Source: an optimization exercise on an open RTL-to-GDS flow (aim: small area, a short achievable clock period and few clock cycles). Production flows keep margins and buffers that such runs may drop.
Only simulation tests tie the RTL to the original design; equivalence was not proved.
Some runs may be left out. An edit can pass the tests and still lose a function that they never use.

Fig. 1: run 1, met1 routing
Supply wires on this layer in grey. Cells faint in the background.
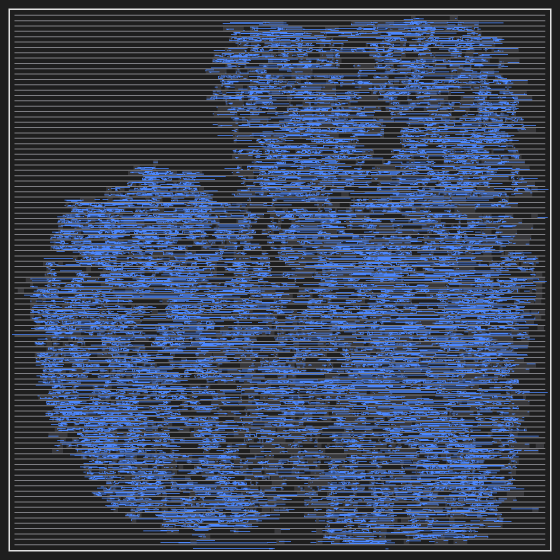
Fig. 2: run 1, the metal 2 layer
Scale bar: 100 um. Cells faint in the background.
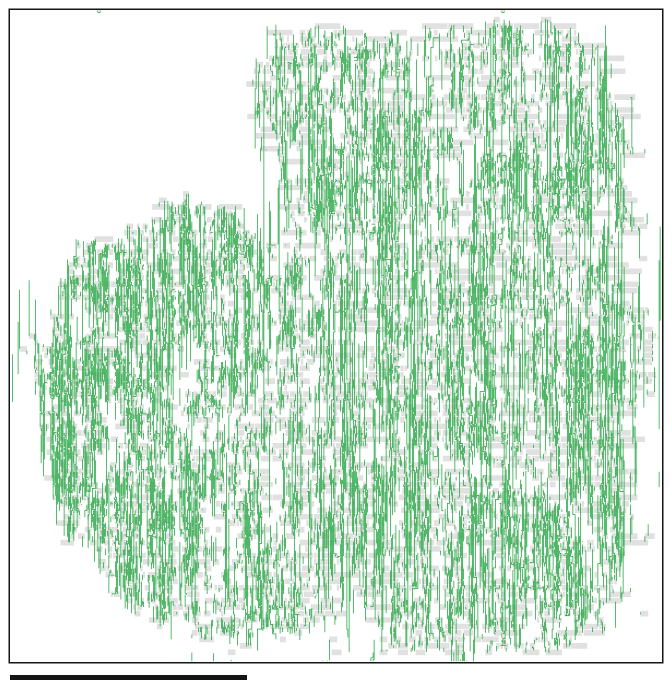
Fig. 3: run 1, metal 3
Scale bar: 100 um. Cells faint in the background.
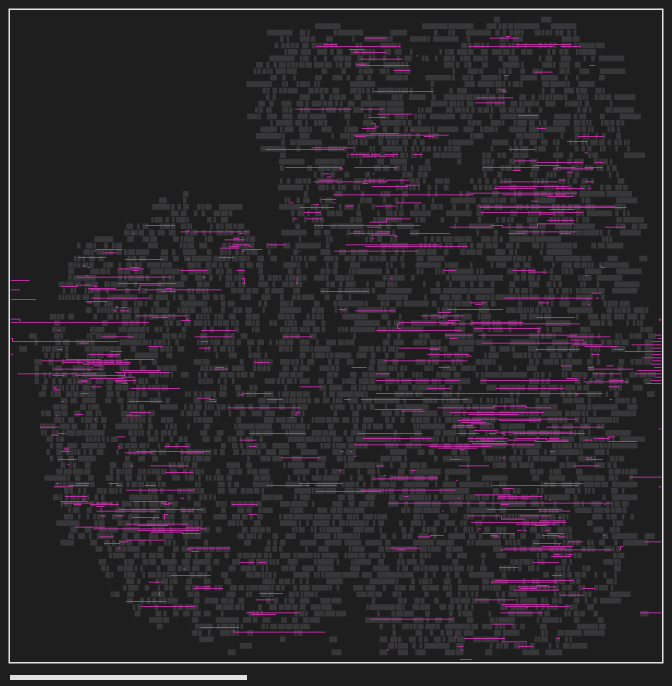
Fig. 4: run 1, M4 wires
Scale bar: 100 um. Supply wires on this layer in grey. Cells faint in the background.
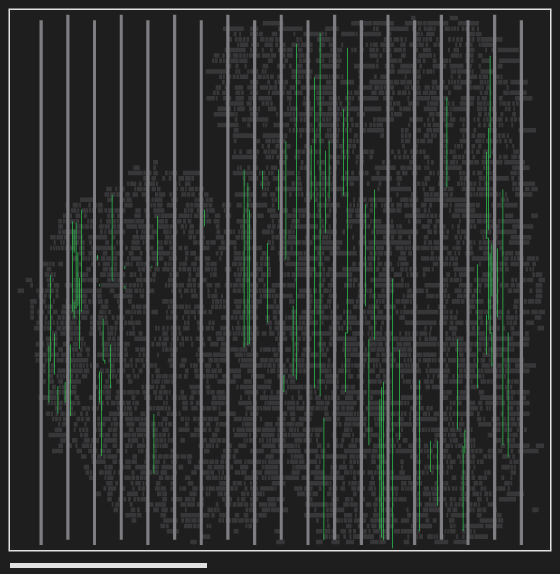
==> design/flow/design.v <==
module circle(input logic clk, input logic rst_n, input logic [2:0] colour,
              input logic [7:0] centre_x, input logic [6:0] centre_y, input logic [7:0] radius,
              input logic start, output logic done,
              output logic [7:0] vga_x, output logic [6:0] vga_y,
              output logic [2:0] vga_colour, output logic vga_plot);
logic y_increment, x_increment, crit1_increment, crit2_increment, loop_start, plot;
logic [9:0] offset_x, next_vgax, offset_y, next_vgay, crit;
logic [3:0] state, next_state, which_octant; 
assign vga_colour = colour; 
localparam x_dimension = 159; 
localparam y_dimension = 119;  
localparam RESET = 4'b0000;
localparam START_DRAWING = 4'b0001;
localparam BIG_LOOP = 4'b0010;
localparam OCTANT_1 = 4'b0011;
localparam OCTANT_2 = 4'b0100;
localparam OCTANT_3 = 4'b0101;
localparam OCTANT_4 = 4'b0110;
localparam OCTANT_5 = 4'b0111;
localparam OCTANT_6 = 4'b1000;
localparam OCTANT_7 = 4'b1001;
localparam OCTANT_8 = 4'b1010;
localparam INCREMENT_Y = 4'b1011;
localparam INCREMENT_CRIT1 = 4'b1100;
localparam INCREMENT_CRIT2 = 4'b1101;
localparam DONE_ALL = 4'b1110;
always_ff @(posedge clk or negedge rst_n) begin 
	if(!rst_n) state = RESET; 
	else state = next_state; 
end  
always_comb begin 
	if (plot ==1 && $signed(next_vgax) >= 0 && $signed(next_vgax) <= x_dimension && $signed(next_vgay) >= 0 && $signed(next_vgay) <= y_dimension)
		vga_plot = 1;
	else vga_plot = 0;
end
always_ff @(posedge clk) begin
	if(loop_start == 1) offset_y <= 10'd0; 
	else if (y_increment) offset_y <= offset_y + 10'd1;
	else offset_y <= offset_y;
end
always_ff @ (posedge clk) begin
	if(loop_start == 1) offset_x <= radius;
	else if (x_increment) offset_x <= offset_x - 10'd1;
	else offset_x <= offset_x;
end
always_ff @ (posedge clk) begin
	if(loop_start == 1) crit <= 10'd1 - radius;
	else if (crit1_increment) crit <= crit + (10'd2 * offset_y) + 10'd1; 
	else if (crit2_increment) crit <= crit + (10'd2 * (offset_y - offset_x)) + 10'd1;
	else crit <= crit;
end  
always_ff @(posedge clk) begin 
	if (loop_start == 1) begin
		next_vgax = centre_x + radius;
		next_vgay = centre_y; end
	else
	case(which_octant) 
	4'd1: begin
		next_vgax = centre_x + offset_x;
		next_vgay = centre_y + offset_y; end
	4'd2: begin
		next_vgax = centre_x + offset_y;
		next_vgay = centre_y + offset_x; end
	4'd3: begin
		next_vgax = centre_x - offset_x;
		next_vgay = centre_y + offset_y; end
	4'd4: begin
		next_vgax = centre_x - offset_y;
		next_vgay = centre_y + offset_x; end
	4'd5: begin
		next_vgax = centre_x - offset_x;
		next_vgay = centre_y - offset_y; end
	4'd6: begin
		next_vgax = centre_x - offset_y;
		next_vgay = centre_y - offset_x; end
	4'd7: begin
		next_vgax = centre_x + offset_x;
		next_vgay = centre_y - offset_y; end
	4'd8: begin
		next_vgax = centre_x + offset_y;
		next_vgay = centre_y - offset_x; end
	default:  begin
		next_vgax = next_vgax;
		next_vgay = next_vgay; end
	endcase
end  
assign vga_x = next_vgax[7:0];
assign vga_y = next_vgay[6:0];
always_comb begin
	case(state)
	RESET: begin
		if (start) begin
			next_state = START_DRAWING; 
			end
		else next_state = RESET;
		end
	START_DRAWING: begin 
			next_state = BIG_LOOP; end 
	BIG_LOOP: begin  
			if ($signed(offset_y) <= $signed(offset_x)) next_state = OCTANT_1;  
			else next_state = DONE_ALL; 
		end
	OCTANT_1: next_state = OCTANT_2; 
	OCTANT_2: next_state = OCTANT_3;  
	OCTANT_3: next_state = OCTANT_4; 
	OCTANT_4: next_state = OCTANT_5; 
	OCTANT_5: next_state = OCTANT_6; 
	OCTANT_6: next_state = OCTANT_7;  
	OCTANT_7: next_state = OCTANT_8; 
	OCTANT_8: next_state = INCREMENT_Y; 
	INCREMENT_Y: next_state = INCREMENT_CRIT1; 
	INCREMENT_CRIT1: begin 
		if($signed(crit) <= 0) next_state = BIG_LOOP; 
		else next_state = INCREMENT_CRIT2;  
		end
	INCREMENT_CRIT2: next_state = BIG_LOOP; 
	DONE_ALL: next_state = DONE_ALL;  
	default: next_state = RESET;  
	endcase
end  
always_comb begin
	case(state) 
	RESET: begin
		loop_start = 0;
		which_octant = 0;
		plot = 0;
		x_increment = 0;
		y_increment = 0;
		crit1_increment = 0;
		crit2_increment  = 0;
		done = 0;
		end
	START_DRAWING: begin
		loop_start = 1;
		which_octant = 0;
		plot = 0;
		x_increment = 0;
		y_increment = 0;
		crit1_increment = 0;
		crit2_increment  = 0;
		done = 0;
		end
	BIG_LOOP: begin
		loop_start = 0;
		which_octant = 0;
		plot = 0;
		x_increment = 0;
		y_increment = 0;
		crit1_increment = 0;
		crit2_increment  = 0;
		done = 0;
		end
	OCTANT_1: begin
		loop_start = 0;
		which_octant = 4'd1;
		plot = 1;
		x_increment = 0;
		y_increment = 0;
		crit1_increment = 0;
		crit2_increment  = 0;
		done = 0;
		end
	OCTANT_2: begin
		loop_start = 0;
		which_octant = 4'd2;
		plot = 1;
		x_increment = 0;
		y_increment = 0;
		crit1_increment = 0;
		crit2_increment  = 0;
		done = 0;
		end
	OCTANT_3: begin
		loop_start = 0;
		which_octant = 4'd3;
		plot = 1;
		x_increment = 0;
		y_increment = 0;
		crit1_increment = 0;
		crit2_increment  = 0;
		done = 0;
		end
	OCTANT_4: begin
		loop_start = 0;
		which_octant = 4'd4;
		plot = 1;
		x_increment = 0;
		y_increment = 0;
		crit1_increment = 0;
		crit2_increment  = 0;
		done = 0;
		end
	OCTANT_5: begin
		loop_start = 0;
		which_octant = 4'd5;
		plot = 1;
		x_increment = 0;
		y_increment = 0;
		crit1_increment = 0;
		crit2_increment  = 0;
		done = 0;
		end
	OCTANT_6: begin
		loop_start = 0;
		which_octant = 4'd6;
		plot = 1;
		x_increment = 0;
		y_increment = 0;
		crit1_increment = 0;
		crit2_increment  = 0;
		done = 0;
		end
	OCTANT_7: begin
		loop_start = 0;
		which_octant = 4'd7;
		plot = 1;
		x_increment = 0;
		y_increment = 0;
		crit1_increment = 0;
		crit2_increment  = 0;
		done = 0;
		end
	OCTANT_8: begin
		loop_start = 0;
		which_octant = 4'd8;
		plot = 1;
		x_increment = 0;
		y_increment = 0;
		crit1_increment = 0;
		crit2_increment  = 0;
		done = 0;
		end
	INCREMENT_Y: begin
		loop_start = 0;
		which_octant = 4'd8;
		plot = 1;
		x_increment = 0;
		y_increment = 1;
		crit1_increment = 0;
		crit2_increment  = 0;
		done = 0;
		end
	INCREMENT_CRIT1: begin
		if($signed(crit) <= 0) begin crit1_increment = 1; x_increment = 0; end 
		else begin x_increment = 1; crit1_increment = 0; end  
		loop_start = 0;
		which_octant = 0;
		plot = 0;
		y_increment = 0;
		crit2_increment  = 0;
		done = 0;
		end
	INCREMENT_CRIT2: begin
		loop_start = 0;
		which_octant = 0;
		plot = 0;
		x_increment = 0;
		y_increment = 0;
		crit1_increment = 0;
		crit2_increment  = 1;
		done = 0;
		end
	DONE_ALL: begin
		loop_start = 0;
		which_octant = 0;
		plot = 0;
		x_increment = 0;
		y_increment = 0;
		crit1_increment = 0;
		crit2_increment  = 0;
		done = 1;
		end
	default:  begin
		loop_start = 0;
		which_octant = 0;
		plot = 0;
		x_increment = 0;
		y_increment = 0;
		crit1_increment = 0;
		crit2_increment  = 0;
		done = 0;
		end
	endcase
end  
endmodule
module reuleaux(input logic clk, input logic rst_n, input logic [2:0] colour,
                input logic [7:0] centre_x, input logic [6:0] centre_y, input logic [7:0] diameter,
                input logic start, output logic done,
                output logic [7:0] vga_x, output logic [6:0] vga_y,
                output logic [2:0] vga_colour, output logic vga_plot);
localparam RESET = 4'b0000;
localparam CIRCLE_1 = 4'b0001;
localparam CIRCLE_2 = 4'b0010;
localparam CIRCLE_3 = 4'b0011;
localparam DONE = 4'b0100;
logic [7:0] corner_x1, corner_y1, corner_x2, corner_y2, corner_x3, corner_y3;
logic circle_1_start, circle_2_start, circle_3_start, circle_1_done, circle_2_done, circle_3_done, circle_1_plot, circle_2_plot, circle_3_plot; 
logic [7:0] circle_1_x, circle_2_x, circle_3_x;
logic [6:0] circle_1_y, circle_2_y, circle_3_y;
logic [3:0] state, next_state;
logic [2:0] circle_1_colour_out, circle_2_colour_out, circle_3_colour_out;
assign vga_colour = colour; 
assign corner_x1 = centre_x + (diameter / 2); 
assign corner_y1 = centre_y + (((diameter * 978122)/564719)/6);
assign corner_x2 = centre_x - (diameter / 2);
assign corner_y2 = centre_y + (((diameter * 978122)/564719)/6);
assign corner_x3 = centre_x;
assign corner_y3 = centre_y - (((diameter * 978122)/564719)/3);
circle circle_1(.clk(clk), .rst_n(rst_n),  .colour(colour),
	.centre_x(corner_x1), .centre_y(corner_y1), .radius(diameter),
	 .start(circle_1_start), .done(circle_1_done), .vga_x(circle_1_x), .vga_y(circle_1_y), 
	.vga_colour(circle_1_colour_out), .vga_plot(circle_1_plot) );
circle circle_2(.clk(clk), .rst_n(rst_n),  .colour(colour),
	.centre_x(corner_x2), .centre_y(corner_y2), .radius(diameter),
	 .start(circle_2_start), .done(circle_2_done), .vga_x(circle_2_x), .vga_y(circle_2_y), 
	.vga_colour(circle_2_colour_out), .vga_plot(circle_2_plot) );
circle circle_3(.clk(clk), .rst_n(rst_n),  .colour(colour),
	.centre_x(corner_x3), .centre_y(corner_y3), .radius(diameter),
	 .start(circle_3_start), .done(circle_3_done), .vga_x(circle_3_x), .vga_y(circle_3_y), 
	.vga_colour(circle_3_colour_out), .vga_plot(circle_3_plot) );
always_comb begin 
	if (circle_1_plot ==1 
			&& $signed(circle_1_x) >= $signed(0) 
			&& $signed(circle_1_x) <= $signed(corner_x3) 
			&& (circle_1_y) >= (corner_y3) 
			&& (circle_1_y) <= (corner_y2) 
		) begin
		vga_x = circle_1_x;
		vga_y = circle_1_y;
		vga_plot = circle_1_plot;
		end
	else if (circle_2_plot == 1 
			&& $signed(circle_2_x) >= $signed(corner_x3)
			&& $signed(circle_2_x) <= $signed(corner_x1) 
			&& (circle_2_y) >= (corner_y3) 
			&& (circle_2_y) <= (corner_y1) 
		) begin
		vga_x = circle_2_x;
		vga_y = circle_2_y;
		vga_plot = circle_2_plot;
		end
	else if (circle_3_plot == 1
			&& $signed(circle_3_x) >= $signed(corner_x2)
			&& $signed(circle_3_x) <= $signed(corner_x1)
			&& (circle_3_y) >= (corner_y3) 
			&& (circle_3_y) <= (corner_y1 + diameter) 
			) begin
		vga_x = circle_3_x;
		vga_y = circle_3_y;
		vga_plot = circle_3_plot;
		end
	else begin 
		vga_x = 0;
		vga_y = 0;
		vga_plot = 0;
		end
end
always_ff @(posedge clk or negedge rst_n) begin 
	if(!rst_n) state = RESET; 
	else state = next_state; 
end  
always_comb begin
	case(state)
	RESET: begin
		if (start) next_state = CIRCLE_1;
		else next_state = RESET;
		end
	CIRCLE_1: begin
		if (circle_1_done) next_state = CIRCLE_2;
		else next_state = CIRCLE_1;
		end
	CIRCLE_2: begin
		if (circle_2_done) next_state = CIRCLE_3;
		else next_state = CIRCLE_2;
		end
	CIRCLE_3: begin
		if (circle_3_done) next_state = DONE;
		else next_state = CIRCLE_3;
		end
	DONE: next_state = DONE;
	default: next_state = RESET;
	endcase
end
always_comb begin  
	case(state)
	RESET: begin
		circle_1_start = 0;
		circle_2_start = 0;
		circle_3_start = 0;
		done = 0; end
	CIRCLE_1:  begin
		circle_1_start = 1;
		circle_2_start = 0;
		circle_3_start = 0;
		done = 0; end
	CIRCLE_2: begin
		circle_1_start = 0;
		circle_2_start = 1;
		circle_3_start = 0;
		done = 0; end
	CIRCLE_3: begin
		circle_1_start = 0;
		circle_2_start = 0;
		circle_3_start = 1;
		done = 0; end
	DONE: begin
		circle_1_start = 0;
		circle_2_start = 0;
		circle_3_start = 0;
		done = 1; end
	default:  begin
		circle_1_start = 0;
		circle_2_start = 0;
		circle_3_start = 0;
		done = 0; end
	endcase
end  
endmodule
==> design/flow/run.sh <==
#!/bin/bash
# synth_recipe.tcl (not shown) runs the flow's synth.tcl, then flattens the netlist and writes it again
# the make line also repeats each setting of config.mk as NAME=value (left out here)
make -C /OpenROAD-flow-scripts/flow DESIGN_CONFIG=/design/flow/config.mk WORK_HOME=/design/flow/orfs CLKGATE_MAP_FILE= SYNTH_SCRIPT=/design/flow/synth_recipe.tcl finish
==> design/flow/config.mk <==
export PLATFORM = sky130hd
export DESIGN_NAME = reuleaux
export DESIGN_NICKNAME = reuleaux
export VERILOG_FILES = /design/flow/design.v
export SDC_FILE = /design/flow/constraint.sdc
export NUM_CORES = 4
export LEC_CHECK = 0
export CAP_MARGIN = 20
export CORE_MARGIN = 2
export CORE_UTILIZATION = 40
export SLEW_MARGIN = 20
==> design/flow/constraint.sdc <==
create_clock -name core_clock -period 34.0 [get_ports {clk}]
set_input_delay 6.8000 -clock core_clock [delete_from_list [all_inputs] [get_ports {clk}]]
set_output_delay 6.8000 -clock core_clock [all_outputs]
set_load 0.01 [all_outputs]
==> flow_summary.yaml, run 1 <==
worst_hold_path:
  hold_path_class: "register to register"
  holdPathEnd: "circle_1.next_vgay[9]$_SDFFE_PP0P_"
  worstHoldPathCells: 2
detailed_routing:
  ant_nets: 0
  dr.first_iter.drc_count: 2894
  drt-met1-wl_mm: 44.3
  drc_errors: 0
  top_layer_used: "met5"
setup_path:
  required_ns: 27.20
  path_class: "input pin to output port"
  critPathCapture: "vga_y[2]"
  path_depth: 75
  worst-path-buf-inv: 12
synth:
  synth_cells: 3871
  synthAdderAreaFrac: 0.191
  synth_top_area_share: 0.148
  avgSynthCellArea_sq_um: 7.57
  ys_seq_area_frac: 0.151
  netlist.top_cell.by_area: "ha_1"
  synth_cell_types: 126
  synth-compound-area-share: 0.274
  ys_seq_elements: 165
  synth_edf_count: 105
  ys_warn_count: 5
grt:
  grt_pass1_wl_mm: 155
  grt_usage: 0.258
  grt_overflow: 0
  antenna_found_initial: 4
  grt_pass1_vias: 27100
  grt_max_degree: 37
  top_usage_layer: "met2"
sta:
  worst_slack_ns: 0.915
  maxSlewHeadroom: 0.216
  fin_crit_sh: 0.973
  tns_ns: 0
  fin_skew_ns: 0.0248
  worstMarginPinSlew_ns: 1.17
finish:
  fillers: 7298
  utilization: 0.448
clock_network:
  hold_buffers: 0
  tritoncts: "built"
  clkTransAtPathRegs_ns: 0.07
  numCtsBuffers: 17
  clock_sinks: 165
  cts_buffer_depth: 2
die:
  die_w_um: 275
  die_area_sq_um: 75500
  die_h_um: 275
  fp-row-count: 99
status:
  outcome: "no timing/DRC/antenna violations"
job:
  timing.max_cap.violations: 0
Testbench counts for the RTL of run 1, summed over its fixed seeds: cycles 415,028.
About Fig. 1:
wire length on this layer	44.3 mm
nets with wire on the layer	4168
drt total wl: 99.2 mm
met1 Track Usage GR: 0.356
vias: 28800

About Fig. 2:
main direction	vertical
longest straight run	128 um
nets with wire on the layer	3544
share of all routed wire	46%
wire length on this layer	45.3 mm
met2 Resource Use GR: 0.421

About Fig. 3:
wire length on this layer	6240 um
main direction	horizontal
share of all routed wire	6.3%
nets with wire on the layer	398
longest straight run	95.2 um
grt met3 use: 0.0237

About Fig. 4:
share of all routed wire	3.4%
main direction	vertical

run 1: state kept, by name, summed over array words and instances, names as in the netlist, 4 cells and up:
signal              flops
circle_2.crit          10
circle_1.crit          10
circle_3.crit          10
circle_2.offset_x      10
circle_2.offset_y      10
circle_3.state          4
circle_1.offset_x      10
circle_2.next_vgay     10
circle_1.state          4
circle_3.offset_x      10
circle_3.next_vgay     10
circle_1.next_vgay     10
circle_3.next_vgax     10
circle_2.state          4
circle_1.offset_y      10
circle_1.next_vgax     10
circle_3.offset_y      10
circle_2.next_vgax     10
run 1: layout make-up:
cell class / count / area, sq um / area share
Antenna cell: 2 / 5.00 / 0.000154
Clock buffer: 18 / 450 / 0.0138
Clock inverter: 14 / 168 / 0.00515
Inverter: 294 / 1100 / 0.0339
Multi-Input combinational cell: 3268 / 23700 / 0.728
Sequential cell: 165 / 4430 / 0.136
Tap cell: 959 / 1200 / 0.0369
Timing Repair Buffer: 181 / 1500 / 0.0460
run 1: layout by cell type, fill, tap and decap left out, drive strengths merged, types with 41 or more instances in the layout:
cell / count
ha: 347
nor2: 398
a21o: 81
nand2: 310
xor2: 102
o21ai: 286
xnor2: 230
o21bai: 47
dfxtp: 45
inv: 302
a22oi: 41
a211oi: 42
nor2b: 61
a21oi: 372
nor3: 87
buf: 140
edfxtp: 105
nand2b: 67
and2: 62
nand3: 96
fa: 61
run 1: worst reg2reg max path: stages (launching register included):
cell      delay, ns
dfrtp_1        0.70
nor2b_1        0.52
nand2_1        0.13
o21ai_0        0.25
nor2b_1        0.61
a222oi_1       0.23
nand2_1        0.11
o21a_1         0.29
ha_1           0.29
a21o_1         0.17
a21oi_1        0.23
o21ai_0        0.13
a21oi_1        0.24
o21bai_1       0.10
a21oi_1        0.24
nor2b_1        0.07
o21ai_0        0.21
xnor2_1        0.15
nor2_1         0.05
run 1: stage by stage:
| step | cells | instance area, sq um |
|---|---|---|
| 2_1_floorplan | 3871 | 29300 |
| 3_3_place_gp | 4843 | 31200 |
| 3_5_place_dp | 4845 | 31200 |
| 4_1_cts | 4878 | 31900 |
| 5_1_grt | 4899 | 32600 |
| 6_report | 4901 | 32600 |
Fig. 5: run 1, congestion heat map
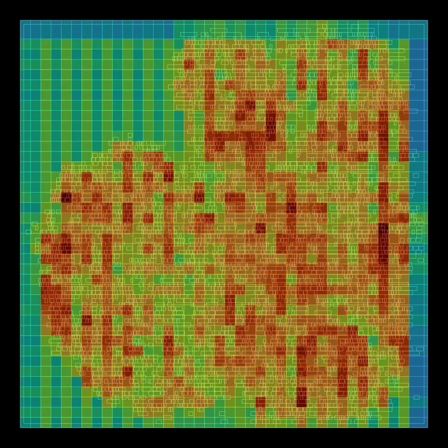

==> run 2: a larger rewrite; changed files in full <==
==> design/flow/design.v <==
module circle_xtest(input logic [7:0] xc, input logic [7:0] off, input logic sub,
                    input logic [7:0] lo, input logic [7:0] hi,
                    output logic [7:0] x, output logic pass);
  logic [9:0] X;
  assign X = sub ? ({2'b00, xc} - {2'b00, off}) : ({2'b00, xc} + {2'b00, off});
  assign x = X[7:0];
  assign pass = ($signed(X) >= 0) && ($signed(X) <= 159) &&
                ($signed(X[7:0]) >= $signed(lo)) && ($signed(X[7:0]) <= $signed(hi));
endmodule
module circle_ytest(input logic [6:0] yc, input logic [7:0] off, input logic sub,
                    input logic [7:0] lo, input logic [7:0] hi,
                    output logic [6:0] y, output logic pass);
  logic [9:0] Y;
  assign Y = sub ? ({3'b000, yc} - {2'b00, off}) : ({3'b000, yc} + {2'b00, off});
  assign y = Y[6:0];
  assign pass = ($signed(Y) >= 0) && ($signed(Y) <= 119) &&
                ({1'b0, Y[6:0]} >= lo) && ({1'b0, Y[6:0]} <= hi);
endmodule
module reuleaux(input logic clk, input logic rst_n, input logic [2:0] colour,
                input logic [7:0] centre_x, input logic [6:0] centre_y, input logic [7:0] diameter,
                input logic start, output logic done,
                output logic [7:0] vga_x, output logic [6:0] vga_y,
                output logic [2:0] vga_colour, output logic vga_plot);
localparam IDLE = 2'd0;
localparam RUN  = 2'd1;
localparam FIN  = 2'd2;
localparam DONE = 2'd3;
logic [1:0] state;
logic [1:0] ci;                  
logic [7:0] cx, d;
logic [6:0] cy;
logic [2:0] col;
logic [7:0] ox, oy;              
logic [9:0] crit;                
logic [2:0] ptr;                 
logic [7:0] px;
logic [6:0] py;
logic plot_r, done_r;
assign vga_x = px;
assign vga_y = py;
assign vga_colour = col;
assign vga_plot = plot_r;
assign done = done_r;
logic [21:0] prod;
logic [7:0] h3, h6;
assign prod = {14'd0, d} * 22'd9459;
assign h3 = prod[21:14];
assign h6 = {1'b0, h3[7:1]};
logic [7:0] x1, x2, x3, y1, y3, y1d;
logic [8:0] x1w, x2w;
assign x1w = {1'b0, cx} + {2'b00, d[7:1]};
assign x2w = {1'b0, cx} - {2'b00, d[7:1]};
assign x1 = x1w[7:0];
assign x2 = x2w[7:0];
assign x3 = cx;
assign y1 = {1'b0, cy} + h6;
assign y3 = {1'b0, cy} - h3;
assign y1d = y1 + d;
logic e1, e2, e3;
assign e1 = x3[7] || (y3 > y1) || (y3 > 8'd119);
assign e2 = ($signed(x3) > $signed(x1)) || (y3 > y1) || (y3 > 8'd119);
assign e3 = ($signed(x2) > $signed(x1)) || (y3 > y1d) || (y3 > 8'd119);
logic nowrap;
assign nowrap = !x1w[8] && !x2w[8];
logic [7:0] xc, xlo, xhi, yhi;
logic [6:0] yc;
always_comb begin
  case (ci)
    2'd0: begin xc = x1; yc = y1[6:0]; xlo = 8'd0; xhi = x3; yhi = y1; end
    2'd1: begin xc = x2; yc = y1[6:0]; xlo = x3;   xhi = x1; yhi = y1; end
    default: begin xc = x3; yc = y3[6:0]; xlo = x2; xhi = x1; yhi = y1d; end
  endcase
end
logic [7:0] xa, xb, xcc, xd;
logic [6:0] ya, yb, ycc, yd;
logic pxa, pxb, pxc, pxd, pya, pyb, pyc, pyd;
circle_xtest tx_a(.xc(xc), .off(ox), .sub(1'b0), .lo(xlo), .hi(xhi), .x(xa),  .pass(pxa));
circle_xtest tx_b(.xc(xc), .off(ox), .sub(1'b1), .lo(xlo), .hi(xhi), .x(xb),  .pass(pxb));
circle_xtest tx_c(.xc(xc), .off(oy), .sub(1'b0), .lo(xlo), .hi(xhi), .x(xcc), .pass(pxc));
circle_xtest tx_d(.xc(xc), .off(oy), .sub(1'b1), .lo(xlo), .hi(xhi), .x(xd),  .pass(pxd));
circle_ytest ty_a(.yc(yc), .off(oy), .sub(1'b0), .lo(y3), .hi(yhi), .y(ya),  .pass(pya));
circle_ytest ty_b(.yc(yc), .off(oy), .sub(1'b1), .lo(y3), .hi(yhi), .y(yb),  .pass(pyb));
circle_ytest ty_c(.yc(yc), .off(ox), .sub(1'b0), .lo(y3), .hi(yhi), .y(ycc), .pass(pyc));
circle_ytest ty_d(.yc(yc), .off(ox), .sub(1'b1), .lo(y3), .hi(yhi), .y(yd),  .pass(pyd));
logic [7:0] mask, avail;
assign mask = {pxc & pyd, pxa & pyb, pxd & pyd, pxb & pyb,
               pxd & pyc, pxb & pya, pxc & pyc, pxa & pya};
assign avail = mask & (8'hFF << ptr);
logic [2:0] sel;
logic any, last;
always_comb begin
  sel = 3'd0;
  for (int i = 7; i >= 0; i--) if (avail[i]) sel = 3'(i);
end
assign any = |avail;
assign last = (avail & ~(8'd1 << sel)) == 8'd0;
logic [7:0] sx;
logic [6:0] sy;
always_comb begin
  case (sel)
    3'd0: begin sx = xa;  sy = ya;  end
    3'd1: begin sx = xcc; sy = ycc; end
    3'd2: begin sx = xb;  sy = ya;  end
    3'd3: begin sx = xd;  sy = ycc; end
    3'd4: begin sx = xb;  sy = yb;  end
    3'd5: begin sx = xd;  sy = yd;  end
    3'd6: begin sx = xa;  sy = yb;  end
    default: begin sx = xcc; sy = yd; end
  endcase
end
logic dec, cont, skip;
logic [8:0] oy_n;
logic [8:0] ox_n;
logic [9:0] crit_n;
assign dec = !crit[9] || (&crit);
assign oy_n = {1'b0, oy} + 9'd1;
assign ox_n = {1'b0, ox} - {8'd0, dec};
assign crit_n = dec ? crit + {oy_n, 1'b0} - {ox_n, 1'b0} + 10'd1
                    : crit + {oy_n, 1'b0} + 10'd1;
always_comb begin
  case (ci)
    2'd0: skip = e1;
    2'd1: skip = e2;
    default: skip = e3;
  endcase
end
assign cont = !skip && ($signed({1'b0, oy_n}) <= $signed({ox_n[8], ox_n})) &&
              !(ci == 2'd2 && nowrap && oy_n > {1'b0, d[7:1]});
logic [1:0] ci_nx;
logic fin_nx;
always_comb begin
  fin_nx = 1'b0;
  ci_nx = 2'd2;
  if (ci == 2'd0 && !e2) ci_nx = 2'd1;
  else if (ci != 2'd2 && !e3) ci_nx = 2'd2;
  else fin_nx = 1'b1;
end
logic adv;
assign adv = skip || !any || last;
always_ff @(posedge clk or negedge rst_n) begin
  if (!rst_n) begin
    state <= IDLE;
    plot_r <= 1'b0;
    done_r <= 1'b0;
  end else begin
    case (state)
      IDLE: if (start) state <= RUN;
      RUN: begin
        plot_r <= any && !skip;
        if (adv && !cont && fin_nx) begin
          if (any && !skip) state <= FIN;
          else begin state <= DONE; done_r <= 1'b1; end
        end
      end
      FIN: begin state <= DONE; plot_r <= 1'b0; done_r <= 1'b1; end
      default: ;
    endcase
  end
end
always_ff @(posedge clk) begin
  if (state == IDLE) begin
    cx <= centre_x;
    cy <= centre_y;
    d <= diameter;
    col <= colour;
    ci <= 2'd0;
    ox <= diameter;
    oy <= 8'd0;
    crit <= {2'b11, ~diameter};
    ptr <= 3'd0;
  end else if (state == RUN) begin
    px <= sx;
    py <= sy;
    if (adv) begin
      ptr <= 3'd0;
      if (cont) begin
        ox <= ox_n[7:0];
        oy <= oy_n[7:0];
        crit <= crit_n;
      end else begin
        ci <= ci_nx;
        ox <= d;
        oy <= 8'd0;
        crit <= {2'b11, ~d};
      end
    end else begin
      ptr <= sel + 3'd1;
    end
  end
end
endmodule
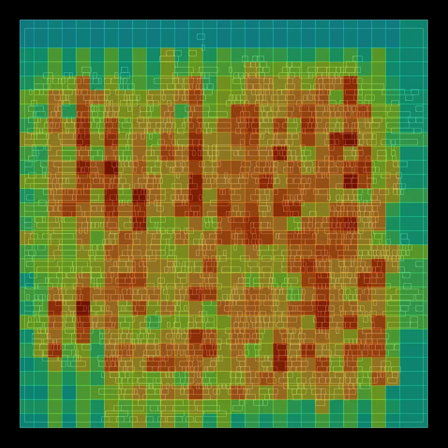
Fig. 6. Congestion heat map (run 2).
met2 Resource Use GR: 0.434
GRT Total Usage: 0.259
DR WL/cell: 21.1 um
grt met3 use: 0.0346
Core Util, Final: 0.442

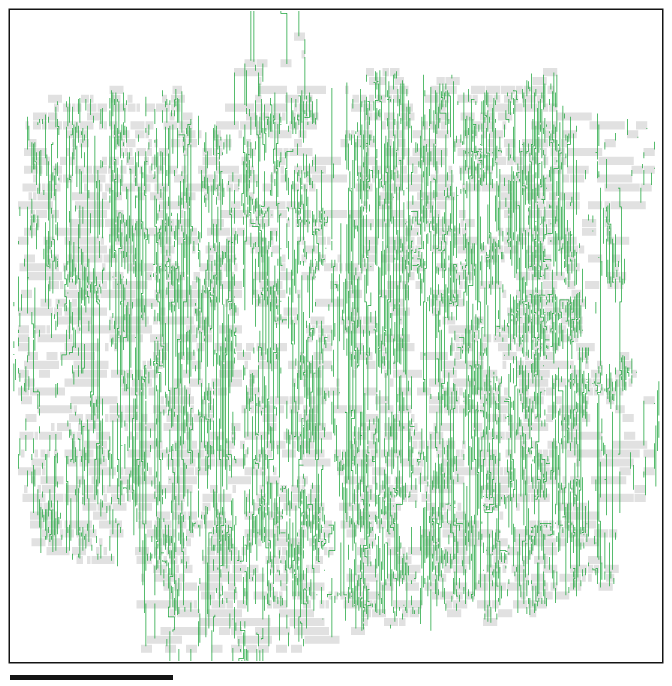
Fig. 7. The metal 2 layer (run 2).
Scale bar: 50 um. Cells faint in the background.
main direction	vertical
nets with wire on the layer	1873
longest straight run	89.4 um
drt total wl: 50.0 mm
vias: 13900

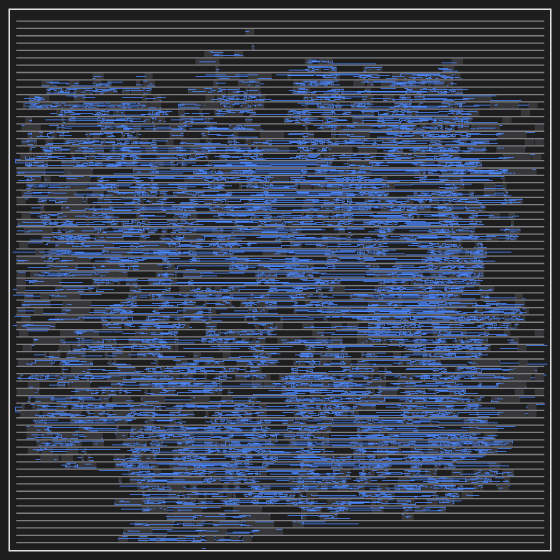
Fig. 8. Met1 routing (run 2).
Supply wires on this layer in grey. Cells faint in the background.
nets with wire on the layer	2132
longest straight run	69.0 um
share of all routed wire	46%
met1 Track Usage GR: 0.354

==> run 2 against run 1 <==
  * Still clean on timing, DRC and antenna
  * Critical path depth is 28 lower
  * Register-to-register slack worse by 7.9 ns
  * Setup slack better by 20 ns
  * Synthesized cell count decreased by 53%
  * Flip-flop and latch count down 89
  * Critical endpoint is now ox[0]$_DFFE_PP_
==> flow_summary.yaml, run 2 <==
finish:
  largest_reg_flops: 10
  fin_cells: 2367
  layout_common_cells: "ha_1, inv_1, nor2_1, a21oi_1, nand2_1"
  top_register: "crit"
  final_common_cell: "ha_1"
  antenna_cells: 0
detailed_routing:
  top_layer_used: "met4"
worst_hold_path:
  hold_path_class: "register to register"
synth:
  ys_seq_elements: 76
  avgSynthCellArea_sq_um: 8.40
  synth_top_area_share: 0.288
  synth_cells: 1829
  ys_seq_area_frac: 0.138
sta:
  maxSlewHeadroom: 0.312
  fin_crit_sh: 0.379
  fin_skew_ns: 0.0140
  tns_ns: 0
die:
  die_w_um: 200
  fp-row-count: 71
setup_path:
  required_ns: 33.96
place:
  dp.cells: 2349
grt:
  grt_pass1_wl_mm: 78.9
  grt_max_degree: 72
clock_network:
  hold_buffers: 0
status:
  outcome: "no timing/DRC/antenna violations"
Testbench counts for the RTL of run 2, summed over its fixed seeds: cycles 35,328.
==> run 2: cell count changes after synthesis, moves of 30 or more <==
cell      delta
a21o_1      -37
nand2_1    -213
clkbuf_1    -81
edfxtp_1    -48
nor2_1     -264
inv_1      -117
nor3_1      -59
a21oi_1    -247
o21ai_0    -168
xor2_1      -57
and2_1      -43
dfxtp_1     -30
xnor2_1    -165
nand3_1     -55
==> run 2: cell type report <==
cell class	instances	area, sq um
clock buffers	10	229
fillers	3765	21100
clock inverters	6	95.1
repair buffers	58	571
flip-flops and latches	76	2110
multi-input cells	1528	12400
inverters	178	668
well taps	511	639
==> run 2: path summary, 6_finish.rpt <==
kind                                      from                  end  cells after the start
min                        ptr[2]$_SDFFE_PP0P_  ptr[2]$_SDFFE_PP0P_                      2
max in group asynchronous                rst_n   done_r$_DFFE_PN0P_                      1
min reg2reg                ptr[2]$_SDFFE_PP0P_  ptr[2]$_SDFFE_PP0P_                      2
min in group asynchronous                rst_n   plot_r$_DFFE_PN0P_                      1
max                             d[5]$_DFFE_PP_      ox[0]$_DFFE_PP_                     47
max reg2reg                     d[5]$_DFFE_PP_      ox[0]$_DFFE_PP_                     47
==> run 2: through the flow <==
step	setup WS (ns)	cell area, sq um	utilization	hold slack, ns
floorplan	23.65	15400	-	0.477
global placement	21.56	16300	0.433	0.507
detailed placement	21.05	16300	0.433	0.515
CTS	20.99	16700	0.441	0.527
global route	19.99	16700	0.442	0.554
finish	21.11	16700	0.442	0.533
==> run 2: metal layers <==
| layer | up-vias | global-route usage |
|---|---|---|
| met2 | 449 | 0.434 |
| met1 | 6675 | 0.354 |
| met4 | 0 | 0.0634 |
| met5 | - | 0 |
| met3 | 69 | 0.0346 |
| li1 | 6730 | - |
==> run 2: cells by family after synthesis <==
group	Yosys count
simple gates	486
flops	76
compound gates	514
xor+xnor	109
mux	30
buf+inv	225
fa+ha+maj	389
Fig. 9: run 2, path with the least slack
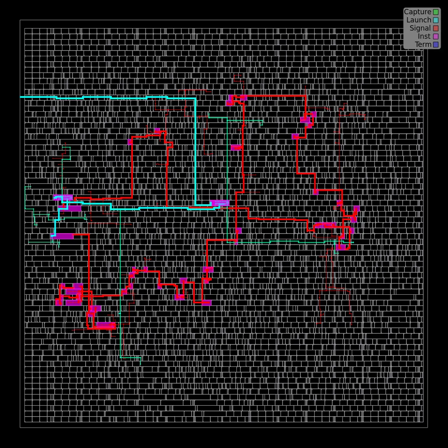

==> run 3: a larger rewrite; changed files in full <==
==> design/flow/design.v <==
module radd #(parameter W = 8) (input logic [W-1:0] a, input logic [W-1:0] b, input logic ci,
                               output logic [W-1:0] s, output logic co);
  logic [W:0] c;
  assign c[0] = ci;
  for (genvar i = 0; i < W; i++) begin : g
    assign s[i] = a[i] ^ b[i] ^ c[i];
    assign c[i+1] = (a[i] & b[i]) | (a[i] & c[i]) | (b[i] & c[i]);
  end
  assign co = c[W];
endmodule
module rge #(parameter W = 8) (input logic [W-1:0] a, input logic [W-1:0] b, output logic ge);
  logic [W:0] c;
  assign c[0] = 1'b1;
  for (genvar i = 0; i < W; i++) begin : g
    assign c[i+1] = (a[i] & ~b[i]) | (a[i] & c[i]) | (~b[i] & c[i]);
  end
  assign ge = c[W];
endmodule
module circle_cand(input logic [7:0] xc, input logic [6:0] yc,
                   input logic [7:0] a, input logic [7:0] b, input logic sx, input logic sy,
                   input logic [7:0] xlo, input logic [7:0] xhi,
                   input logic [7:0] ylo, input logic [7:0] yhi,
                   output logic [7:0] x, output logic [6:0] y, output logic pass);
  logic [9:0] X, Y;
  logic cx_, cy_;
  radd #(10) ax(.a({2'b00, xc}), .b({2'b00, a} ^ {10{sx}}), .ci(sx), .s(X), .co(cx_));
  radd #(10) ay(.a({3'b000, yc}), .b({2'b00, b} ^ {10{sy}}), .ci(sy), .s(Y), .co(cy_));
  assign x = X[7:0];
  assign y = Y[6:0];
  logic xge, xle, yge, yle;
  rge #(8) c1(.a({~X[7], X[6:0]}), .b({~xlo[7], xlo[6:0]}), .ge(xge));
  rge #(8) c2(.a({~xhi[7], xhi[6:0]}), .b({~X[7], X[6:0]}), .ge(xle));
  rge #(8) c3(.a(Y[7:0]), .b(ylo), .ge(yge));
  rge #(8) c4(.a(yhi), .b(Y[7:0]), .ge(yle));
  logic xin, yin;
  assign xin = (X[9:8] == 2'b00) && !(X[7] && (X[6:5] != 2'b00)) && !(X[7:5] == 3'b100 && X[4:0] > 5'd31);
  assign yin = (Y[9:7] == 3'b000) && !(Y[6:3] == 4'b1111);
  assign pass = xin && yin && xge && xle && yge && yle;
endmodule
module reuleaux(input logic clk, input logic rst_n, input logic [2:0] colour,
                input logic [7:0] centre_x, input logic [6:0] centre_y, input logic [7:0] diameter,
                input logic start, output logic done,
                output logic [7:0] vga_x, output logic [6:0] vga_y,
                output logic [2:0] vga_colour, output logic vga_plot);
localparam IDLE  = 3'd0;
localparam SETUP = 3'd1;
localparam RUN   = 3'd2;
localparam FIN   = 3'd3;
localparam DONE  = 3'd4;
logic [2:0] state;
logic [2:0] col;
logic [7:0] x3, d, y1, y3;
logic [1:0] ci;                  
logic [1:0] ph;                  
logic qonly;                     
logic [7:0] ox, oy;
logic [9:0] crit;                
logic [7:0] px;
logic [6:0] py;
logic plot_r, done_r;
assign vga_x = px;
assign vga_y = py;
assign vga_colour = col;
assign vga_plot = plot_r;
assign done = done_r;
logic [7:0] t5; logic c5;
radd #(8) m1(.a({2'b00, d[7:2]}), .b(d), .ci(1'b0), .s(t5), .co(c5));
logic [10:0] d5;
assign d5 = {c5, t5, d[1:0]};
logic [8:0] u37; logic c37;
radd #(9) m2(.a({3'b000, d5[10:5]}), .b({1'b0, d}), .ci(1'b0), .s(u37), .co(c37));
logic [13:0] d37;
assign d37 = {u37, d5[4:0]};
logic [8:0] d3s; logic c3s;
radd #(9) m3(.a({1'b0, d}), .b({d, 1'b0}), .ci(1'b0), .s(d3s), .co(c3s));
logic [12:0] d29; logic c29;
radd #(13) m4(.a({d, 5'd0}), .b(~{3'b000, c3s, d3s}), .ci(1'b1), .s(d29), .co(c29));
logic [13:0] r37; logic cr;
radd #(14) m5(.a(d37), .b(~{10'd0, d29[12:9]}), .ci(1'b1), .s(r37), .co(cr));
logic [7:0] h3;
assign h3 = r37[13:6];
logic [7:0] y1s, y3s; logic cy1, cy3;
radd #(8) m6(.a(y1), .b({1'b0, h3[7:1]}), .ci(1'b0), .s(y1s), .co(cy1));
radd #(8) m7(.a(y3), .b(~h3), .ci(1'b1), .s(y3s), .co(cy3));
logic [7:0] x1, x2, y1d; logic cx1, cx2, cyd;
radd #(8) m8(.a(x3), .b({1'b0, d[7:1]}), .ci(1'b0), .s(x1), .co(cx1));
radd #(8) m9(.a(x3), .b(~{1'b0, d[7:1]}), .ci(1'b1), .s(x2), .co(cx2));
radd #(8) m10(.a(y1), .b(d), .ci(1'b0), .s(y1d), .co(cyd));
logic nowrap;
assign nowrap = !cx1 && cx2;
logic ov1, ov2, e1, e2, e3;
assign ov1 = !x3[7] && x1[7];
assign ov2 = x3[7] && !x2[7];
assign e1 = x3[7];
assign e2 = ov1;
assign e3 = ov1 || ov2;
logic norm, norm_s;
assign norm = nowrap && !y1[7] && (d[7:1] != 7'd0);
assign norm_s = nowrap && !y1s[7] && (d[7:1] != 7'd0);
logic [7:0] xc, xlo, xhi, yhi;
logic [6:0] yc;
always_comb begin
  case (ci)
    2'd0: begin xc = x1; yc = y1[6:0]; xlo = 8'd0; xhi = x3; yhi = y1; end
    2'd1: begin xc = x2; yc = y1[6:0]; xlo = x3;   xhi = x1; yhi = y1; end
    default: begin xc = x3; yc = y3[6:0]; xlo = x2; xhi = x1; yhi = y1d; end
  endcase
end
function automatic [1:0] ph_first(input logic [1:0] c, input logic n);
  if (!n) ph_first = 2'd0;
  else case (c)
    2'd0: ph_first = 2'd2;
    2'd1: ph_first = 2'd3;
    default: ph_first = 2'd0;
  endcase
endfunction
logic [1:0] ph_last;
always_comb begin
  if (!norm) ph_last = 2'd3;
  else case (ci)
    2'd0: ph_last = 2'd2;
    2'd1: ph_last = 2'd3;
    default: ph_last = 2'd1;
  endcase
end
logic sx, sy;
assign sx = ph[0] ^ ph[1];
assign sy = ph[1];
logic [7:0] xp, xq;
logic [6:0] yp, yq;
logic okp, okq;
circle_cand cp(.xc(xc), .yc(yc), .a(ox), .b(oy), .sx(sx), .sy(sy), .xlo(xlo), .xhi(xhi),
               .ylo(y3), .yhi(yhi), .x(xp), .y(yp), .pass(okp));
circle_cand cq(.xc(xc), .yc(yc), .a(oy), .b(ox), .sx(sx), .sy(sy), .xlo(xlo), .xhi(xhi),
               .ylo(y3), .yhi(yhi), .x(xq), .y(yq), .pass(okq));
logic oy0;
assign oy0 = (oy == 8'd0);
logic wp, wq;
assign wp = okp && !qonly;
assign wq = okq && !(oy0 && ph == 2'd1);
logic ph_done, it_done;
assign ph_done = !(wp && wq);
assign it_done = ph_done && (ph == ph_last);
logic dec;
assign dec = !crit[9] || (&crit);
logic [7:0] oy_n; logic coy;
radd #(8) m11(.a(oy), .b(8'd0), .ci(1'b1), .s(oy_n), .co(coy));
logic [7:0] ox_n; logic cox;
radd #(8) m12(.a(ox), .b({8{dec}}), .ci(1'b0), .s(ox_n), .co(cox));
logic [9:0] k1, crit_n; logic ck1, ckn;
radd #(10) m13(.a(crit), .b({1'b0, oy_n, 1'b1}), .ci(1'b0), .s(k1), .co(ck1));
radd #(10) m14(.a(k1), .b(dec ? ~{1'b0, ox_n, 1'b0} : 10'd0), .ci(dec), .s(crit_n), .co(ckn));
logic le_n;
rge #(9) m15(.a({1'b0, ox_n}), .b({coy, oy_n}), .ge(le_n));
logic past3;
rge #(8) m16(.a(oy), .b({1'b0, d[7:1]}), .ge(past3));
logic cont;
assign cont = le_n && !(dec && !cox) && !(ci == 2'd2 && nowrap && past3);
logic [1:0] ci_nx;
logic fin_nx;
always_comb begin
  fin_nx = 1'b0;
  ci_nx = 2'd2;
  if (ci == 2'd0 && !e2) ci_nx = 2'd1;
  else if (ci != 2'd2 && !e3) ci_nx = 2'd2;
  else fin_nx = 1'b1;
end
logic [1:0] ci_0;
logic none;
always_comb begin
  none = 1'b0;
  ci_0 = 2'd2;
  if (!e1) ci_0 = 2'd0;
  else if (!e2) ci_0 = 2'd1;
  else if (!e3) ci_0 = 2'd2;
  else none = 1'b1;
end
always_ff @(posedge clk or negedge rst_n) begin
  if (!rst_n) begin
    state <= IDLE;
    plot_r <= 1'b0;
    done_r <= 1'b0;
  end else begin
    case (state)
      IDLE: if (start) state <= SETUP;
      SETUP: if (none) begin state <= DONE; done_r <= 1'b1; end
             else state <= RUN;
      RUN: begin
        plot_r <= wp || wq;
        if (it_done && !cont && fin_nx) begin
          if (wp || wq) state <= FIN;
          else begin state <= DONE; done_r <= 1'b1; end
        end
      end
      FIN: begin state <= DONE; plot_r <= 1'b0; done_r <= 1'b1; end
      default: ;
    endcase
  end
end
always_ff @(posedge clk) begin
  case (state)
    IDLE: begin
      x3 <= centre_x;
      y1 <= {1'b0, centre_y};
      y3 <= {1'b0, centre_y};
      d <= diameter;
      col <= colour;
    end
    SETUP: begin
      y1 <= y1s;
      y3 <= y3s;
      ci <= ci_0;
      ph <= ph_first(ci_0, norm_s);
      qonly <= 1'b0;
      ox <= d;
      oy <= 8'd0;
      crit <= {2'b11, ~d};
    end
    RUN: begin
      px <= wp ? xp : xq;
      py <= wp ? yp : yq;
      qonly <= !ph_done;
      if (ph_done) begin
        if (!it_done) ph <= ph + 2'd1;
        else if (cont) begin
          ph <= ph_first(ci, norm);
          ox <= ox_n;
          oy <= oy_n;
          crit <= crit_n;
        end else begin
          ci <= ci_nx;
          ph <= ph_first(ci_nx, norm);
          ox <= d;
          oy <= 8'd0;
          crit <= {2'b11, ~d};
        end
      end
    end
    default: ;
  endcase
end
endmodule
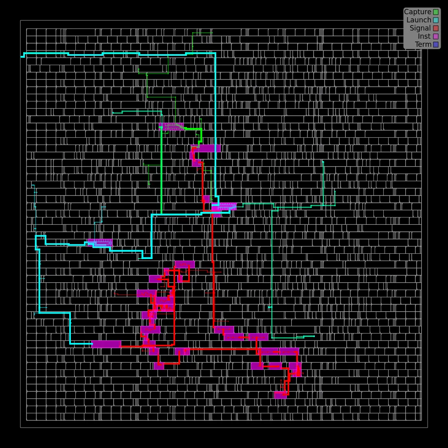
Fig. 10. Path with the least slack (run 3).
post-route setup TNS: 0 ns
final critical-path required period: 9.26 ns
Core Util, Final: 0.456

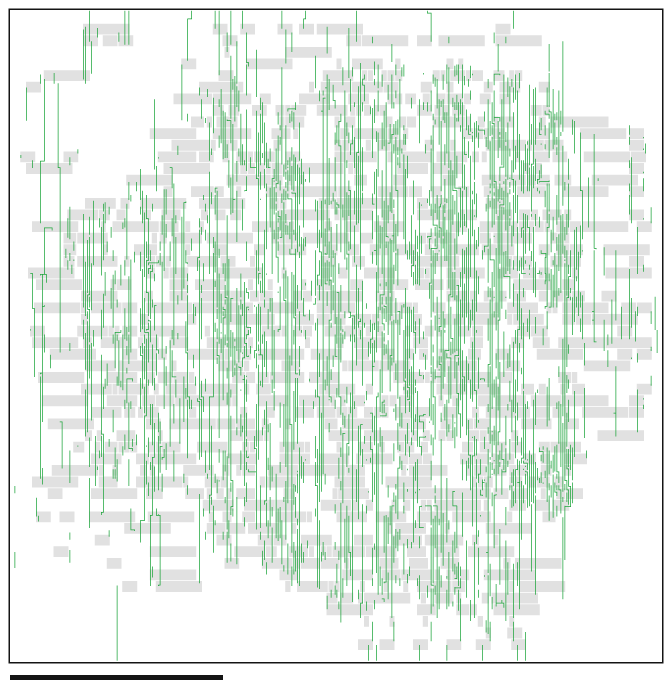
Fig. 11. The metal 2 layer (run 3).
Scale bar: 50 um. Cells faint in the background.
share of all routed wire	46%
nets with wire on the layer	885
drt total wl: 23.4 mm
met2 Resource Use GR: 0.325
vias: 6690

==> run 3 against run 2 <==
  * Critical path depth decreased by 12
  * Global-route usage decreased by 5.4 points
  * Cell count decreased by 50%
  * First-iteration DRC count decreased by 51%
  * Routed wire length decreased by 53%
==> flow_summary.yaml, run 3 <==
status:
  outcome: "no timing/DRC/antenna violations"
grt:
  grt_pass1_vias: 6741
  grt_overflow: 0
  grt_max_degree: 75
  antenna_found_initial: 0
  use_met1: 0.284
  top_usage_layer: "met2"
detailed_routing:
  drt-wirelength-per-cell_um: 19.6
setup_path:
  reg2reg_to: "ph[0]$_DFFE_PP_"
  required_ns: 34.21
  rr_worst_depth: 35
clock_network:
  cts_buffer_depth: 2
  clkTransAtPathRegs_ns: 0.07
  clock_sinks: 86
finish:
  antenna_cells: 0
  layout_common_cells: "inv_1, fa_1, edfxtp_1, nand2_1"
  regArea_sq_um: 2560
die:
  die_w_um: 153
sta:
  worstMarginPinSlew_ns: 0.909
  maxSlewHeadroom: 0.394
synth:
  synth_edf_count: 81
  ys_seq_area_frac: 0.289
  synth_cells: 868
  avgSynthCellArea_sq_um: 10.2
  ys_seq_elements: 86
Testbench counts for the RTL of run 3, summed over its fixed seeds: cycles 35,214.
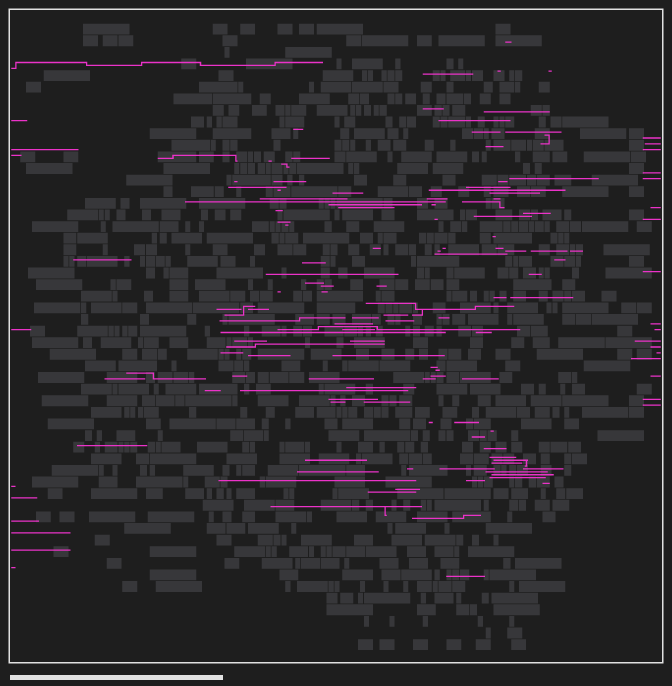
Fig. 12. Metal 3 (run 3).
Scale bar: 50 um. Cells faint in the background.
nets with wire on the layer	111
wire length on this layer	1450 um
grt met3 use: 0.0364

==> run 3: cell types whose count changed after synthesis, sizes merged, moves of 31 or more <==
| cell | previous run | this run |
|---|---|---|
| a21o | 44 | 1 |
| a21oi | 120 | 46 |
| fa | 36 | 90 |
| ha | 353 | 45 |
| inv | 177 | 105 |
| nand2b | 45 | 7 |
| nand3 | 40 | 7 |
| nor2 | 133 | 47 |
| o21a | 38 | 4 |
| o21ai | 101 | 55 |
| xor2 | 44 | 13 |
==> run 3: worst register-to-register path, delay by kind of cell (launching register included) <==
family | cells | cell delay [ns]
buffers and inverters | 3 | 0.19
AND/OR/NAND/NOR | 3 | 0.65
AO/OA/AOI/OAI | 9 | 1.13
XOR/XNOR | 1 | 0.16
flip-flops | 1 | 0.71
adder cells (fa/ha/maj) | 19 | 6.26
==> run 3: final cells by class <==
cell class / count / share of cell area
multi-input combinational: 644 / 0.577
inverter: 105 / 0.0397
clock inverter: 7 / 0.00971
clock buffer: 9 / 0.0227
tap: 280 / 0.0353
sequential: 86 / 0.258
timing repair buffer: 59 / 0.0575
==> run 3: per-stage QoR <==
stage	setup WS, ns	cells	hold slack (ns)	utilization	cell area, sq um
CTS	24.72	1190	0.501	0.456	9920
global route	24.05	1190	0.520	0.456	9920
detailed placement	24.74	1174	0.485	0.441	9600
floorplan	25.58	868	0.503	-	8850
finish	24.74	1190	0.486	0.456	9920
global placement	24.94	1173	0.469	0.441	9590
==> run 3: how the worst max path moves through the flow <==
stage                                 end  depth (start not counted)  slack (ns)
after floorplan           ph[0]$_DFFE_PP_                         35       25.58
after global placement    ph[0]$_DFFE_PP_                         34       24.94
after detailed placement  ph[0]$_DFFE_PP_                         35       24.74
after CTS                 ph[0]$_DFFE_PP_                         35       24.72
after global routing      ph[0]$_DFFE_PP_                         34       24.05
final                     ph[0]$_DFFE_PP_                         35       24.74
==> run 3: cells by family after synthesis <==
group | synth area share
AND/OR/NAND/NOR | 0.127
AO/OA/AOI/OAI | 0.140
adder cells (fa/ha/maj) | 0.287
buffers and inverters | 0.0639
flip-flops | 0.289
XOR/XNOR | 0.0485
multiplexers | 0.0444
Fig. 13: run 3, congestion heat map
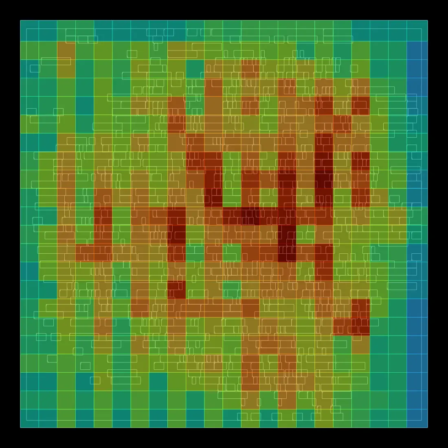

--- run 4 (diff from run 3) ---
--- a/design/flow/design.v
+++ b/design/flow/design.v
@@ -43,15 +43,17 @@
                 output logic [7:0] vga_x, output logic [6:0] vga_y,
                 output logic [2:0] vga_colour, output logic vga_plot);
 localparam IDLE  = 3'd0;
-localparam SETUP = 3'd1;
-localparam RUN   = 3'd2;
-localparam FIN   = 3'd3;
-localparam DONE  = 3'd4;
+localparam SET1  = 3'd1;
+localparam SET2  = 3'd2;
+localparam RUN   = 3'd3;
+localparam FIN   = 3'd4;
+localparam DONE  = 3'd5;
 logic [2:0] state;
 logic [2:0] col;
 logic [7:0] x3, d, y1, y3;
 logic [1:0] ci;                  
-logic [1:0] ph;                  
+logic [1:0] pr;                  
+logic [7:0] xc;                  
 logic qonly;                     
 logic [7:0] ox, oy;
 logic [9:0] crit;                
@@ -80,8 +82,8 @@
 logic [7:0] h3;
 assign h3 = r37[13:6];
 logic [7:0] y1s, y3s; logic cy1, cy3;
-radd #(8) m6(.a(y1), .b({1'b0, h3[7:1]}), .ci(1'b0), .s(y1s), .co(cy1));
-radd #(8) m7(.a(y3), .b(~h3), .ci(1'b1), .s(y3s), .co(cy3));
+radd #(8) m6(.a(y1), .b({1'b0, oy[7:1]}), .ci(1'b0), .s(y1s), .co(cy1));
+radd #(8) m7(.a(y3), .b(~oy), .ci(1'b1), .s(y3s), .co(cy3));
 logic [7:0] x1, x2, y1d; logic cx1, cx2, cyd;
 radd #(8) m8(.a(x3), .b({1'b0, d[7:1]}), .ci(1'b0), .s(x1), .co(cx1));
 radd #(8) m9(.a(x3), .b(~{1'b0, d[7:1]}), .ci(1'b1), .s(x2), .co(cx2));
@@ -94,33 +96,35 @@
 assign e1 = x3[7];
 assign e2 = ov1;
 assign e3 = ov1 || ov2;
-logic norm, norm_s;
+logic norm;
 assign norm = nowrap && !y1[7] && (d[7:1] != 7'd0);
-assign norm_s = nowrap && !y1s[7] && (d[7:1] != 7'd0);
-logic [7:0] xc, xlo, xhi, yhi;
+logic [7:0] xlo, xhi, yhi;
 logic [6:0] yc;
 always_comb begin
   case (ci)
-    2'd0: begin xc = x1; yc = y1[6:0]; xlo = 8'd0; xhi = x3; yhi = y1; end
-    2'd1: begin xc = x2; yc = y1[6:0]; xlo = x3;   xhi = x1; yhi = y1; end
-    default: begin xc = x3; yc = y3[6:0]; xlo = x2; xhi = x1; yhi = y1d; end
-  endcase
-end
-function automatic [1:0] ph_first(input logic [1:0] c, input logic n);
-  if (!n) ph_first = 2'd0;
-  else case (c)
-    2'd0: ph_first = 2'd2;
-    2'd1: ph_first = 2'd3;
-    default: ph_first = 2'd0;
+    2'd0: begin yc = y1[6:0]; xlo = 8'd0; xhi = x3; yhi = y1; end
+    2'd1: begin yc = y1[6:0]; xlo = x3;   xhi = x1; yhi = y1; end
+    default: begin yc = y3[6:0]; xlo = x2; xhi = x1; yhi = y1d; end
+  endcase
+end
+function automatic [7:0] centre(input logic [1:0] c, input logic [7:0] a1, input logic [7:0] a2,
+                                input logic [7:0] a3);
+  case (c)
+    2'd0: centre = a1;
+    2'd1: centre = a2;
+    default: centre = a3;
   endcase
 endfunction
-logic [1:0] ph_last;
-always_comb begin
-  if (!norm) ph_last = 2'd3;
-  else case (ci)
-    2'd0: ph_last = 2'd2;
-    2'd1: ph_last = 2'd3;
-    default: ph_last = 2'd1;
+logic [1:0] ph;
+logic pr_last;
+always_comb begin
+  if (!norm) begin
+    ph = pr;
+    pr_last = (pr == 2'd3);
+  end else case (ci)
+    2'd0: begin ph = 2'd2; pr_last = 1'b1; end
+    2'd1: begin ph = 2'd3; pr_last = 1'b1; end
+    default: begin ph = pr; pr_last = pr[0]; end
   endcase
 end
 logic sx, sy;
@@ -140,7 +144,7 @@
 assign wq = okq && !(oy0 && ph == 2'd1);
 logic ph_done, it_done;
 assign ph_done = !(wp && wq);
-assign it_done = ph_done && (ph == ph_last);
+assign it_done = ph_done && pr_last;
 logic dec;
 assign dec = !crit[9] || (&crit);
 logic [7:0] oy_n; logic coy;
@@ -182,9 +186,10 @@
     done_r <= 1'b0;
   end else begin
     case (state)
-      IDLE: if (start) state <= SETUP;
-      SETUP: if (none) begin state <= DONE; done_r <= 1'b1; end
-             else state <= RUN;
+      IDLE: if (start) state <= SET1;
+      SET1: state <= SET2;
+      SET2: if (none) begin state <= DONE; done_r <= 1'b1; end
+            else state <= RUN;
       RUN: begin
         plot_r <= wp || wq;
         if (it_done && !cont && fin_nx) begin
@@ -198,6 +203,8 @@
   end
 end
 always_ff @(posedge clk) begin
+  px <= wp ? xp : xq;
+  py <= wp ? yp : yq;
   case (state)
     IDLE: begin
       x3 <= centre_x;
@@ -206,30 +213,31 @@
       d <= diameter;
       col <= colour;
     end
-    SETUP: begin
+    SET1: oy <= h3;
+    SET2: begin
       y1 <= y1s;
       y3 <= y3s;
       ci <= ci_0;
-      ph <= ph_first(ci_0, norm_s);
+      xc <= centre(ci_0, x1, x2, x3);
+      pr <= 2'd0;
       qonly <= 1'b0;
       ox <= d;
       oy <= 8'd0;
       crit <= {2'b11, ~d};
     end
     RUN: begin
-      px <= wp ? xp : xq;
-      py <= wp ? yp : yq;
       qonly <= !ph_done;
       if (ph_done) begin
-        if (!it_done) ph <= ph + 2'd1;
+        if (!it_done) pr <= pr + 2'd1;
         else if (cont) begin
-          ph <= ph_first(ci, norm);
+          pr <= 2'd0;
           ox <= ox_n;
           oy <= oy_n;
           crit <= crit_n;
         end else begin
           ci <= ci_nx;
-          ph <= ph_first(ci_nx, norm);
+          xc <= centre(ci_nx, x1, x2, x3);
+          pr <= 2'd0;
           ox <= d;
           oy <= 8'd0;
           crit <= {2'b11, ~d};
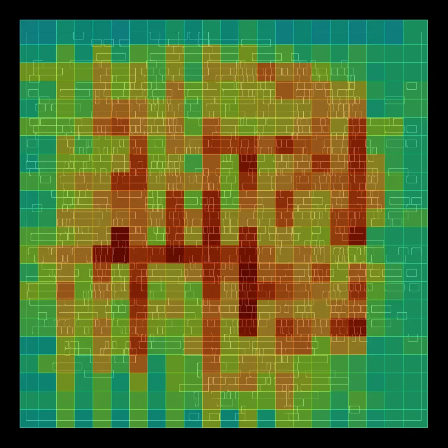
Fig. 14. Congestion heat map (run 4).
grt met3 use: 0.0451
DR WL/cell: 20.6 um
met2 Resource Use GR: 0.353
met1 Track Usage GR: 0.302

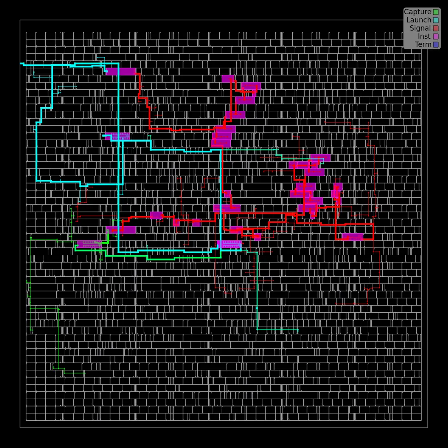
Fig. 15. Path with the least slack (run 4).
Core Util, Final: 0.457
fin worst setup slack: 22.66 ns
final critical-path required period: 11.34 ns
Layout Cells excl Fill: 1224

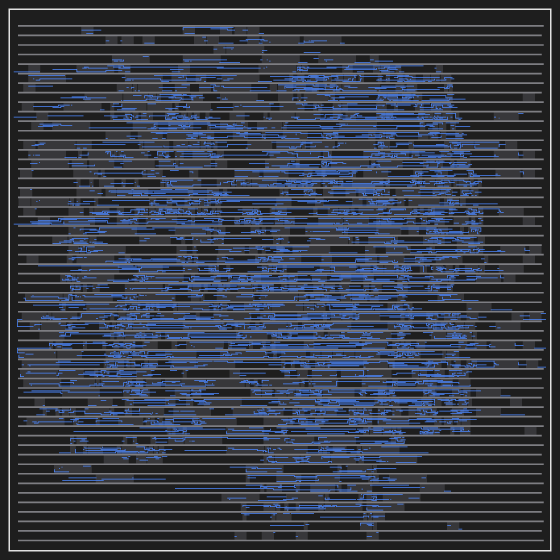
Fig. 16. Met1 routing (run 4).
Supply wires on this layer in grey. Cells faint in the background.
nets with wire on the layer	1031
share of all routed wire	44%
main direction	horizontal
wire length on this layer	11100 um
longest straight run	36.8 um
drt total wl: 25.2 mm
vias: 7054

==> run 4 against run 3 <==
  * Area after synthesis is 1.9% higher
  * Cell count is 2.9% higher
  * First-iteration DRC count up 25%
  * Worst hold slack better by 0.039 ns
  * Final area is 1.1% higher
  * Non-clock buffer count is 4 lower
  * Global-route usage grew 1.5 points
  * Sequential share of layout area increased by 0.62 points
  * Critical path type unchanged
  * Largest cell class unchanged
  * Highest routed layer unchanged
==> flow_summary.yaml, run 4 <==
finish:
  antenna_cells: 0
  regArea_sq_um: 2650
  final_cell_area_sq_um: 10000
  largest_reg_flops: 10
  fillers: 2074
  layout_common_cells: "inv_1, fa_1, nand2_1, edfxtp_1, nor2_1"
  top_register: "crit"
  final_common_cell: "inv_1"
  multi_input_area_sq_um: 5860
  syn_to_final_growth_pct: 11.3
setup_path:
  worstSetupStartpointType: "register"
  rr_worst_depth: 30
  required_ns: 34.00
  reg2reg_to: "oy[2]$_DFFE_PP_"
  crit_start: "d[1]$_DFFE_PP_"
  path_depth: 30
  critPathCapture: "oy[2]$_DFFE_PP_"
  r2r_setup_slack_ns: 22.66
  r2r_start: "d[1]$_DFFE_PP_"
  path_class: "register to register"
  worst-path-buf-inv: 3
detailed_routing:
  ant_nets: 0
  top_layer_used: "met4"
  drt-met1-wl_mm: 11.1
  dr.first_iter.drc_count: 594
  drc_errors: 0
clock_network:
  cts_buffer_depth: 2
  clkTransAtPathRegs_ns: 0.07
  post_cts_resized: 0
  clock_sinks: 94
  tritoncts: "built"
  hold_buffers: 0
  numCtsBuffers: 9
synth:
  synth_area_leaders: "edfxtp_1, fa_1, ha_1"
  ys_seq_elements: 94
  synth_edf_count: 74
  synth_cell_types: 88
  avgSynthCellArea_sq_um: 9.97
  synth_top_area_share: 0.246
  ys_seq_area_frac: 0.294
  netlist.top_cell.by_area: "edfxtp_1"
  ys_warn_count: 1
die:
  die_w_um: 154
status:
  outcome: "no timing/DRC/antenna violations"
sta:
  tns_ns: 0
  finalHoldViolCount: 0
  worstMarginPinSlew_ns: 0.924
  fin_crit_sh: 0.333
  fin_skew_ns: 0.0113
place:
  placed_area_sq_um: 9750
  post-place-ws_ns: 22.34
grt:
  grt_overflow: 0
  grt_pass1_wl_mm: 40.1
  antenna_found_initial: 0
worst_hold_path:
  hold_path_class: "register to register"
job:
  timing.max_cap.violations: 0
Testbench counts for the RTL of run 4, summed over its fixed seeds: cycles 35,534.
==> run 4: changes by cell type after synthesis, moves of 8 or more <==
cell / change
a21oi_1: -8
and3_1: -8
nor2_1: +10
mux2i_1: -17
nand2_1: +17
dfxtp_1: +15
a22oi_1: +11
==> run 4: cell type report <==
type | instances | area share
clock buffer | 10 | 0.0228
clock inverter | 6 | 0.00461
inverter | 98 | 0.0367
multi-input combinational | 681 | 0.584
sequential | 94 | 0.264
tap | 280 | 0.0349
timing repair buffer | 55 | 0.0531
==> run 4: metal layers <==
metal,global-route usage,up-vias
li1,-,3261
met1,0.302,3462
met2,0.353,289
met3,0.0451,42
met4,0.0681,0
met5,0,-
==> run 4: kinds of logic (layout without fill, tap and decap cells) <==
group,Yosys count,after routing,share of synthesized area
xor gates and xnor gates,47,47,0.0457
and+or+nand+nor,242,242,0.131
muxes,16,16,0.0189
buffers and inverters,129,169,0.0579
AOI/OAI and AO/OA,230,230,0.178
DFF,94,94,0.294
adders and majority gates,146,146,0.275
==> run 4: worst min-delay path by stage <==
stage | from | end | slack (ns) | cells after the start
6_report | done_r$_DFFE_PN0P_ | done_r$_DFFE_PN0P_ | 0.53 | 1
3_3_place_gp | done_r$_DFFE_PN0P_ | done_r$_DFFE_PN0P_ | 0.47 | 1
3_5_place_dp | done_r$_DFFE_PN0P_ | done_r$_DFFE_PN0P_ | 0.50 | 1
4_1_cts | done_r$_DFFE_PN0P_ | done_r$_DFFE_PN0P_ | 0.53 | 1
5_1_grt | done_r$_DFFE_PN0P_ | done_r$_DFFE_PN0P_ | 0.54 | 1
2_1_floorplan | done_r$_DFFE_PN0P_ | done_r$_DFFE_PN0P_ | 0.51 | 1
==> run 4: stage by stage <==
stage          hold slack (ns)  std cells
5_1_grt                  0.536       1224
4_1_cts                  0.530       1224
3_5_place_dp             0.500       1208
3_3_place_gp             0.471       1208
6_report                 0.526       1224
2_1_floorplan            0.506        904
Fig. 17: run 4, metal 3
Scale bar: 50 um. Cells faint in the background.
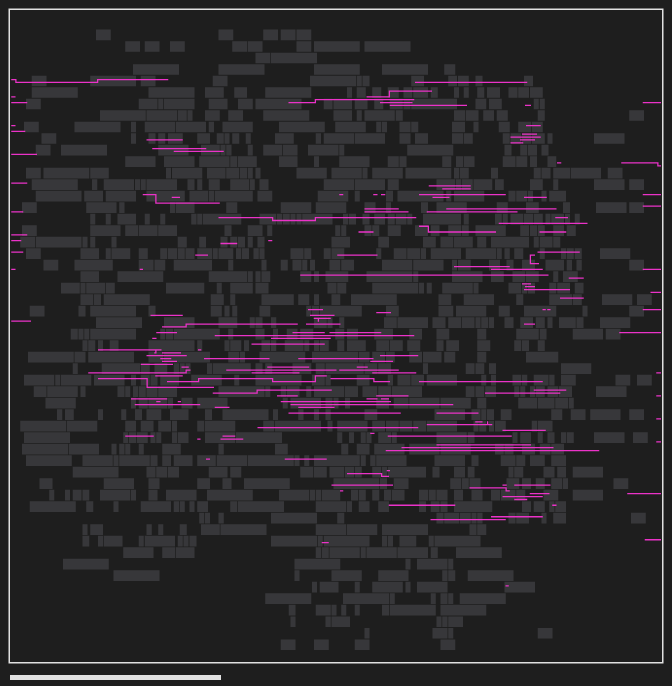

--- run 5 (diff from run 4) ---
--- a/design/flow/design.v
+++ b/design/flow/design.v
@@ -21,20 +21,20 @@
                    input logic [7:0] xlo, input logic [7:0] xhi,
                    input logic [7:0] ylo, input logic [7:0] yhi,
                    output logic [7:0] x, output logic [6:0] y, output logic pass);
-  logic [9:0] X, Y;
+  logic [7:0] X, Y;
   logic cx_, cy_;
-  radd #(10) ax(.a({2'b00, xc}), .b({2'b00, a} ^ {10{sx}}), .ci(sx), .s(X), .co(cx_));
-  radd #(10) ay(.a({3'b000, yc}), .b({2'b00, b} ^ {10{sy}}), .ci(sy), .s(Y), .co(cy_));
-  assign x = X[7:0];
+  radd #(8) ax(.a(xc), .b(a ^ {8{sx}}), .ci(sx), .s(X), .co(cx_));
+  radd #(8) ay(.a({1'b0, yc}), .b(b ^ {8{sy}}), .ci(sy), .s(Y), .co(cy_));
+  assign x = X;
   assign y = Y[6:0];
   logic xge, xle, yge, yle;
   rge #(8) c1(.a({~X[7], X[6:0]}), .b({~xlo[7], xlo[6:0]}), .ge(xge));
   rge #(8) c2(.a({~xhi[7], xhi[6:0]}), .b({~X[7], X[6:0]}), .ge(xle));
-  rge #(8) c3(.a(Y[7:0]), .b(ylo), .ge(yge));
-  rge #(8) c4(.a(yhi), .b(Y[7:0]), .ge(yle));
+  rge #(8) c3(.a(Y), .b(ylo), .ge(yge));
+  rge #(8) c4(.a(yhi), .b(Y), .ge(yle));
   logic xin, yin;
-  assign xin = (X[9:8] == 2'b00) && !(X[7] && (X[6:5] != 2'b00)) && !(X[7:5] == 3'b100 && X[4:0] > 5'd31);
-  assign yin = (Y[9:7] == 3'b000) && !(Y[6:3] == 4'b1111);
+  assign xin = (cx_ == sx) && !(X[7] && (X[6:5] != 2'b00));
+  assign yin = (cy_ == sy) && !Y[7] && !(Y[6:3] == 4'b1111);
   assign pass = xin && yin && xge && xle && yge && yle;
 endmodule
 module reuleaux(input logic clk, input logic rst_n, input logic [2:0] colour,
@@ -52,7 +52,7 @@
 logic [2:0] col;
 logic [7:0] x3, d, y1, y3;
 logic [1:0] ci;                  
-logic [1:0] pr;                  
+logic sx, sy;                    
 logic [7:0] xc;                  
 logic qonly;                     
 logic [7:0] ox, oy;
@@ -96,8 +96,9 @@
 assign e1 = x3[7];
 assign e2 = ov1;
 assign e3 = ov1 || ov2;
-logic norm;
-assign norm = nowrap && !y1[7] && (d[7:1] != 7'd0);
+logic norm;                      
+logic norm_s;
+assign norm_s = nowrap && !y1s[7] && (d[7:1] != 7'd0);
 logic [7:0] xlo, xhi, yhi;
 logic [6:0] yc;
 always_comb begin
@@ -115,21 +116,23 @@
     default: centre = a3;
   endcase
 endfunction
-logic [1:0] ph;
-logic pr_last;
-always_comb begin
-  if (!norm) begin
-    ph = pr;
-    pr_last = (pr == 2'd3);
-  end else case (ci)
-    2'd0: begin ph = 2'd2; pr_last = 1'b1; end
-    2'd1: begin ph = 2'd3; pr_last = 1'b1; end
-    default: begin ph = pr; pr_last = pr[0]; end
-  endcase
-end
-logic sx, sy;
-assign sx = ph[0] ^ ph[1];
-assign sy = ph[1];
+function automatic [1:0] ph_first(input logic [1:0] c, input logic n);
+  if (!n) ph_first = 2'b00;
+  else case (c)
+    2'd0: ph_first = 2'b11;
+    2'd1: ph_first = 2'b01;
+    default: ph_first = 2'b00;
+  endcase
+endfunction
+logic ph_last;
+always_comb begin
+  if (!norm) ph_last = !sx && sy;
+  else case (ci)
+    2'd0: ph_last = 1'b1;
+    2'd1: ph_last = 1'b1;
+    default: ph_last = sx;
+  endcase
+end
 logic [7:0] xp, xq;
 logic [6:0] yp, yq;
 logic okp, okq;
@@ -141,10 +144,10 @@
 assign oy0 = (oy == 8'd0);
 logic wp, wq;
 assign wp = okp && !qonly;
-assign wq = okq && !(oy0 && ph == 2'd1);
+assign wq = okq && !(oy0 && sx && !sy);
 logic ph_done, it_done;
 assign ph_done = !(wp && wq);
-assign it_done = ph_done && pr_last;
+assign it_done = ph_done && ph_last;
 logic dec;
 assign dec = !crit[9] || (&crit);
 logic [7:0] oy_n; logic coy;
@@ -219,7 +222,8 @@
       y3 <= y3s;
       ci <= ci_0;
       xc <= centre(ci_0, x1, x2, x3);
-      pr <= 2'd0;
+      norm <= norm_s;
+      {sx, sy} <= ph_first(ci_0, norm_s);
       qonly <= 1'b0;
       ox <= d;
       oy <= 8'd0;
@@ -228,16 +232,16 @@
     RUN: begin
       qonly <= !ph_done;
       if (ph_done) begin
-        if (!it_done) pr <= pr + 2'd1;
+        if (!it_done) {sx, sy} <= {!sy, sx};
         else if (cont) begin
-          pr <= 2'd0;
+          {sx, sy} <= ph_first(ci, norm);
           ox <= ox_n;
           oy <= oy_n;
           crit <= crit_n;
         end else begin
           ci <= ci_nx;
           xc <= centre(ci_nx, x1, x2, x3);
-          pr <= 2'd0;
+          {sx, sy} <= ph_first(ci_nx, norm);
           ox <= d;
           oy <= 8'd0;
           crit <= {2'b11, ~d};
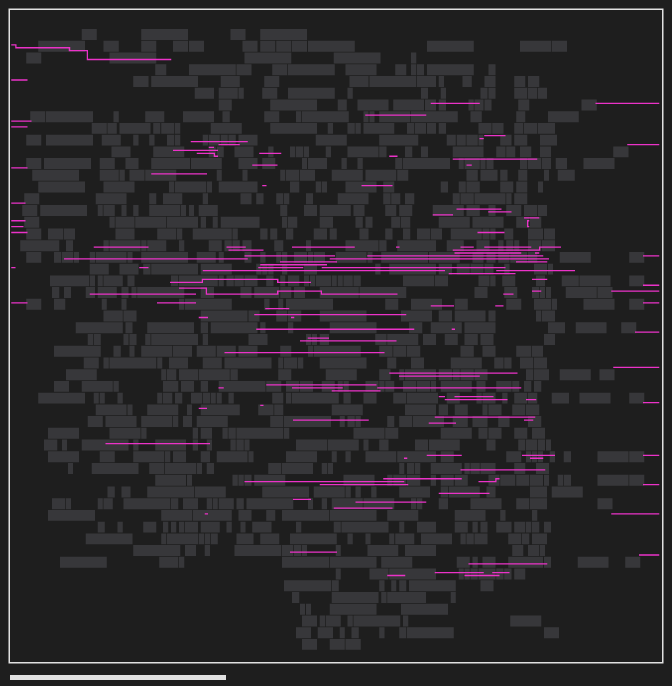
Fig. 18. Metal 3 (run 5).
Scale bar: 50 um. Cells faint in the background.
longest straight run	55.9 um
main direction	horizontal
vias: 6528
drt total wl: 22.9 mm

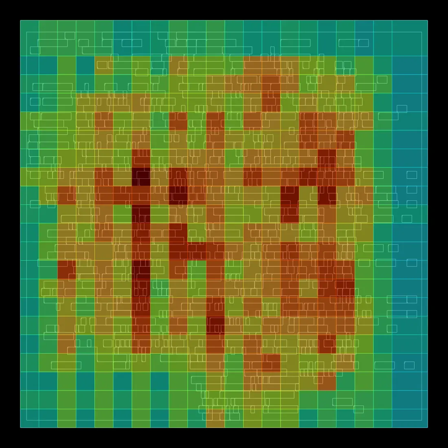
Fig. 19. Congestion heat map (run 5).
GRT Max-Usage Layer: met2
GRT Total Usage: 0.213
met1 Track Usage GR: 0.294
grt met3 use: 0.0373

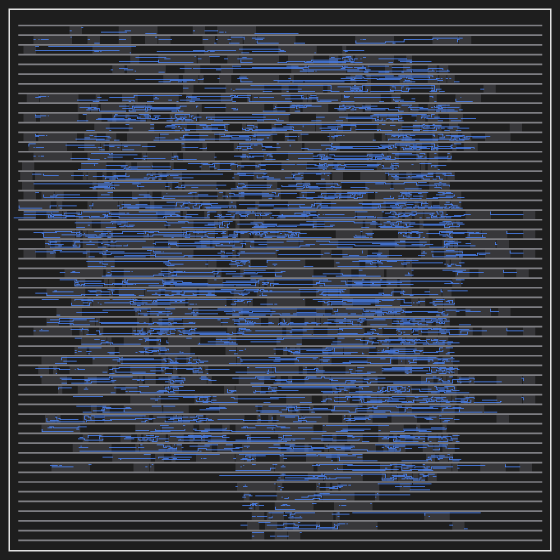
Fig. 20. Met1 routing (run 5).
Supply wires on this layer in grey. Cells faint in the background.
share of all routed wire	44%
nets with wire on the layer	944
longest straight run	35.9 um

==> run 5 against run 4 <==
  * Setup slack improved by 3.3 ns
  * Routed wire length fell by 9.2%
  * Still clean on timing, DRC and antenna
  * Sequential share of layout area rose by 1.2 points
==> flow_summary.yaml, run 5 <==
synth:
  ys_seq_area_frac: 0.309
  netlist.top_cell.by_area: "edfxtp_1"
  avgSynthCellArea_sq_um: 10.4
  yosys.area_share.simple: 0.102
  synth_cells: 834
  synthMuxAreaShare: 0.0284
  synth_top_area_share: 0.260
  synthAdderAreaFrac: 0.289
  synth_xor_area_frac: 0.0546
  synth_edf_count: 75
  synth_top_family_by_area: "adder cells"
clock_network:
  hold_buffers: 0
  post_cts_resized: 0
  cts_buffer_depth: 2
finish:
  syn_to_final_growth_pct: 11.8
  utilization: 0.458
  layout_common_cells: "fa_1, inv_1, nand2_1, edfxtp_1, o21ai_0"
  multi_input_area_sq_um: 5510
  fillers: 1980
  antenna_cells: 0
grt:
  antenna_found_initial: 0
  grt_overflow: 0
  grt_pass1_vias: 6525
setup_path:
  worstSetupStartpointType: "register"
  rr_worst_depth: 17
  r2r_setup_slack_ns: 26.94
  crit_start: "done_r$_DFFE_PN0P_"
  required_ns: 27.20
  r2r_start: "sx$_DFFE_PP_"
  reg2reg_to: "oy[2]$_DFFE_PP_"
  worst-path-buf-inv: 1
sta:
  tns_ns: 0
  min_period_ns: 8.07
  maxSlewHeadroom: 0.414
  fin_crit_sh: 0.237
  fin_skew_ns: 0.00969
status:
  outcome: "no timing/DRC/antenna violations"
die:
  fp-row-count: 53
  die_area_sq_um: 22900
  die_h_um: 151
detailed_routing:
  drc_errors: 0
  ant_nets: 0
worst_hold_path:
  hold_path_class: "register to register"
  worstHoldPathCells: 2
  holdPathEnd: "done_r$_DFFE_PN0P_"
Testbench counts for the RTL of run 5, summed over its fixed seeds: cycles 35,534.
==> run 5: cell types whose count changed after synthesis, sizes merged, moves of 8 or more <==
cell	delta
nand2	-8
xor2	+22
inv	-15
a22oi	-8
a21oi	-8
nor2b	-12
xnor2	-15
nor2	-9
==> run 5: how the worst max path moves through the flow <==
stage / depth (start not counted) / slack, ns / endpoint
after global routing: 1 / 25.89 / done
after floorplan: 3 / 26.75 / state[0]$_DFFE_PN0P_
after global placement: 4 / 26.29 / state[0]$_DFFE_PN0P_
final: 1 / 25.93 / done
after CTS: 1 / 25.89 / done
after detailed placement: 4 / 26.28 / state[0]$_DFFE_PN0P_
==> run 5: final cells by class <==
| cell class | instances | share of cell area |
|---|---|---|
| Tap cell | 275 | 0.0355 |
| Inverter | 85 | 0.0329 |
| Sequential cell | 95 | 0.276 |
| Clock buffer | 9 | 0.0232 |
| Timing Repair Buffer | 59 | 0.0581 |
| Multi-Input combinational cell | 623 | 0.569 |
| Clock inverter | 7 | 0.00491 |
==> run 5: metal layers <==
metal,vias to the layer above,share of wire,GRT usage
li1,3024,-,-
met1,3248,0.44,0.294
met2,224,0.48,0.340
met3,32,0.063,0.0373
met4,0,0.024,0.0748
met5,-,0,0
==> run 5: cell families (layout without fill, tap and decap cells) <==
kind of cell,Yosys count,in the layout
AND/OR/NAND/NOR,190,190
multiplexers,22,22
buffers and inverters,116,160
AO/OA/AOI/OAI,209,209
adder cells (fa/ha/maj),148,148
XOR/XNOR,54,54
flip-flops,95,95
==> run 5: stage by stage <==
step                      hold WS [ns]  instance area [sq um]  cells
after floorplan                  0.507                   8670    834
after global placement           0.510                   9410   1137
after detailed placement         0.500                   9410   1137
after CTS                        0.518                   9680   1153
after global routing             0.532                   9690   1153
final                            0.503                   9690   1153
Fig. 21: run 5, path with the least slack
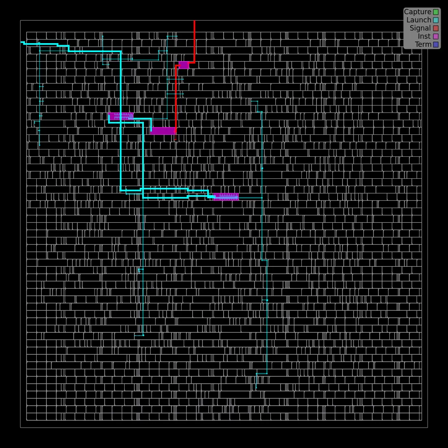

==> run 6: a larger rewrite; changed files in full <==
removed: design/flow/run.sh
==> design/flow/design.v <==
module radd #(parameter W = 8) (input logic [W-1:0] a, input logic [W-1:0] b, input logic ci,
                               output logic [W-1:0] s, output logic co);
  logic [W:0] c;
  assign c[0] = ci;
  for (genvar i = 0; i < W; i++) begin : g
    assign s[i] = a[i] ^ b[i] ^ c[i];
    assign c[i+1] = (a[i] & b[i]) | (a[i] & c[i]) | (b[i] & c[i]);
  end
  assign co = c[W];
endmodule
module rge #(parameter W = 8) (input logic [W-1:0] a, input logic [W-1:0] b, output logic ge);
  logic [W:0] c;
  assign c[0] = 1'b1;
  for (genvar i = 0; i < W; i++) begin : g
    assign c[i+1] = (a[i] & ~b[i]) | (a[i] & c[i]) | (~b[i] & c[i]);
  end
  assign ge = c[W];
endmodule
module circle_cand(input logic [7:0] xc, input logic [6:0] yc,
                   input logic [7:0] a, input logic [7:0] b, input logic sx, input logic sy,
                   input logic [7:0] xlo, input logic [7:0] xhi,
                   input logic [7:0] ylo, input logic [7:0] yhi,
                   output logic [7:0] x, output logic [7:0] y, output logic pass);
  logic [7:0] X, Y;
  logic cx_, cy_;
  radd #(8) ax(.a(xc), .b(a ^ {8{sx}}), .ci(sx), .s(X), .co(cx_));
  radd #(8) ay(.a({1'b0, yc}), .b(b ^ {8{sy}}), .ci(sy), .s(Y), .co(cy_));
  assign x = X;
  assign y = Y;
  logic xge, xle, yge, yle;
  rge #(8) c1(.a({~X[7], X[6:0]}), .b({~xlo[7], xlo[6:0]}), .ge(xge));
  rge #(8) c2(.a({~xhi[7], xhi[6:0]}), .b({~X[7], X[6:0]}), .ge(xle));
  rge #(8) c3(.a(Y), .b(ylo), .ge(yge));
  rge #(8) c4(.a(yhi), .b(Y), .ge(yle));
  logic xin, yin;
  assign xin = (cx_ == sx) && !(X[7] && (X[6:5] != 2'b00));
  assign yin = (cy_ == sy) && !Y[7] && !(Y[6:3] == 4'b1111);
  assign pass = xin && yin && xge && xle && yge && yle;
endmodule
module reuleaux(input logic clk, input logic rst_n, input logic [2:0] colour,
                input logic [7:0] centre_x, input logic [6:0] centre_y, input logic [7:0] diameter,
                input logic start, output logic done,
                output logic [7:0] vga_x, output logic [6:0] vga_y,
                output logic [2:0] vga_colour, output logic vga_plot);
localparam IDLE  = 3'd0;
localparam SET1  = 3'd1;
localparam SET2  = 3'd2;
localparam RUN   = 3'd3;
localparam FIN   = 3'd4;
localparam DONE  = 3'd5;
logic [2:0] state;
logic [2:0] col;
logic [7:0] x3, d, y1, y3;
logic [1:0] ci;                  
logic sx, sy, sw;                
logic [7:0] xc;                  
logic [7:0] ox, oy;
logic [9:0] crit;                
logic [7:0] px;
logic [6:0] py;
logic plot_r, done_r;
assign vga_x = px;
assign vga_y = py;
assign vga_colour = col;
assign vga_plot = plot_r;
assign done = done_r;
logic [7:0] t5; logic c5;
radd #(8) m1(.a({2'b00, d[7:2]}), .b(d), .ci(1'b0), .s(t5), .co(c5));
logic [10:0] d5;
assign d5 = {c5, t5, d[1:0]};
logic [8:0] u37; logic c37;
radd #(9) m2(.a({3'b000, d5[10:5]}), .b({1'b0, d}), .ci(1'b0), .s(u37), .co(c37));
logic [13:0] d37;
assign d37 = {u37, d5[4:0]};
logic [3:0] cc;
always_comb begin
  case (d[7:5])
    3'd0: cc = 4'd0;
    3'd1: cc = 4'd2;
    3'd2: cc = 4'd4;
    3'd3: cc = 4'd5;
    3'd4: cc = 4'd7;
    3'd5: cc = 4'd9;
    3'd6: cc = 4'd10;
    default: cc = 4'd12;
  endcase
end
logic [13:0] r37; logic cr;
radd #(14) m5(.a(d37), .b(~{10'd0, cc}), .ci(1'b1), .s(r37), .co(cr));
logic [7:0] h3;
assign h3 = r37[13:6];
logic [7:0] y1s, y3s;
logic [7:0] x1, x2, y1d; logic cx1, cx2, cyd;
radd #(8) m8(.a(x3), .b({1'b0, d[7:1]}), .ci(1'b0), .s(x1), .co(cx1));
radd #(8) m9(.a(x3), .b(~{1'b0, d[7:1]}), .ci(1'b1), .s(x2), .co(cx2));
radd #(8) m10(.a(y1), .b(d), .ci(1'b0), .s(y1d), .co(cyd));
logic nowrap;
assign nowrap = !cx1 && cx2;
logic ov1, ov2, e1, e2, e3;
assign ov1 = !x3[7] && x1[7];
assign ov2 = x3[7] && !x2[7];
assign e1 = x3[7];
assign e2 = ov1;
assign e3 = ov1 || ov2;
logic norm, norm_s;              
assign norm = nowrap && !y1[7] && (d[7:1] != 7'd0);
assign norm_s = nowrap && !y1s[7] && (d[7:1] != 7'd0);
logic [7:0] xlo, xhi, yhi;
logic [6:0] yc;
always_comb begin
  case (ci)
    2'd0: begin yc = y1[6:0]; xlo = 8'd0; xhi = x3; yhi = y1; end
    2'd1: begin yc = y1[6:0]; xlo = x3;   xhi = x1; yhi = y1; end
    default: begin yc = y3[6:0]; xlo = x2; xhi = x1; yhi = y1d; end
  endcase
end
function automatic [7:0] centre(input logic [1:0] c, input logic [7:0] a1, input logic [7:0] a2,
                                input logic [7:0] a3);
  case (c)
    2'd0: centre = a1;
    2'd1: centre = a2;
    default: centre = a3;
  endcase
endfunction
function automatic [2:0] oct_first(input logic [1:0] c, input logic n);
  if (!n) oct_first = 3'b000;
  else case (c)
    2'd0: oct_first = 3'b110;
    2'd1: oct_first = 3'b010;
    default: oct_first = 3'b001;
  endcase
endfunction
logic past3;                     
logic oy0;
assign oy0 = (oy == 8'd0);
logic it_done;
logic [2:0] oct_nx;
always_comb begin
  if (!norm) begin
    it_done = !sx && sy && sw;
    oct_nx = sw ? {!sy, sx, 1'b0} : {sx, sy, 1'b1};
  end else if (ci != 2'd2) begin
    it_done = sw || !past3;
    oct_nx = {sx, sy, 1'b1};
  end else begin
    it_done = sx || oy0;
    oct_nx = {1'b1, sy, sw};
  end
end
logic [7:0] xv, yv;
logic ok;
circle_cand cand(.xc(xc), .yc(yc), .a(sw ? oy : ox), .b(sw ? ox : oy), .sx(sx), .sy(sy),
                 .xlo(xlo), .xhi(xhi), .ylo(y3), .yhi(yhi), .x(xv), .y(yv), .pass(ok));
assign y3s = xv;
assign y1s = yv;
logic dec;
assign dec = !crit[9] || (&crit);
logic [7:0] oy_n; logic coy;
radd #(8) m11(.a(oy), .b(8'd0), .ci(1'b1), .s(oy_n), .co(coy));
logic [7:0] ox_n; logic cox;
radd #(8) m12(.a(ox), .b({8{dec}}), .ci(1'b0), .s(ox_n), .co(cox));
logic [9:0] k1, crit_n; logic ck1, ckn;
radd #(10) m13(.a(crit), .b({1'b0, oy_n, 1'b1}), .ci(1'b0), .s(k1), .co(ck1));
radd #(10) m14(.a(k1), .b(dec ? ~{1'b0, ox_n, 1'b0} : 10'd0), .ci(dec), .s(crit_n), .co(ckn));
logic le_n;
rge #(9) m15(.a({1'b0, ox_n}), .b({coy, oy_n}), .ge(le_n));
rge #(8) m16(.a(oy), .b({1'b0, d[7:1]}), .ge(past3));
logic cont;
assign cont = le_n && !(dec && !cox) && !(ci == 2'd2 && nowrap && past3);
logic [1:0] ci_nx;
logic fin_nx;
always_comb begin
  fin_nx = 1'b0;
  ci_nx = 2'd2;
  if (ci == 2'd0 && !e2) ci_nx = 2'd1;
  else if (ci != 2'd2 && !e3) ci_nx = 2'd2;
  else fin_nx = 1'b1;
end
logic [1:0] ci_0;
logic none;
always_comb begin
  none = 1'b0;
  ci_0 = 2'd2;
  if (!e1) ci_0 = 2'd0;
  else if (!e2) ci_0 = 2'd1;
  else if (!e3) ci_0 = 2'd2;
  else none = 1'b1;
end
logic [2:0] state_nx;
always_comb begin
  state_nx = state;
  case (state)
    IDLE: if (start) state_nx = SET1;
    SET1: state_nx = SET2;
    SET2: state_nx = none ? DONE : RUN;
    RUN: if (it_done && !cont && fin_nx) state_nx = ok ? FIN : DONE;
    FIN: state_nx = DONE;
    default: ;
  endcase
end
always_ff @(posedge clk or negedge rst_n) begin
  if (!rst_n) begin
    state <= IDLE;
    done_r <= 1'b0;
  end else begin
    state <= state_nx;
    done_r <= (state_nx == DONE);
  end
end
always_ff @(posedge clk) begin
  x3 <= centre_x;
  d <= diameter;
  col <= colour;
  px <= xv;
  py <= yv[6:0];
  plot_r <= (state == RUN) && ok;
  case (state)
    IDLE: begin
      xc <= {1'b0, centre_y};
      y1 <= {1'b0, centre_y};
      y3 <= {1'b0, centre_y};
    end
    SET1: begin
      oy <= h3;
      ox <= {1'b0, h3[7:1]};
      {sx, sy, sw} <= 3'b101;
    end
    SET2: begin
      y1 <= y1s;
      y3 <= y3s;
      ci <= ci_0;
      xc <= centre(ci_0, x1, x2, x3);
      {sx, sy, sw} <= oct_first(ci_0, norm_s);
      ox <= d;
      oy <= 8'd0;
      crit <= {2'b11, ~d};
    end
    RUN: begin
      begin
        if (!it_done) {sx, sy, sw} <= oct_nx;
        else if (cont) begin
          {sx, sy, sw} <= oct_first(ci, norm);
          ox <= ox_n;
          oy <= oy_n;
          crit <= crit_n;
        end else begin
          ci <= ci_nx;
          xc <= centre(ci_nx, x1, x2, x3);
          {sx, sy, sw} <= oct_first(ci_nx, norm);
          ox <= d;
          oy <= 8'd0;
          crit <= {2'b11, ~d};
        end
      end
    end
    default: ;
  endcase
end
endmodule
==> design/flow/flow/run.sh <==
#!/bin/bash
# Layout: the standard flow (standard.sh, ORFS synthesis to finish), with
# the port buffers that ORFS inserts on every input and output made
# sky130_fd_sc_hd__buf_2 instead of the default delay-buffer cell, which is
# slow on the port paths. The whole make output goes to standard.log in this
# folder; ORFS also keeps a log of each step under orfs/logs.
set -euo pipefail
export BUFFER_PORTS_ARGS="-buffer_cell sky130_fd_sc_hd__buf_2"
bash standard.sh > standard.log 2>&1
==> design/flow/standard.sh <==
#!/bin/bash
# synth_recipe.tcl (not shown) runs the flow's synth.tcl, then flattens the netlist and writes it again
# the make line also repeats each setting of config.mk as NAME=value (left out here)
make -C /OpenROAD-flow-scripts/flow DESIGN_CONFIG=/design/flow/config.mk WORK_HOME=/design/flow/orfs CLKGATE_MAP_FILE= SYNTH_SCRIPT=/design/flow/synth_recipe.tcl "${@:-finish}"
==> design/flow/config.mk <==
export PLATFORM = sky130hd
export DESIGN_NAME = reuleaux
export DESIGN_NICKNAME = reuleaux
export VERILOG_FILES = /design/flow/design.v
export SDC_FILE = /design/flow/constraint.sdc
export NUM_CORES = 4
export LEC_CHECK = 0
export CAP_MARGIN = 20
export CORE_MARGIN = 2
export CORE_UTILIZATION = 78
export SLEW_MARGIN = 20
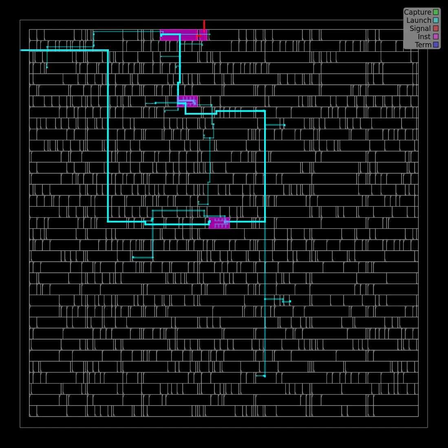
Fig. 22. Path with the least slack (run 6).
Layout Cells excl Fill: 880
final critical-path required period: 7.67 ns
Core Util, Final: 0.845
fin worst setup slack: 26.33 ns

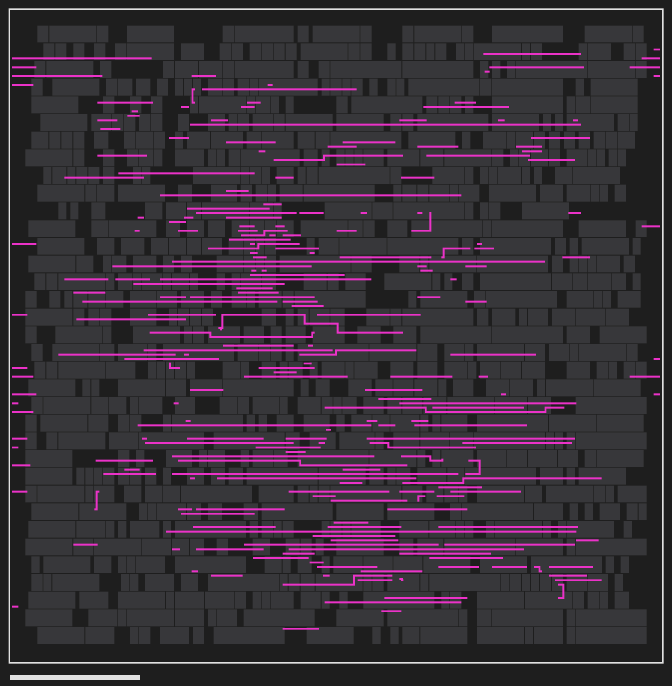
Fig. 23. Metal 3 (run 6).
Scale bar: 20 um. Cells faint in the background.
grt met3 use: 0.103
vias: 5925
drt total wl: 18.6 mm

==> run 6 against run 5 <==
  * Still clean
  * Area after synthesis down 17%
  * Setup slack better by 0.40 ns
  * Fmax up 5.3%
  * Clock-buffer cell count unchanged
  * Die area down 56%
  * Critical path type unchanged
==> flow_summary.yaml, run 6 <==
die:
  die_area_sq_um: 10100
  fp-row-count: 35
  die_h_um: 100
detailed_routing:
  ant_nets: 0
  drt-wirelength-per-cell_um: 21.2
  drc_errors: 0
  dr.first_iter.drc_count: 568
synth:
  ys_seq_elements: 94
  synth_cells: 730
  synth_cell_types: 70
  synth_top_area_share: 0.229
  avgSynthCellArea_sq_um: 9.90
  netlist.top_cell.by_area: "edfxtp_1"
  ys_warn_count: 1
  ys_seq_area_frac: 0.339
  synth_edf_count: 55
grt:
  grt_overflow: 0
  grt_usage: 0.392
  grt_pass1_wl_mm: 29.7
  antenna_found_initial: 0
  grt_pass1_vias: 5764
  grt_max_degree: 42
clock_network:
  cts_buffer_depth: 2
  clkTransAtPathRegs_ns: 0.11
  clock_sinks: 94
  numCtsBuffers: 9
finish:
  largest_reg_flops: 10
  top_register: "crit"
  final_common_cell: "nand2_1"
  syn_to_final_growth_pct: 6.46
  layout_common_cells: "nand2_1, inv_1, fa_1, edfxtp_1, a21oi_1"
setup_path:
  worst-path-buf-inv: 1
  worstSetupStartpointType: "register"
  path_depth: 1
  r2r_start: "crit[8]$_SDFFCE_PN1P_"
  crit_start: "done_r$_DFF_PN0_"
  rr_worst_depth: 17
sta:
  maxSlewHeadroom: 0.321
  tns_ns: 0
  worstMarginPinSlew_ns: 1.02
  fin_crit_sh: 0.226
  finalHoldViolCount: 0
status:
  outcome: "no timing/DRC/antenna violations"
worst_hold_path:
  worstHoldPathCells: 1
  hold_start: "d[5]$_DFF_P_"
place:
  dp.cells: 864
  post-place-ws_ns: 26.47
Testbench counts for the RTL of run 6, summed over its fixed seeds: cycles 36,137.
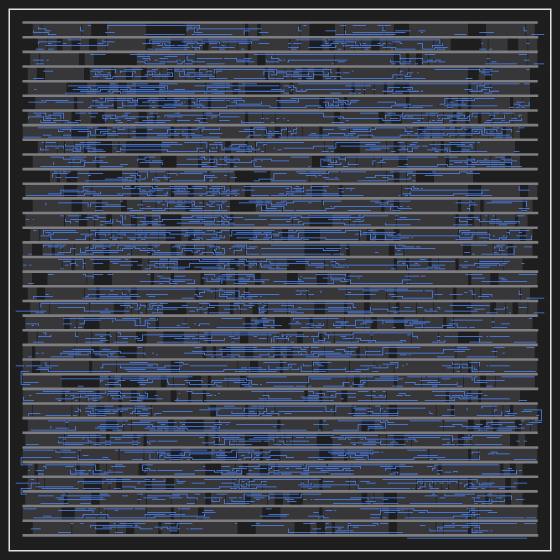
Fig. 24. Met1 routing (run 6).
Supply wires on this layer in grey. Cells faint in the background.
share of all routed wire	37%
longest straight run	39.1 um
wire length on this layer	6850 um
main direction	horizontal
nets with wire on the layer	820
met1 Track Usage GR: 0.510

[run 6: final cells by class]
type	instances	area [sq um]
Timing Repair Buffer	52	270
Clock inverter	7	65.1
Multi-Input combinational cell	526	4340
Clock buffer	9	124
Fill cell	532	1420
Inverter	81	304
Sequential cell	94	2450
Tap cell	111	139
[run 6: cell families (layout without fill, tap and decap cells)]
family,after synthesis,in the layout,synth area share
buffers and inverters,110,149,0.0602
multiplexers,30,30,0.0424
XOR/XNOR,28,28,0.0339
AND/OR/NAND/NOR,178,178,0.120
AO/OA/AOI/OAI,185,185,0.161
flip-flops,94,94,0.339
adder cells (fa/ha/maj),105,105,0.243
[run 6: metrics by stage]
step | hold slack (ns) | area [sq um] | util
after global routing | 0.696 | 7690 | 0.845
after detailed placement | 0.657 | 7500 | 0.824
after CTS | 0.679 | 7690 | 0.845
after floorplan | 0.508 | 7230 | -
final | 0.687 | 7690 | 0.845
after global placement | 0.645 | 7500 | 0.824
[run 6: path summary, 6_finish.rpt]
check | slack, ns | to
max | 26.33 | done
min | 0.69 | ox[5]$_DFFE_PP_
max reg2reg | 27.56 | xc[2]$_DFFE_PP_
min reg2reg | 0.69 | ox[5]$_DFFE_PP_
max in group asynchronous | 27.67 | state[2]$_DFF_PN0_
min in group asynchronous | 6.21 | done_r$_DFF_PN0_
[run 6: metal layers]
metal	global-route usage	routed length, um	up-vias
met5	0	0	-
li1	-	-	2622
met3	0.103	2060	82
met4	0.175	822	0
met1	0.510	6850	2831
met2	0.624	8900	390
Fig. 25: run 6, M4 wires
Scale bar: 20 um. Supply wires on this layer in grey. Cells faint in the background.
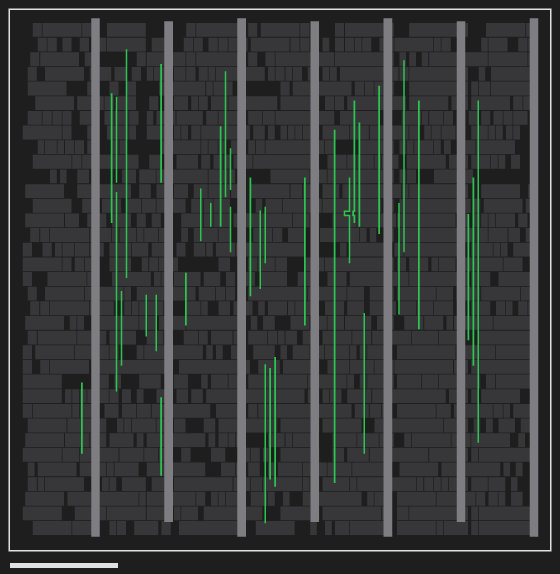

--- run 7 (diff from run 6) ---
--- a/design/flow/config.mk
+++ b/design/flow/config.mk
@@ -7,5 +7,5 @@
 export LEC_CHECK = 0
 export CAP_MARGIN = 20
 export CORE_MARGIN = 2
-export CORE_UTILIZATION = 78
+export CORE_UTILIZATION = 70
 export SLEW_MARGIN = 20
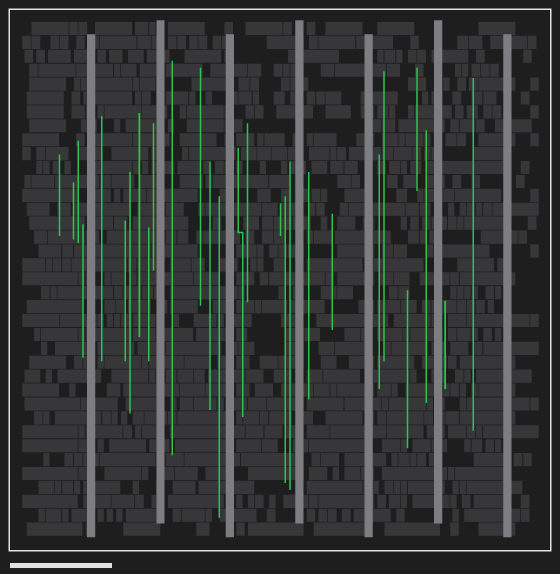
Fig. 26. M4 wires (run 7).
Scale bar: 20 um. Supply wires on this layer in grey. Cells faint in the background.
longest straight run	76.8 um
main direction	vertical
nets with wire on the layer	26
wire length on this layer	1100 um
share of all routed wire	5.9%
vias: 5788
drt total wl: 18.7 mm

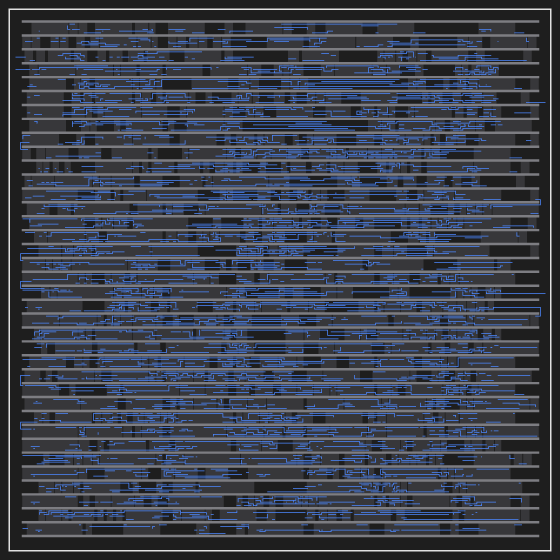
Fig. 27. Met1 routing (run 7).
Supply wires on this layer in grey. Cells faint in the background.
met1 Track Usage GR: 0.479

==> run 7 against run 6 <==
  * Global-route usage shrank 4.0 points
  * Routed wire length rose by 0.50%
  * Final area grew 0.75%
  * Flip-flop and latch count is the same
  * Worst hold slack improved by 0.0066 ns
  * Clock-buffer cell count rose by 2
  * Die area is 11% higher
  * Area after synthesis unchanged
  * Core utilization fell by 8.4 points
  * Critical path depth unchanged
==> flow_summary.yaml, run 7 <==
status:
  outcome: "no timing/DRC/antenna violations"
finish:
  top_register: "crit"
  layout_common_cells: "nand2_1, inv_1, fa_1, edfxtp_1, a21oi_1"
  final_cell_area_sq_um: 7750
  syn_to_final_growth_pct: 7.25
  fillers: 712
  final_common_cell: "nand2_1"
  largest_reg_flops: 10
  antenna_cells: 0
clock_network:
  cts_buffer_depth: 2
  numCtsBuffers: 9
  post_cts_resized: 0
sta:
  fin_crit_sh: 0.226
  fmax_mhz: 130
  finalHoldViolCount: 0
  worstMarginPinSlew_ns: 0.970
  tns_ns: 0
  whs_ns: 0.694
  fin_skew_ns: 0.00883
grt:
  grt_overflow: 0
  grt_pass1_vias: 5717
  grt_max_degree: 42
  grt_use_met3: 0.0519
  grt_pass1_wl_mm: 29.7
  grt_util_met2: 0.543
  antenna_found_initial: 0
setup_path:
  required_ns: 27.20
  path_class: "register to output port"
  r2r_setup_slack_ns: 27.55
  worst-path-buf-inv: 1
  worstSetupStartpointType: "register"
detailed_routing:
  drt-wirelength-per-cell_um: 20.7
  ant_nets: 0
  drc_errors: 0
  dr.first_iter.drc_count: 659
place:
  placed_area_sq_um: 7540
  post-place-ws_ns: 26.47
  dp.cells: 889
synth:
  ys_seq_elements: 94
  synth_edf_count: 55
  synth_cells: 730
  netlist.top_cell.by_area: "edfxtp_1"
  avgSynthCellArea_sq_um: 9.90
  ys_seq_area_frac: 0.339
  ys_warn_count: 1
die:
  die_area_sq_um: 11200
  die_h_um: 106
  fp-row-count: 37
  die_w_um: 106
worst_hold_path:
  hold_path_class: "register to register"
job:
  timing.max_cap.violations: 0
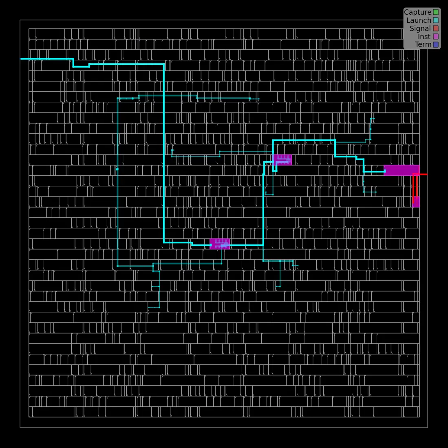
Fig. 28. Path with the least slack (run 7).
Layout Cells excl Fill: 905
Core Util, Final: 0.761
fin worst setup slack: 26.32 ns
final critical-path required period: 7.68 ns

## run 7: worst paths after layout
check / startpoint / to / cells after the start
worst max-delay path: done_r$_DFF_PN0_ / done / 1
worst min-delay path: crit[9]$_SDFFCE_PN1P_ / crit[9]$_SDFFCE_PN1P_ / 3
worst max register to register: crit[7]$_DFFE_PP_ / xc[1]$_DFFE_PP_ / 18
worst min register to register: crit[9]$_SDFFCE_PN1P_ / crit[9]$_SDFFCE_PN1P_ / 3
max in group asynchronous: rst_n / state[1]$_DFF_PN0_ / 1
min in group asynchronous: rst_n / state[0]$_DFF_PN0_ / 1
## run 7: worst reg2reg max path: stages, from the launching register on
cell,delay (ns)
edfxtp_1,0.42
nand4_1,0.12
nor3_1,0.22
nand2b_1,0.61
ha_1,0.33
a211oi_1,0.14
fa_1,0.43
fa_1,0.43
fa_1,0.43
fa_1,0.43
fa_1,0.40
inv_1,0.09
fa_1,0.45
inv_1,0.13
o22ai_1,0.10
o32a_1,0.38
o2111ai_2,0.18
a21oi_1,0.12
nor2_1,0.69
## run 7: kinds of logic after synthesis
logic type	after synthesis	share of synthesized area
AO/OA/AOI/OAI	185	0.161
AND/OR/NAND/NOR	178	0.120
buffers and inverters	110	0.0602
adder cells (fa/ha/maj)	105	0.243
flip-flops	94	0.339
multiplexers	30	0.0424
XOR/XNOR	28	0.0339
## run 7: layout make-up
cell class,instances,area [sq um],area share
repair buffers,52,270,0.0349
clock inverters,5,62.6,0.00807
flip-flops and latches,94,2450,0.316
multi-input cells,526,4340,0.560
well taps,136,170,0.0220
inverters,81,304,0.0392
clock buffers,11,153,0.0197
## run 7: layer usage
metal / up-vias / wire (um)
met5: - / 0
met4: 0 / 1100
met3: 60 / 1570
met1: 2771 / 7480
li1: 2616 / -
met2: 341 / 8590
Fig. 29: run 7, metal 3
Scale bar: 20 um. Cells faint in the background.
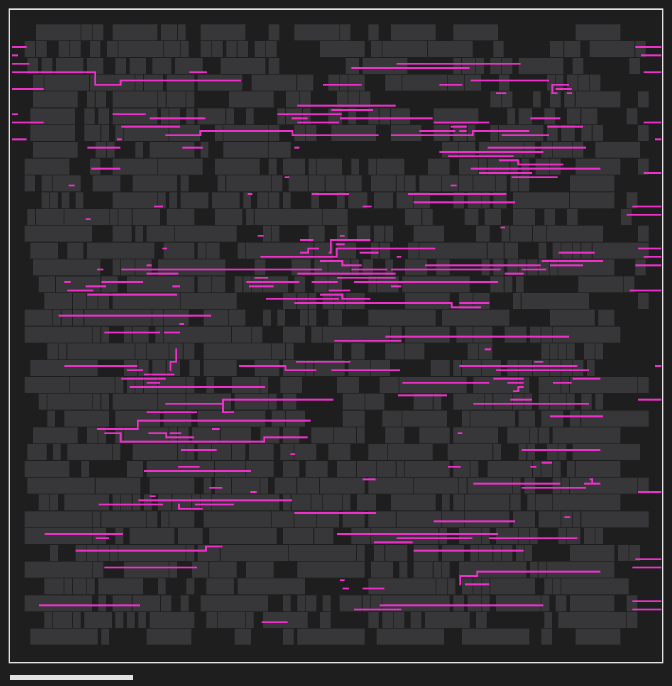

--- run 8 (diff from run 7) ---
==> design/flow/flow/run.sh (replaced) <==
#!/bin/bash
# Layout: the standard flow (standard.sh, ORFS synthesis to finish), with
# two changes: the port buffers that ORFS inserts on every input and output
# are sky130_fd_sc_hd__buf_2 instead of the default delay-buffer cell, which
# is slow on the port paths, and clock tree synthesis adds no dummy loads.
# The whole make output goes to standard.log in this folder; ORFS also keeps
# a log of each step under orfs/logs.
set -euo pipefail
export BUFFER_PORTS_ARGS="-buffer_cell sky130_fd_sc_hd__buf_2"
export CTS_ARGS="-sink_clustering_enable -repair_clock_nets -dont_use_dummy_load"
bash standard.sh > standard.log 2>&1
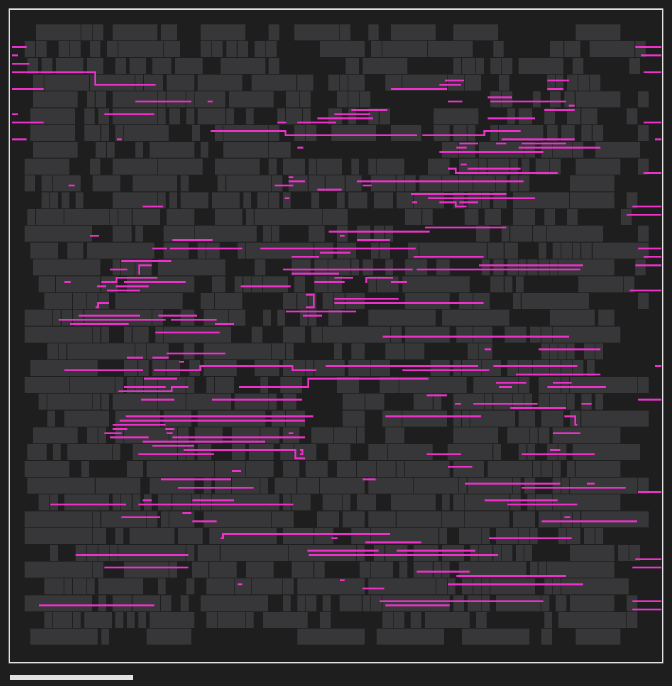
Fig. 30. Metal 3 (run 8).
Scale bar: 20 um. Cells faint in the background.
longest straight run	30.4 um
main direction	horizontal
nets with wire on the layer	139
grt met3 use: 0.0519
vias: 5754
drt total wl: 18.6 mm

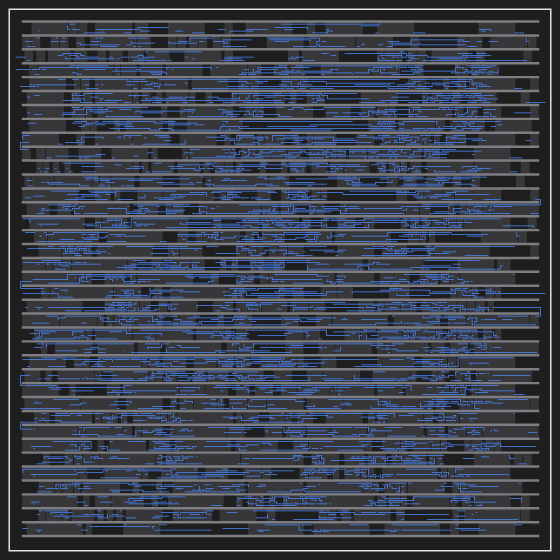
Fig. 31. Met1 routing (run 8).
Supply wires on this layer in grey. Cells faint in the background.
longest straight run	46.9 um
nets with wire on the layer	827
met1 Track Usage GR: 0.475

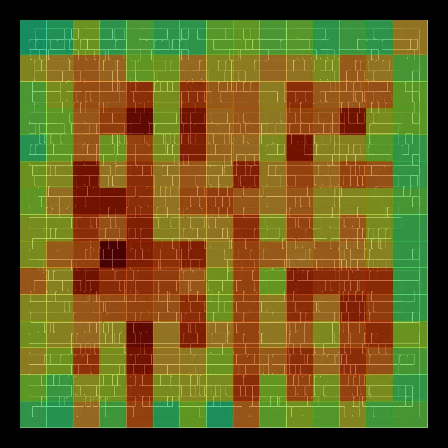
Fig. 32. Congestion heat map (run 8).
met2 Resource Use GR: 0.547
GRT Total Usage: 0.350

==> run 8 against run 7 <==
  * Still clean
  * Critical path depth unchanged
  * Global-route usage decreased by 0.18 points
  * Synthesized cell count unchanged
  * Flip-flop and latch count unchanged
  * Core utilization decreased by 0.90 points
  * Register-to-register slack improved by 0.06 ns
  * Critical path type unchanged
  * Critical endpoint unchanged
==> flow_summary.yaml, run 8 <==
die:
  fp-row-count: 37
  die_h_um: 106
sta:
  min_period_ns: 7.67
  tns_ns: 0
  worstMarginPinSlew_ns: 0.952
grt:
  antenna_found_initial: 0
  grt_max_degree: 42
  grt_pass1_wl_mm: 29.5
setup_path:
  r2r_setup_slack_ns: 27.61
  required_ns: 27.20
  r2r_start: "crit[6]$_DFFE_PP_"
status:
  outcome: "no timing/DRC/antenna violations"
clock_network:
  clock_sinks: 94
  post_cts_resized: 0
  clkTransAtPathRegs_ns: 0.08
worst_hold_path:
  hold_start: "crit[9]$_SDFFCE_PN1P_"
  holdPathEnd: "crit[9]$_SDFFCE_PN1P_"
synth:
  synth_top_area_share: 0.229
  avgSynthCellArea_sq_um: 9.90
  netlist.top_cell.by_area: "edfxtp_1"
  synth_cells: 730
detailed_routing:
  drt-wirelength-per-cell_um: 20.8
  ant_nets: 0
job:
  timing.max_cap.violations: 0
finish:
  fillers: 727
  final_common_cell: "nand2_1"
  antenna_cells: 0
  regArea_sq_um: 2450
  syn_to_final_growth_pct: 5.99
## run 8: cell counts after synthesis
Identical to the previous run, type by type.
## run 8: worst max path at each step
stage                           from                  to  slack, ns  depth (start not counted)
global placement               start  state[0]$_DFF_PN0_      26.52                          5
floorplan                centre_y[0]     xc[0]$_DFFE_PP_      26.66                          1
finish              done_r$_DFF_PN0_                done      26.33                          1
global route        done_r$_DFF_PN0_                done      26.31                          1
detailed placement             start  state[0]$_DFF_PN0_      26.47                          5
CTS                 done_r$_DFF_PN0_                done      26.33                          1
## run 8: cells by family after synthesis
family	share of synthesized area
buffers and inverters	0.0602
multiplexers	0.0424
adder cells (fa/ha/maj)	0.243
AO/OA/AOI/OAI	0.161
XOR/XNOR	0.0339
AND/OR/NAND/NOR	0.120
flip-flops	0.339
## run 8: cell type report
cell class | count | area share
repair buffers | 52 | 0.0353
well taps | 136 | 0.0222
flip-flops and latches | 94 | 0.320
clock buffers | 9 | 0.0162
inverters | 81 | 0.0397
multi-input cells | 526 | 0.566
## run 8: stage by stage
step           hold slack, ns  cells  area [sq um]   util
2_1_floorplan           0.508    730          7230      -
3_3_place_gp            0.669    889          7540  0.740
3_5_place_dp            0.671    889          7540  0.740
4_1_cts                 0.696    898          7660  0.752
5_1_grt                 0.747    898          7660  0.752
6_report                0.692    898          7660  0.752
## run 8: per-layer routing
metal	global-route usage	routed length, um	vias up
li1	-	-	2604
met3	0.0519	1640	56
met2	0.547	8720	357
met4	0.190	911	0
met1	0.475	7370	2737
met5	0	0	-
## run 8: worst register-to-register path: stages (launching register included)
cell       delay [ns]
edfxtp_1         0.41
nand4_1          0.11
nor3_1           0.21
nand2b_1         0.60
ha_1             0.32
a211oi_1         0.13
fa_1             0.43
fa_1             0.43
fa_1             0.43
fa_1             0.43
fa_1             0.40
inv_1            0.10
fa_1             0.43
inv_1            0.11
o22ai_1          0.09
o32a_1           0.38
o2111ai_2        0.18
a21oi_1          0.12
nor2_1           0.69
Fig. 33: run 8, path with the least slack
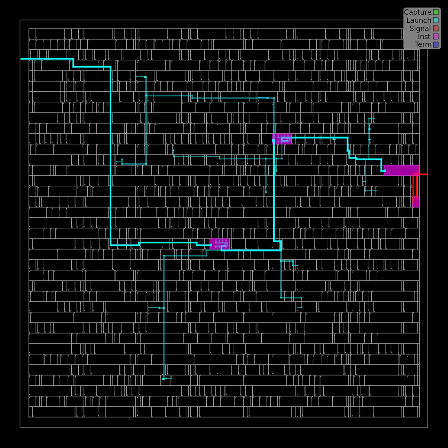

--- run 9 (diff from run 8) ---
--- a/design/flow/config.mk
+++ b/design/flow/config.mk
@@ -7,5 +7,5 @@
 export LEC_CHECK = 0
 export CAP_MARGIN = 20
 export CORE_MARGIN = 2
-export CORE_UTILIZATION = 70
+export CORE_UTILIZATION = 78
 export SLEW_MARGIN = 20
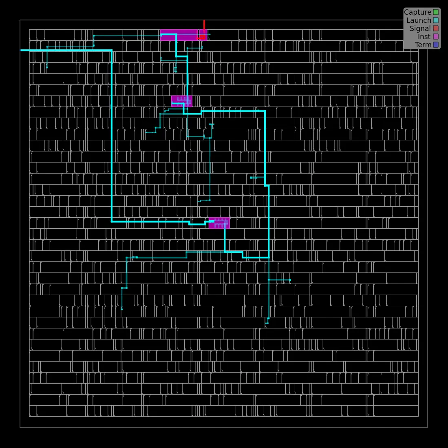
Fig. 34. Path with the least slack (run 9).
Core Util, Final: 0.838
final critical-path required period: 7.65 ns
Layout Cells excl Fill: 873
fin worst setup slack: 26.35 ns

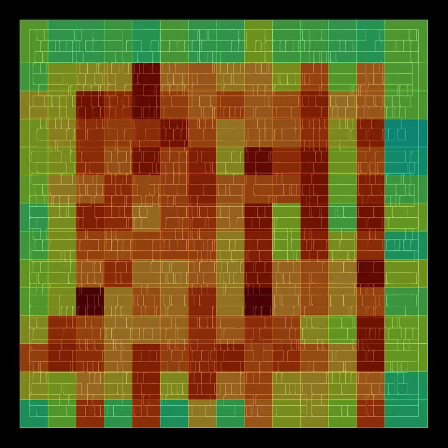
Fig. 35. Congestion heat map (run 9).
GRT Total Usage: 0.388
DR WL/cell: 21.0 um

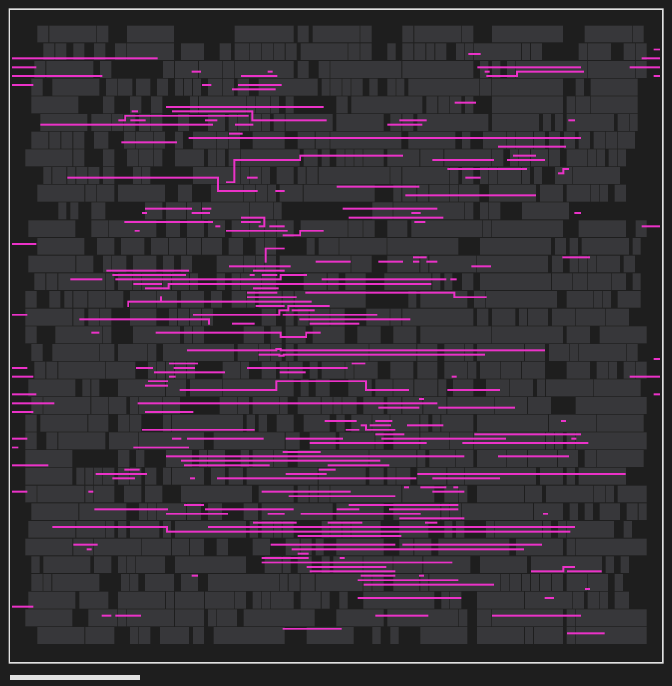
Fig. 36. Metal 3 (run 9).
Scale bar: 20 um. Cells faint in the background.
longest straight run	61.9 um
share of all routed wire	11%
drt total wl: 18.4 mm
grt met3 use: 0.0926

==> run 9 against run 8 <==
  * Area after synthesis unchanged
  * First-iteration DRC count shrank 16%
  * Critical path type unchanged
==> flow_summary.yaml, run 9 <==
status:
  outcome: "no timing/DRC/antenna violations"
place:
  dp.cells: 864
worst_hold_path:
  hold_start: "d[5]$_DFF_P_"
  worstHoldPathCells: 1
detailed_routing:
  dr.first_iter.drc_count: 537
  drc_errors: 0
setup_path:
  r2r_start: "crit[8]$_SDFFCE_PN1P_"
  rr_worst_depth: 17
  path_class: "register to output port"
  worst-path-buf-inv: 1
clock_network:
  numCtsBuffers: 9
  clock_sinks: 94
finish:
  antenna_cells: 0
  final_common_cell: "nand2_1"
  syn_to_final_growth_pct: 5.56
synth:
  netlist.top_cell.by_area: "edfxtp_1"
  ys_seq_area_frac: 0.339
  synth_cell_types: 70
  synth_edf_count: 55
  ys_seq_elements: 94
die:
  die_area_sq_um: 10100
grt:
  grt_overflow: 0
  grt_max_degree: 42
  grt_pass1_wl_mm: 29.4
sta:
  fin_skew_ns: 0.0373
  maxSlewHeadroom: 0.334
  finalHoldViolCount: 0
[run 9: cell counts in the layout (fill, tap and decap cells not counted)]
No cell type changed its count.
[run 9: kinds of logic after synthesis]
group,after synthesis,synth area share
AND/OR/NAND/NOR,178,0.120
multiplexers,30,0.0424
AO/OA/AOI/OAI,185,0.161
XOR/XNOR,28,0.0339
adder cells (fa/ha/maj),105,0.243
flip-flops,94,0.339
buffers and inverters,110,0.0602
[run 9: worst max-delay path by stage]
stage	start	end	slack, ns	cells past startpoint
detailed placement	start	state[0]$_DFF_PN0_	26.47	5
floorplan	centre_y[0]	xc[0]$_DFFE_PP_	26.66	1
global placement	start	state[0]$_DFF_PN0_	26.52	5
finish	done_r$_DFF_PN0_	done	26.35	1
CTS	done_r$_DFF_PN0_	done	26.35	1
global route	done_r$_DFF_PN0_	done	26.33	1
[run 9: cell type report]
type	count	area (sq um)
Sequential cell	94	2450
Timing Repair Buffer	52	270
Fill cell	544	1480
Multi-Input combinational cell	526	4340
Tap cell	111	139
Clock buffer	9	124
Inverter	81	304
[run 9: metrics by stage]
stage	instance area, sq um	hold WS [ns]
after floorplan	7230	0.508
after global placement	7500	0.645
after detailed placement	7500	0.657
after CTS	7630	0.655
after global routing	7630	0.686
final	7630	0.683
[run 9: routing by layer]
metal	up-vias	wire length (um)	track usage
li1	2608	-	-
met1	2803	6730	0.511
met2	386	8760	0.615
met3	82	2070	0.0926
met4	0	803	0.174
met5	-	0	0

[re-timing with driven ports]
Ports are ideal in the flow. The routed layouts listed here were re-timed in OpenROAD. Step 1 assumes that a clkbuf_16 drives the clock port and a buf_2 every other input. Step 2, shift: input delay + t, output delay - t, t = (earliest + latest rising clock arrival at the registers) / 2. This alone moves slack from input paths to output paths. Slacks: ideal ports / drivers / drivers and shift; pairs: ideal ports / drivers.
run | shift t [ns] | slack for setup (ns) | latest minus earliest clock arrival (ns)
run 1 | 0.525 | 0.915 / 0.871 / 0.871 | 0.029 / 0.028
run 2 | 0.426 | 21.111 / 21.111 / 21.111 | 0.014 / 0.014
run 3 | 0.400 | 24.736 / 24.736 / 24.736 | 0.012 / 0.012
run 4 | 0.410 | 22.662 / 22.662 / 22.662 | 0.011 / 0.012
run 5 | 0.407 | 25.928 / 25.883 / 26.252 | 0.009 / 0.010
run 6 | 0.402 | 26.332 / 26.297 / 26.433 | 0.021 / 0.021
run 7 | 0.408 | 26.323 / 26.286 / 26.445 | 0.008 / 0.009
run 8 | 0.405 | 26.332 / 26.296 / 26.416 | 0.024 / 0.025
run 9 | 0.386 | 26.351 / 26.316 / 26.438 | 0.037 / 0.037
After both steps setup and hold are still met in every run listed. For run 1, which loses most, drivers alone change the setup slack by -0.044 ns; drivers and shift together by -0.044 ns.
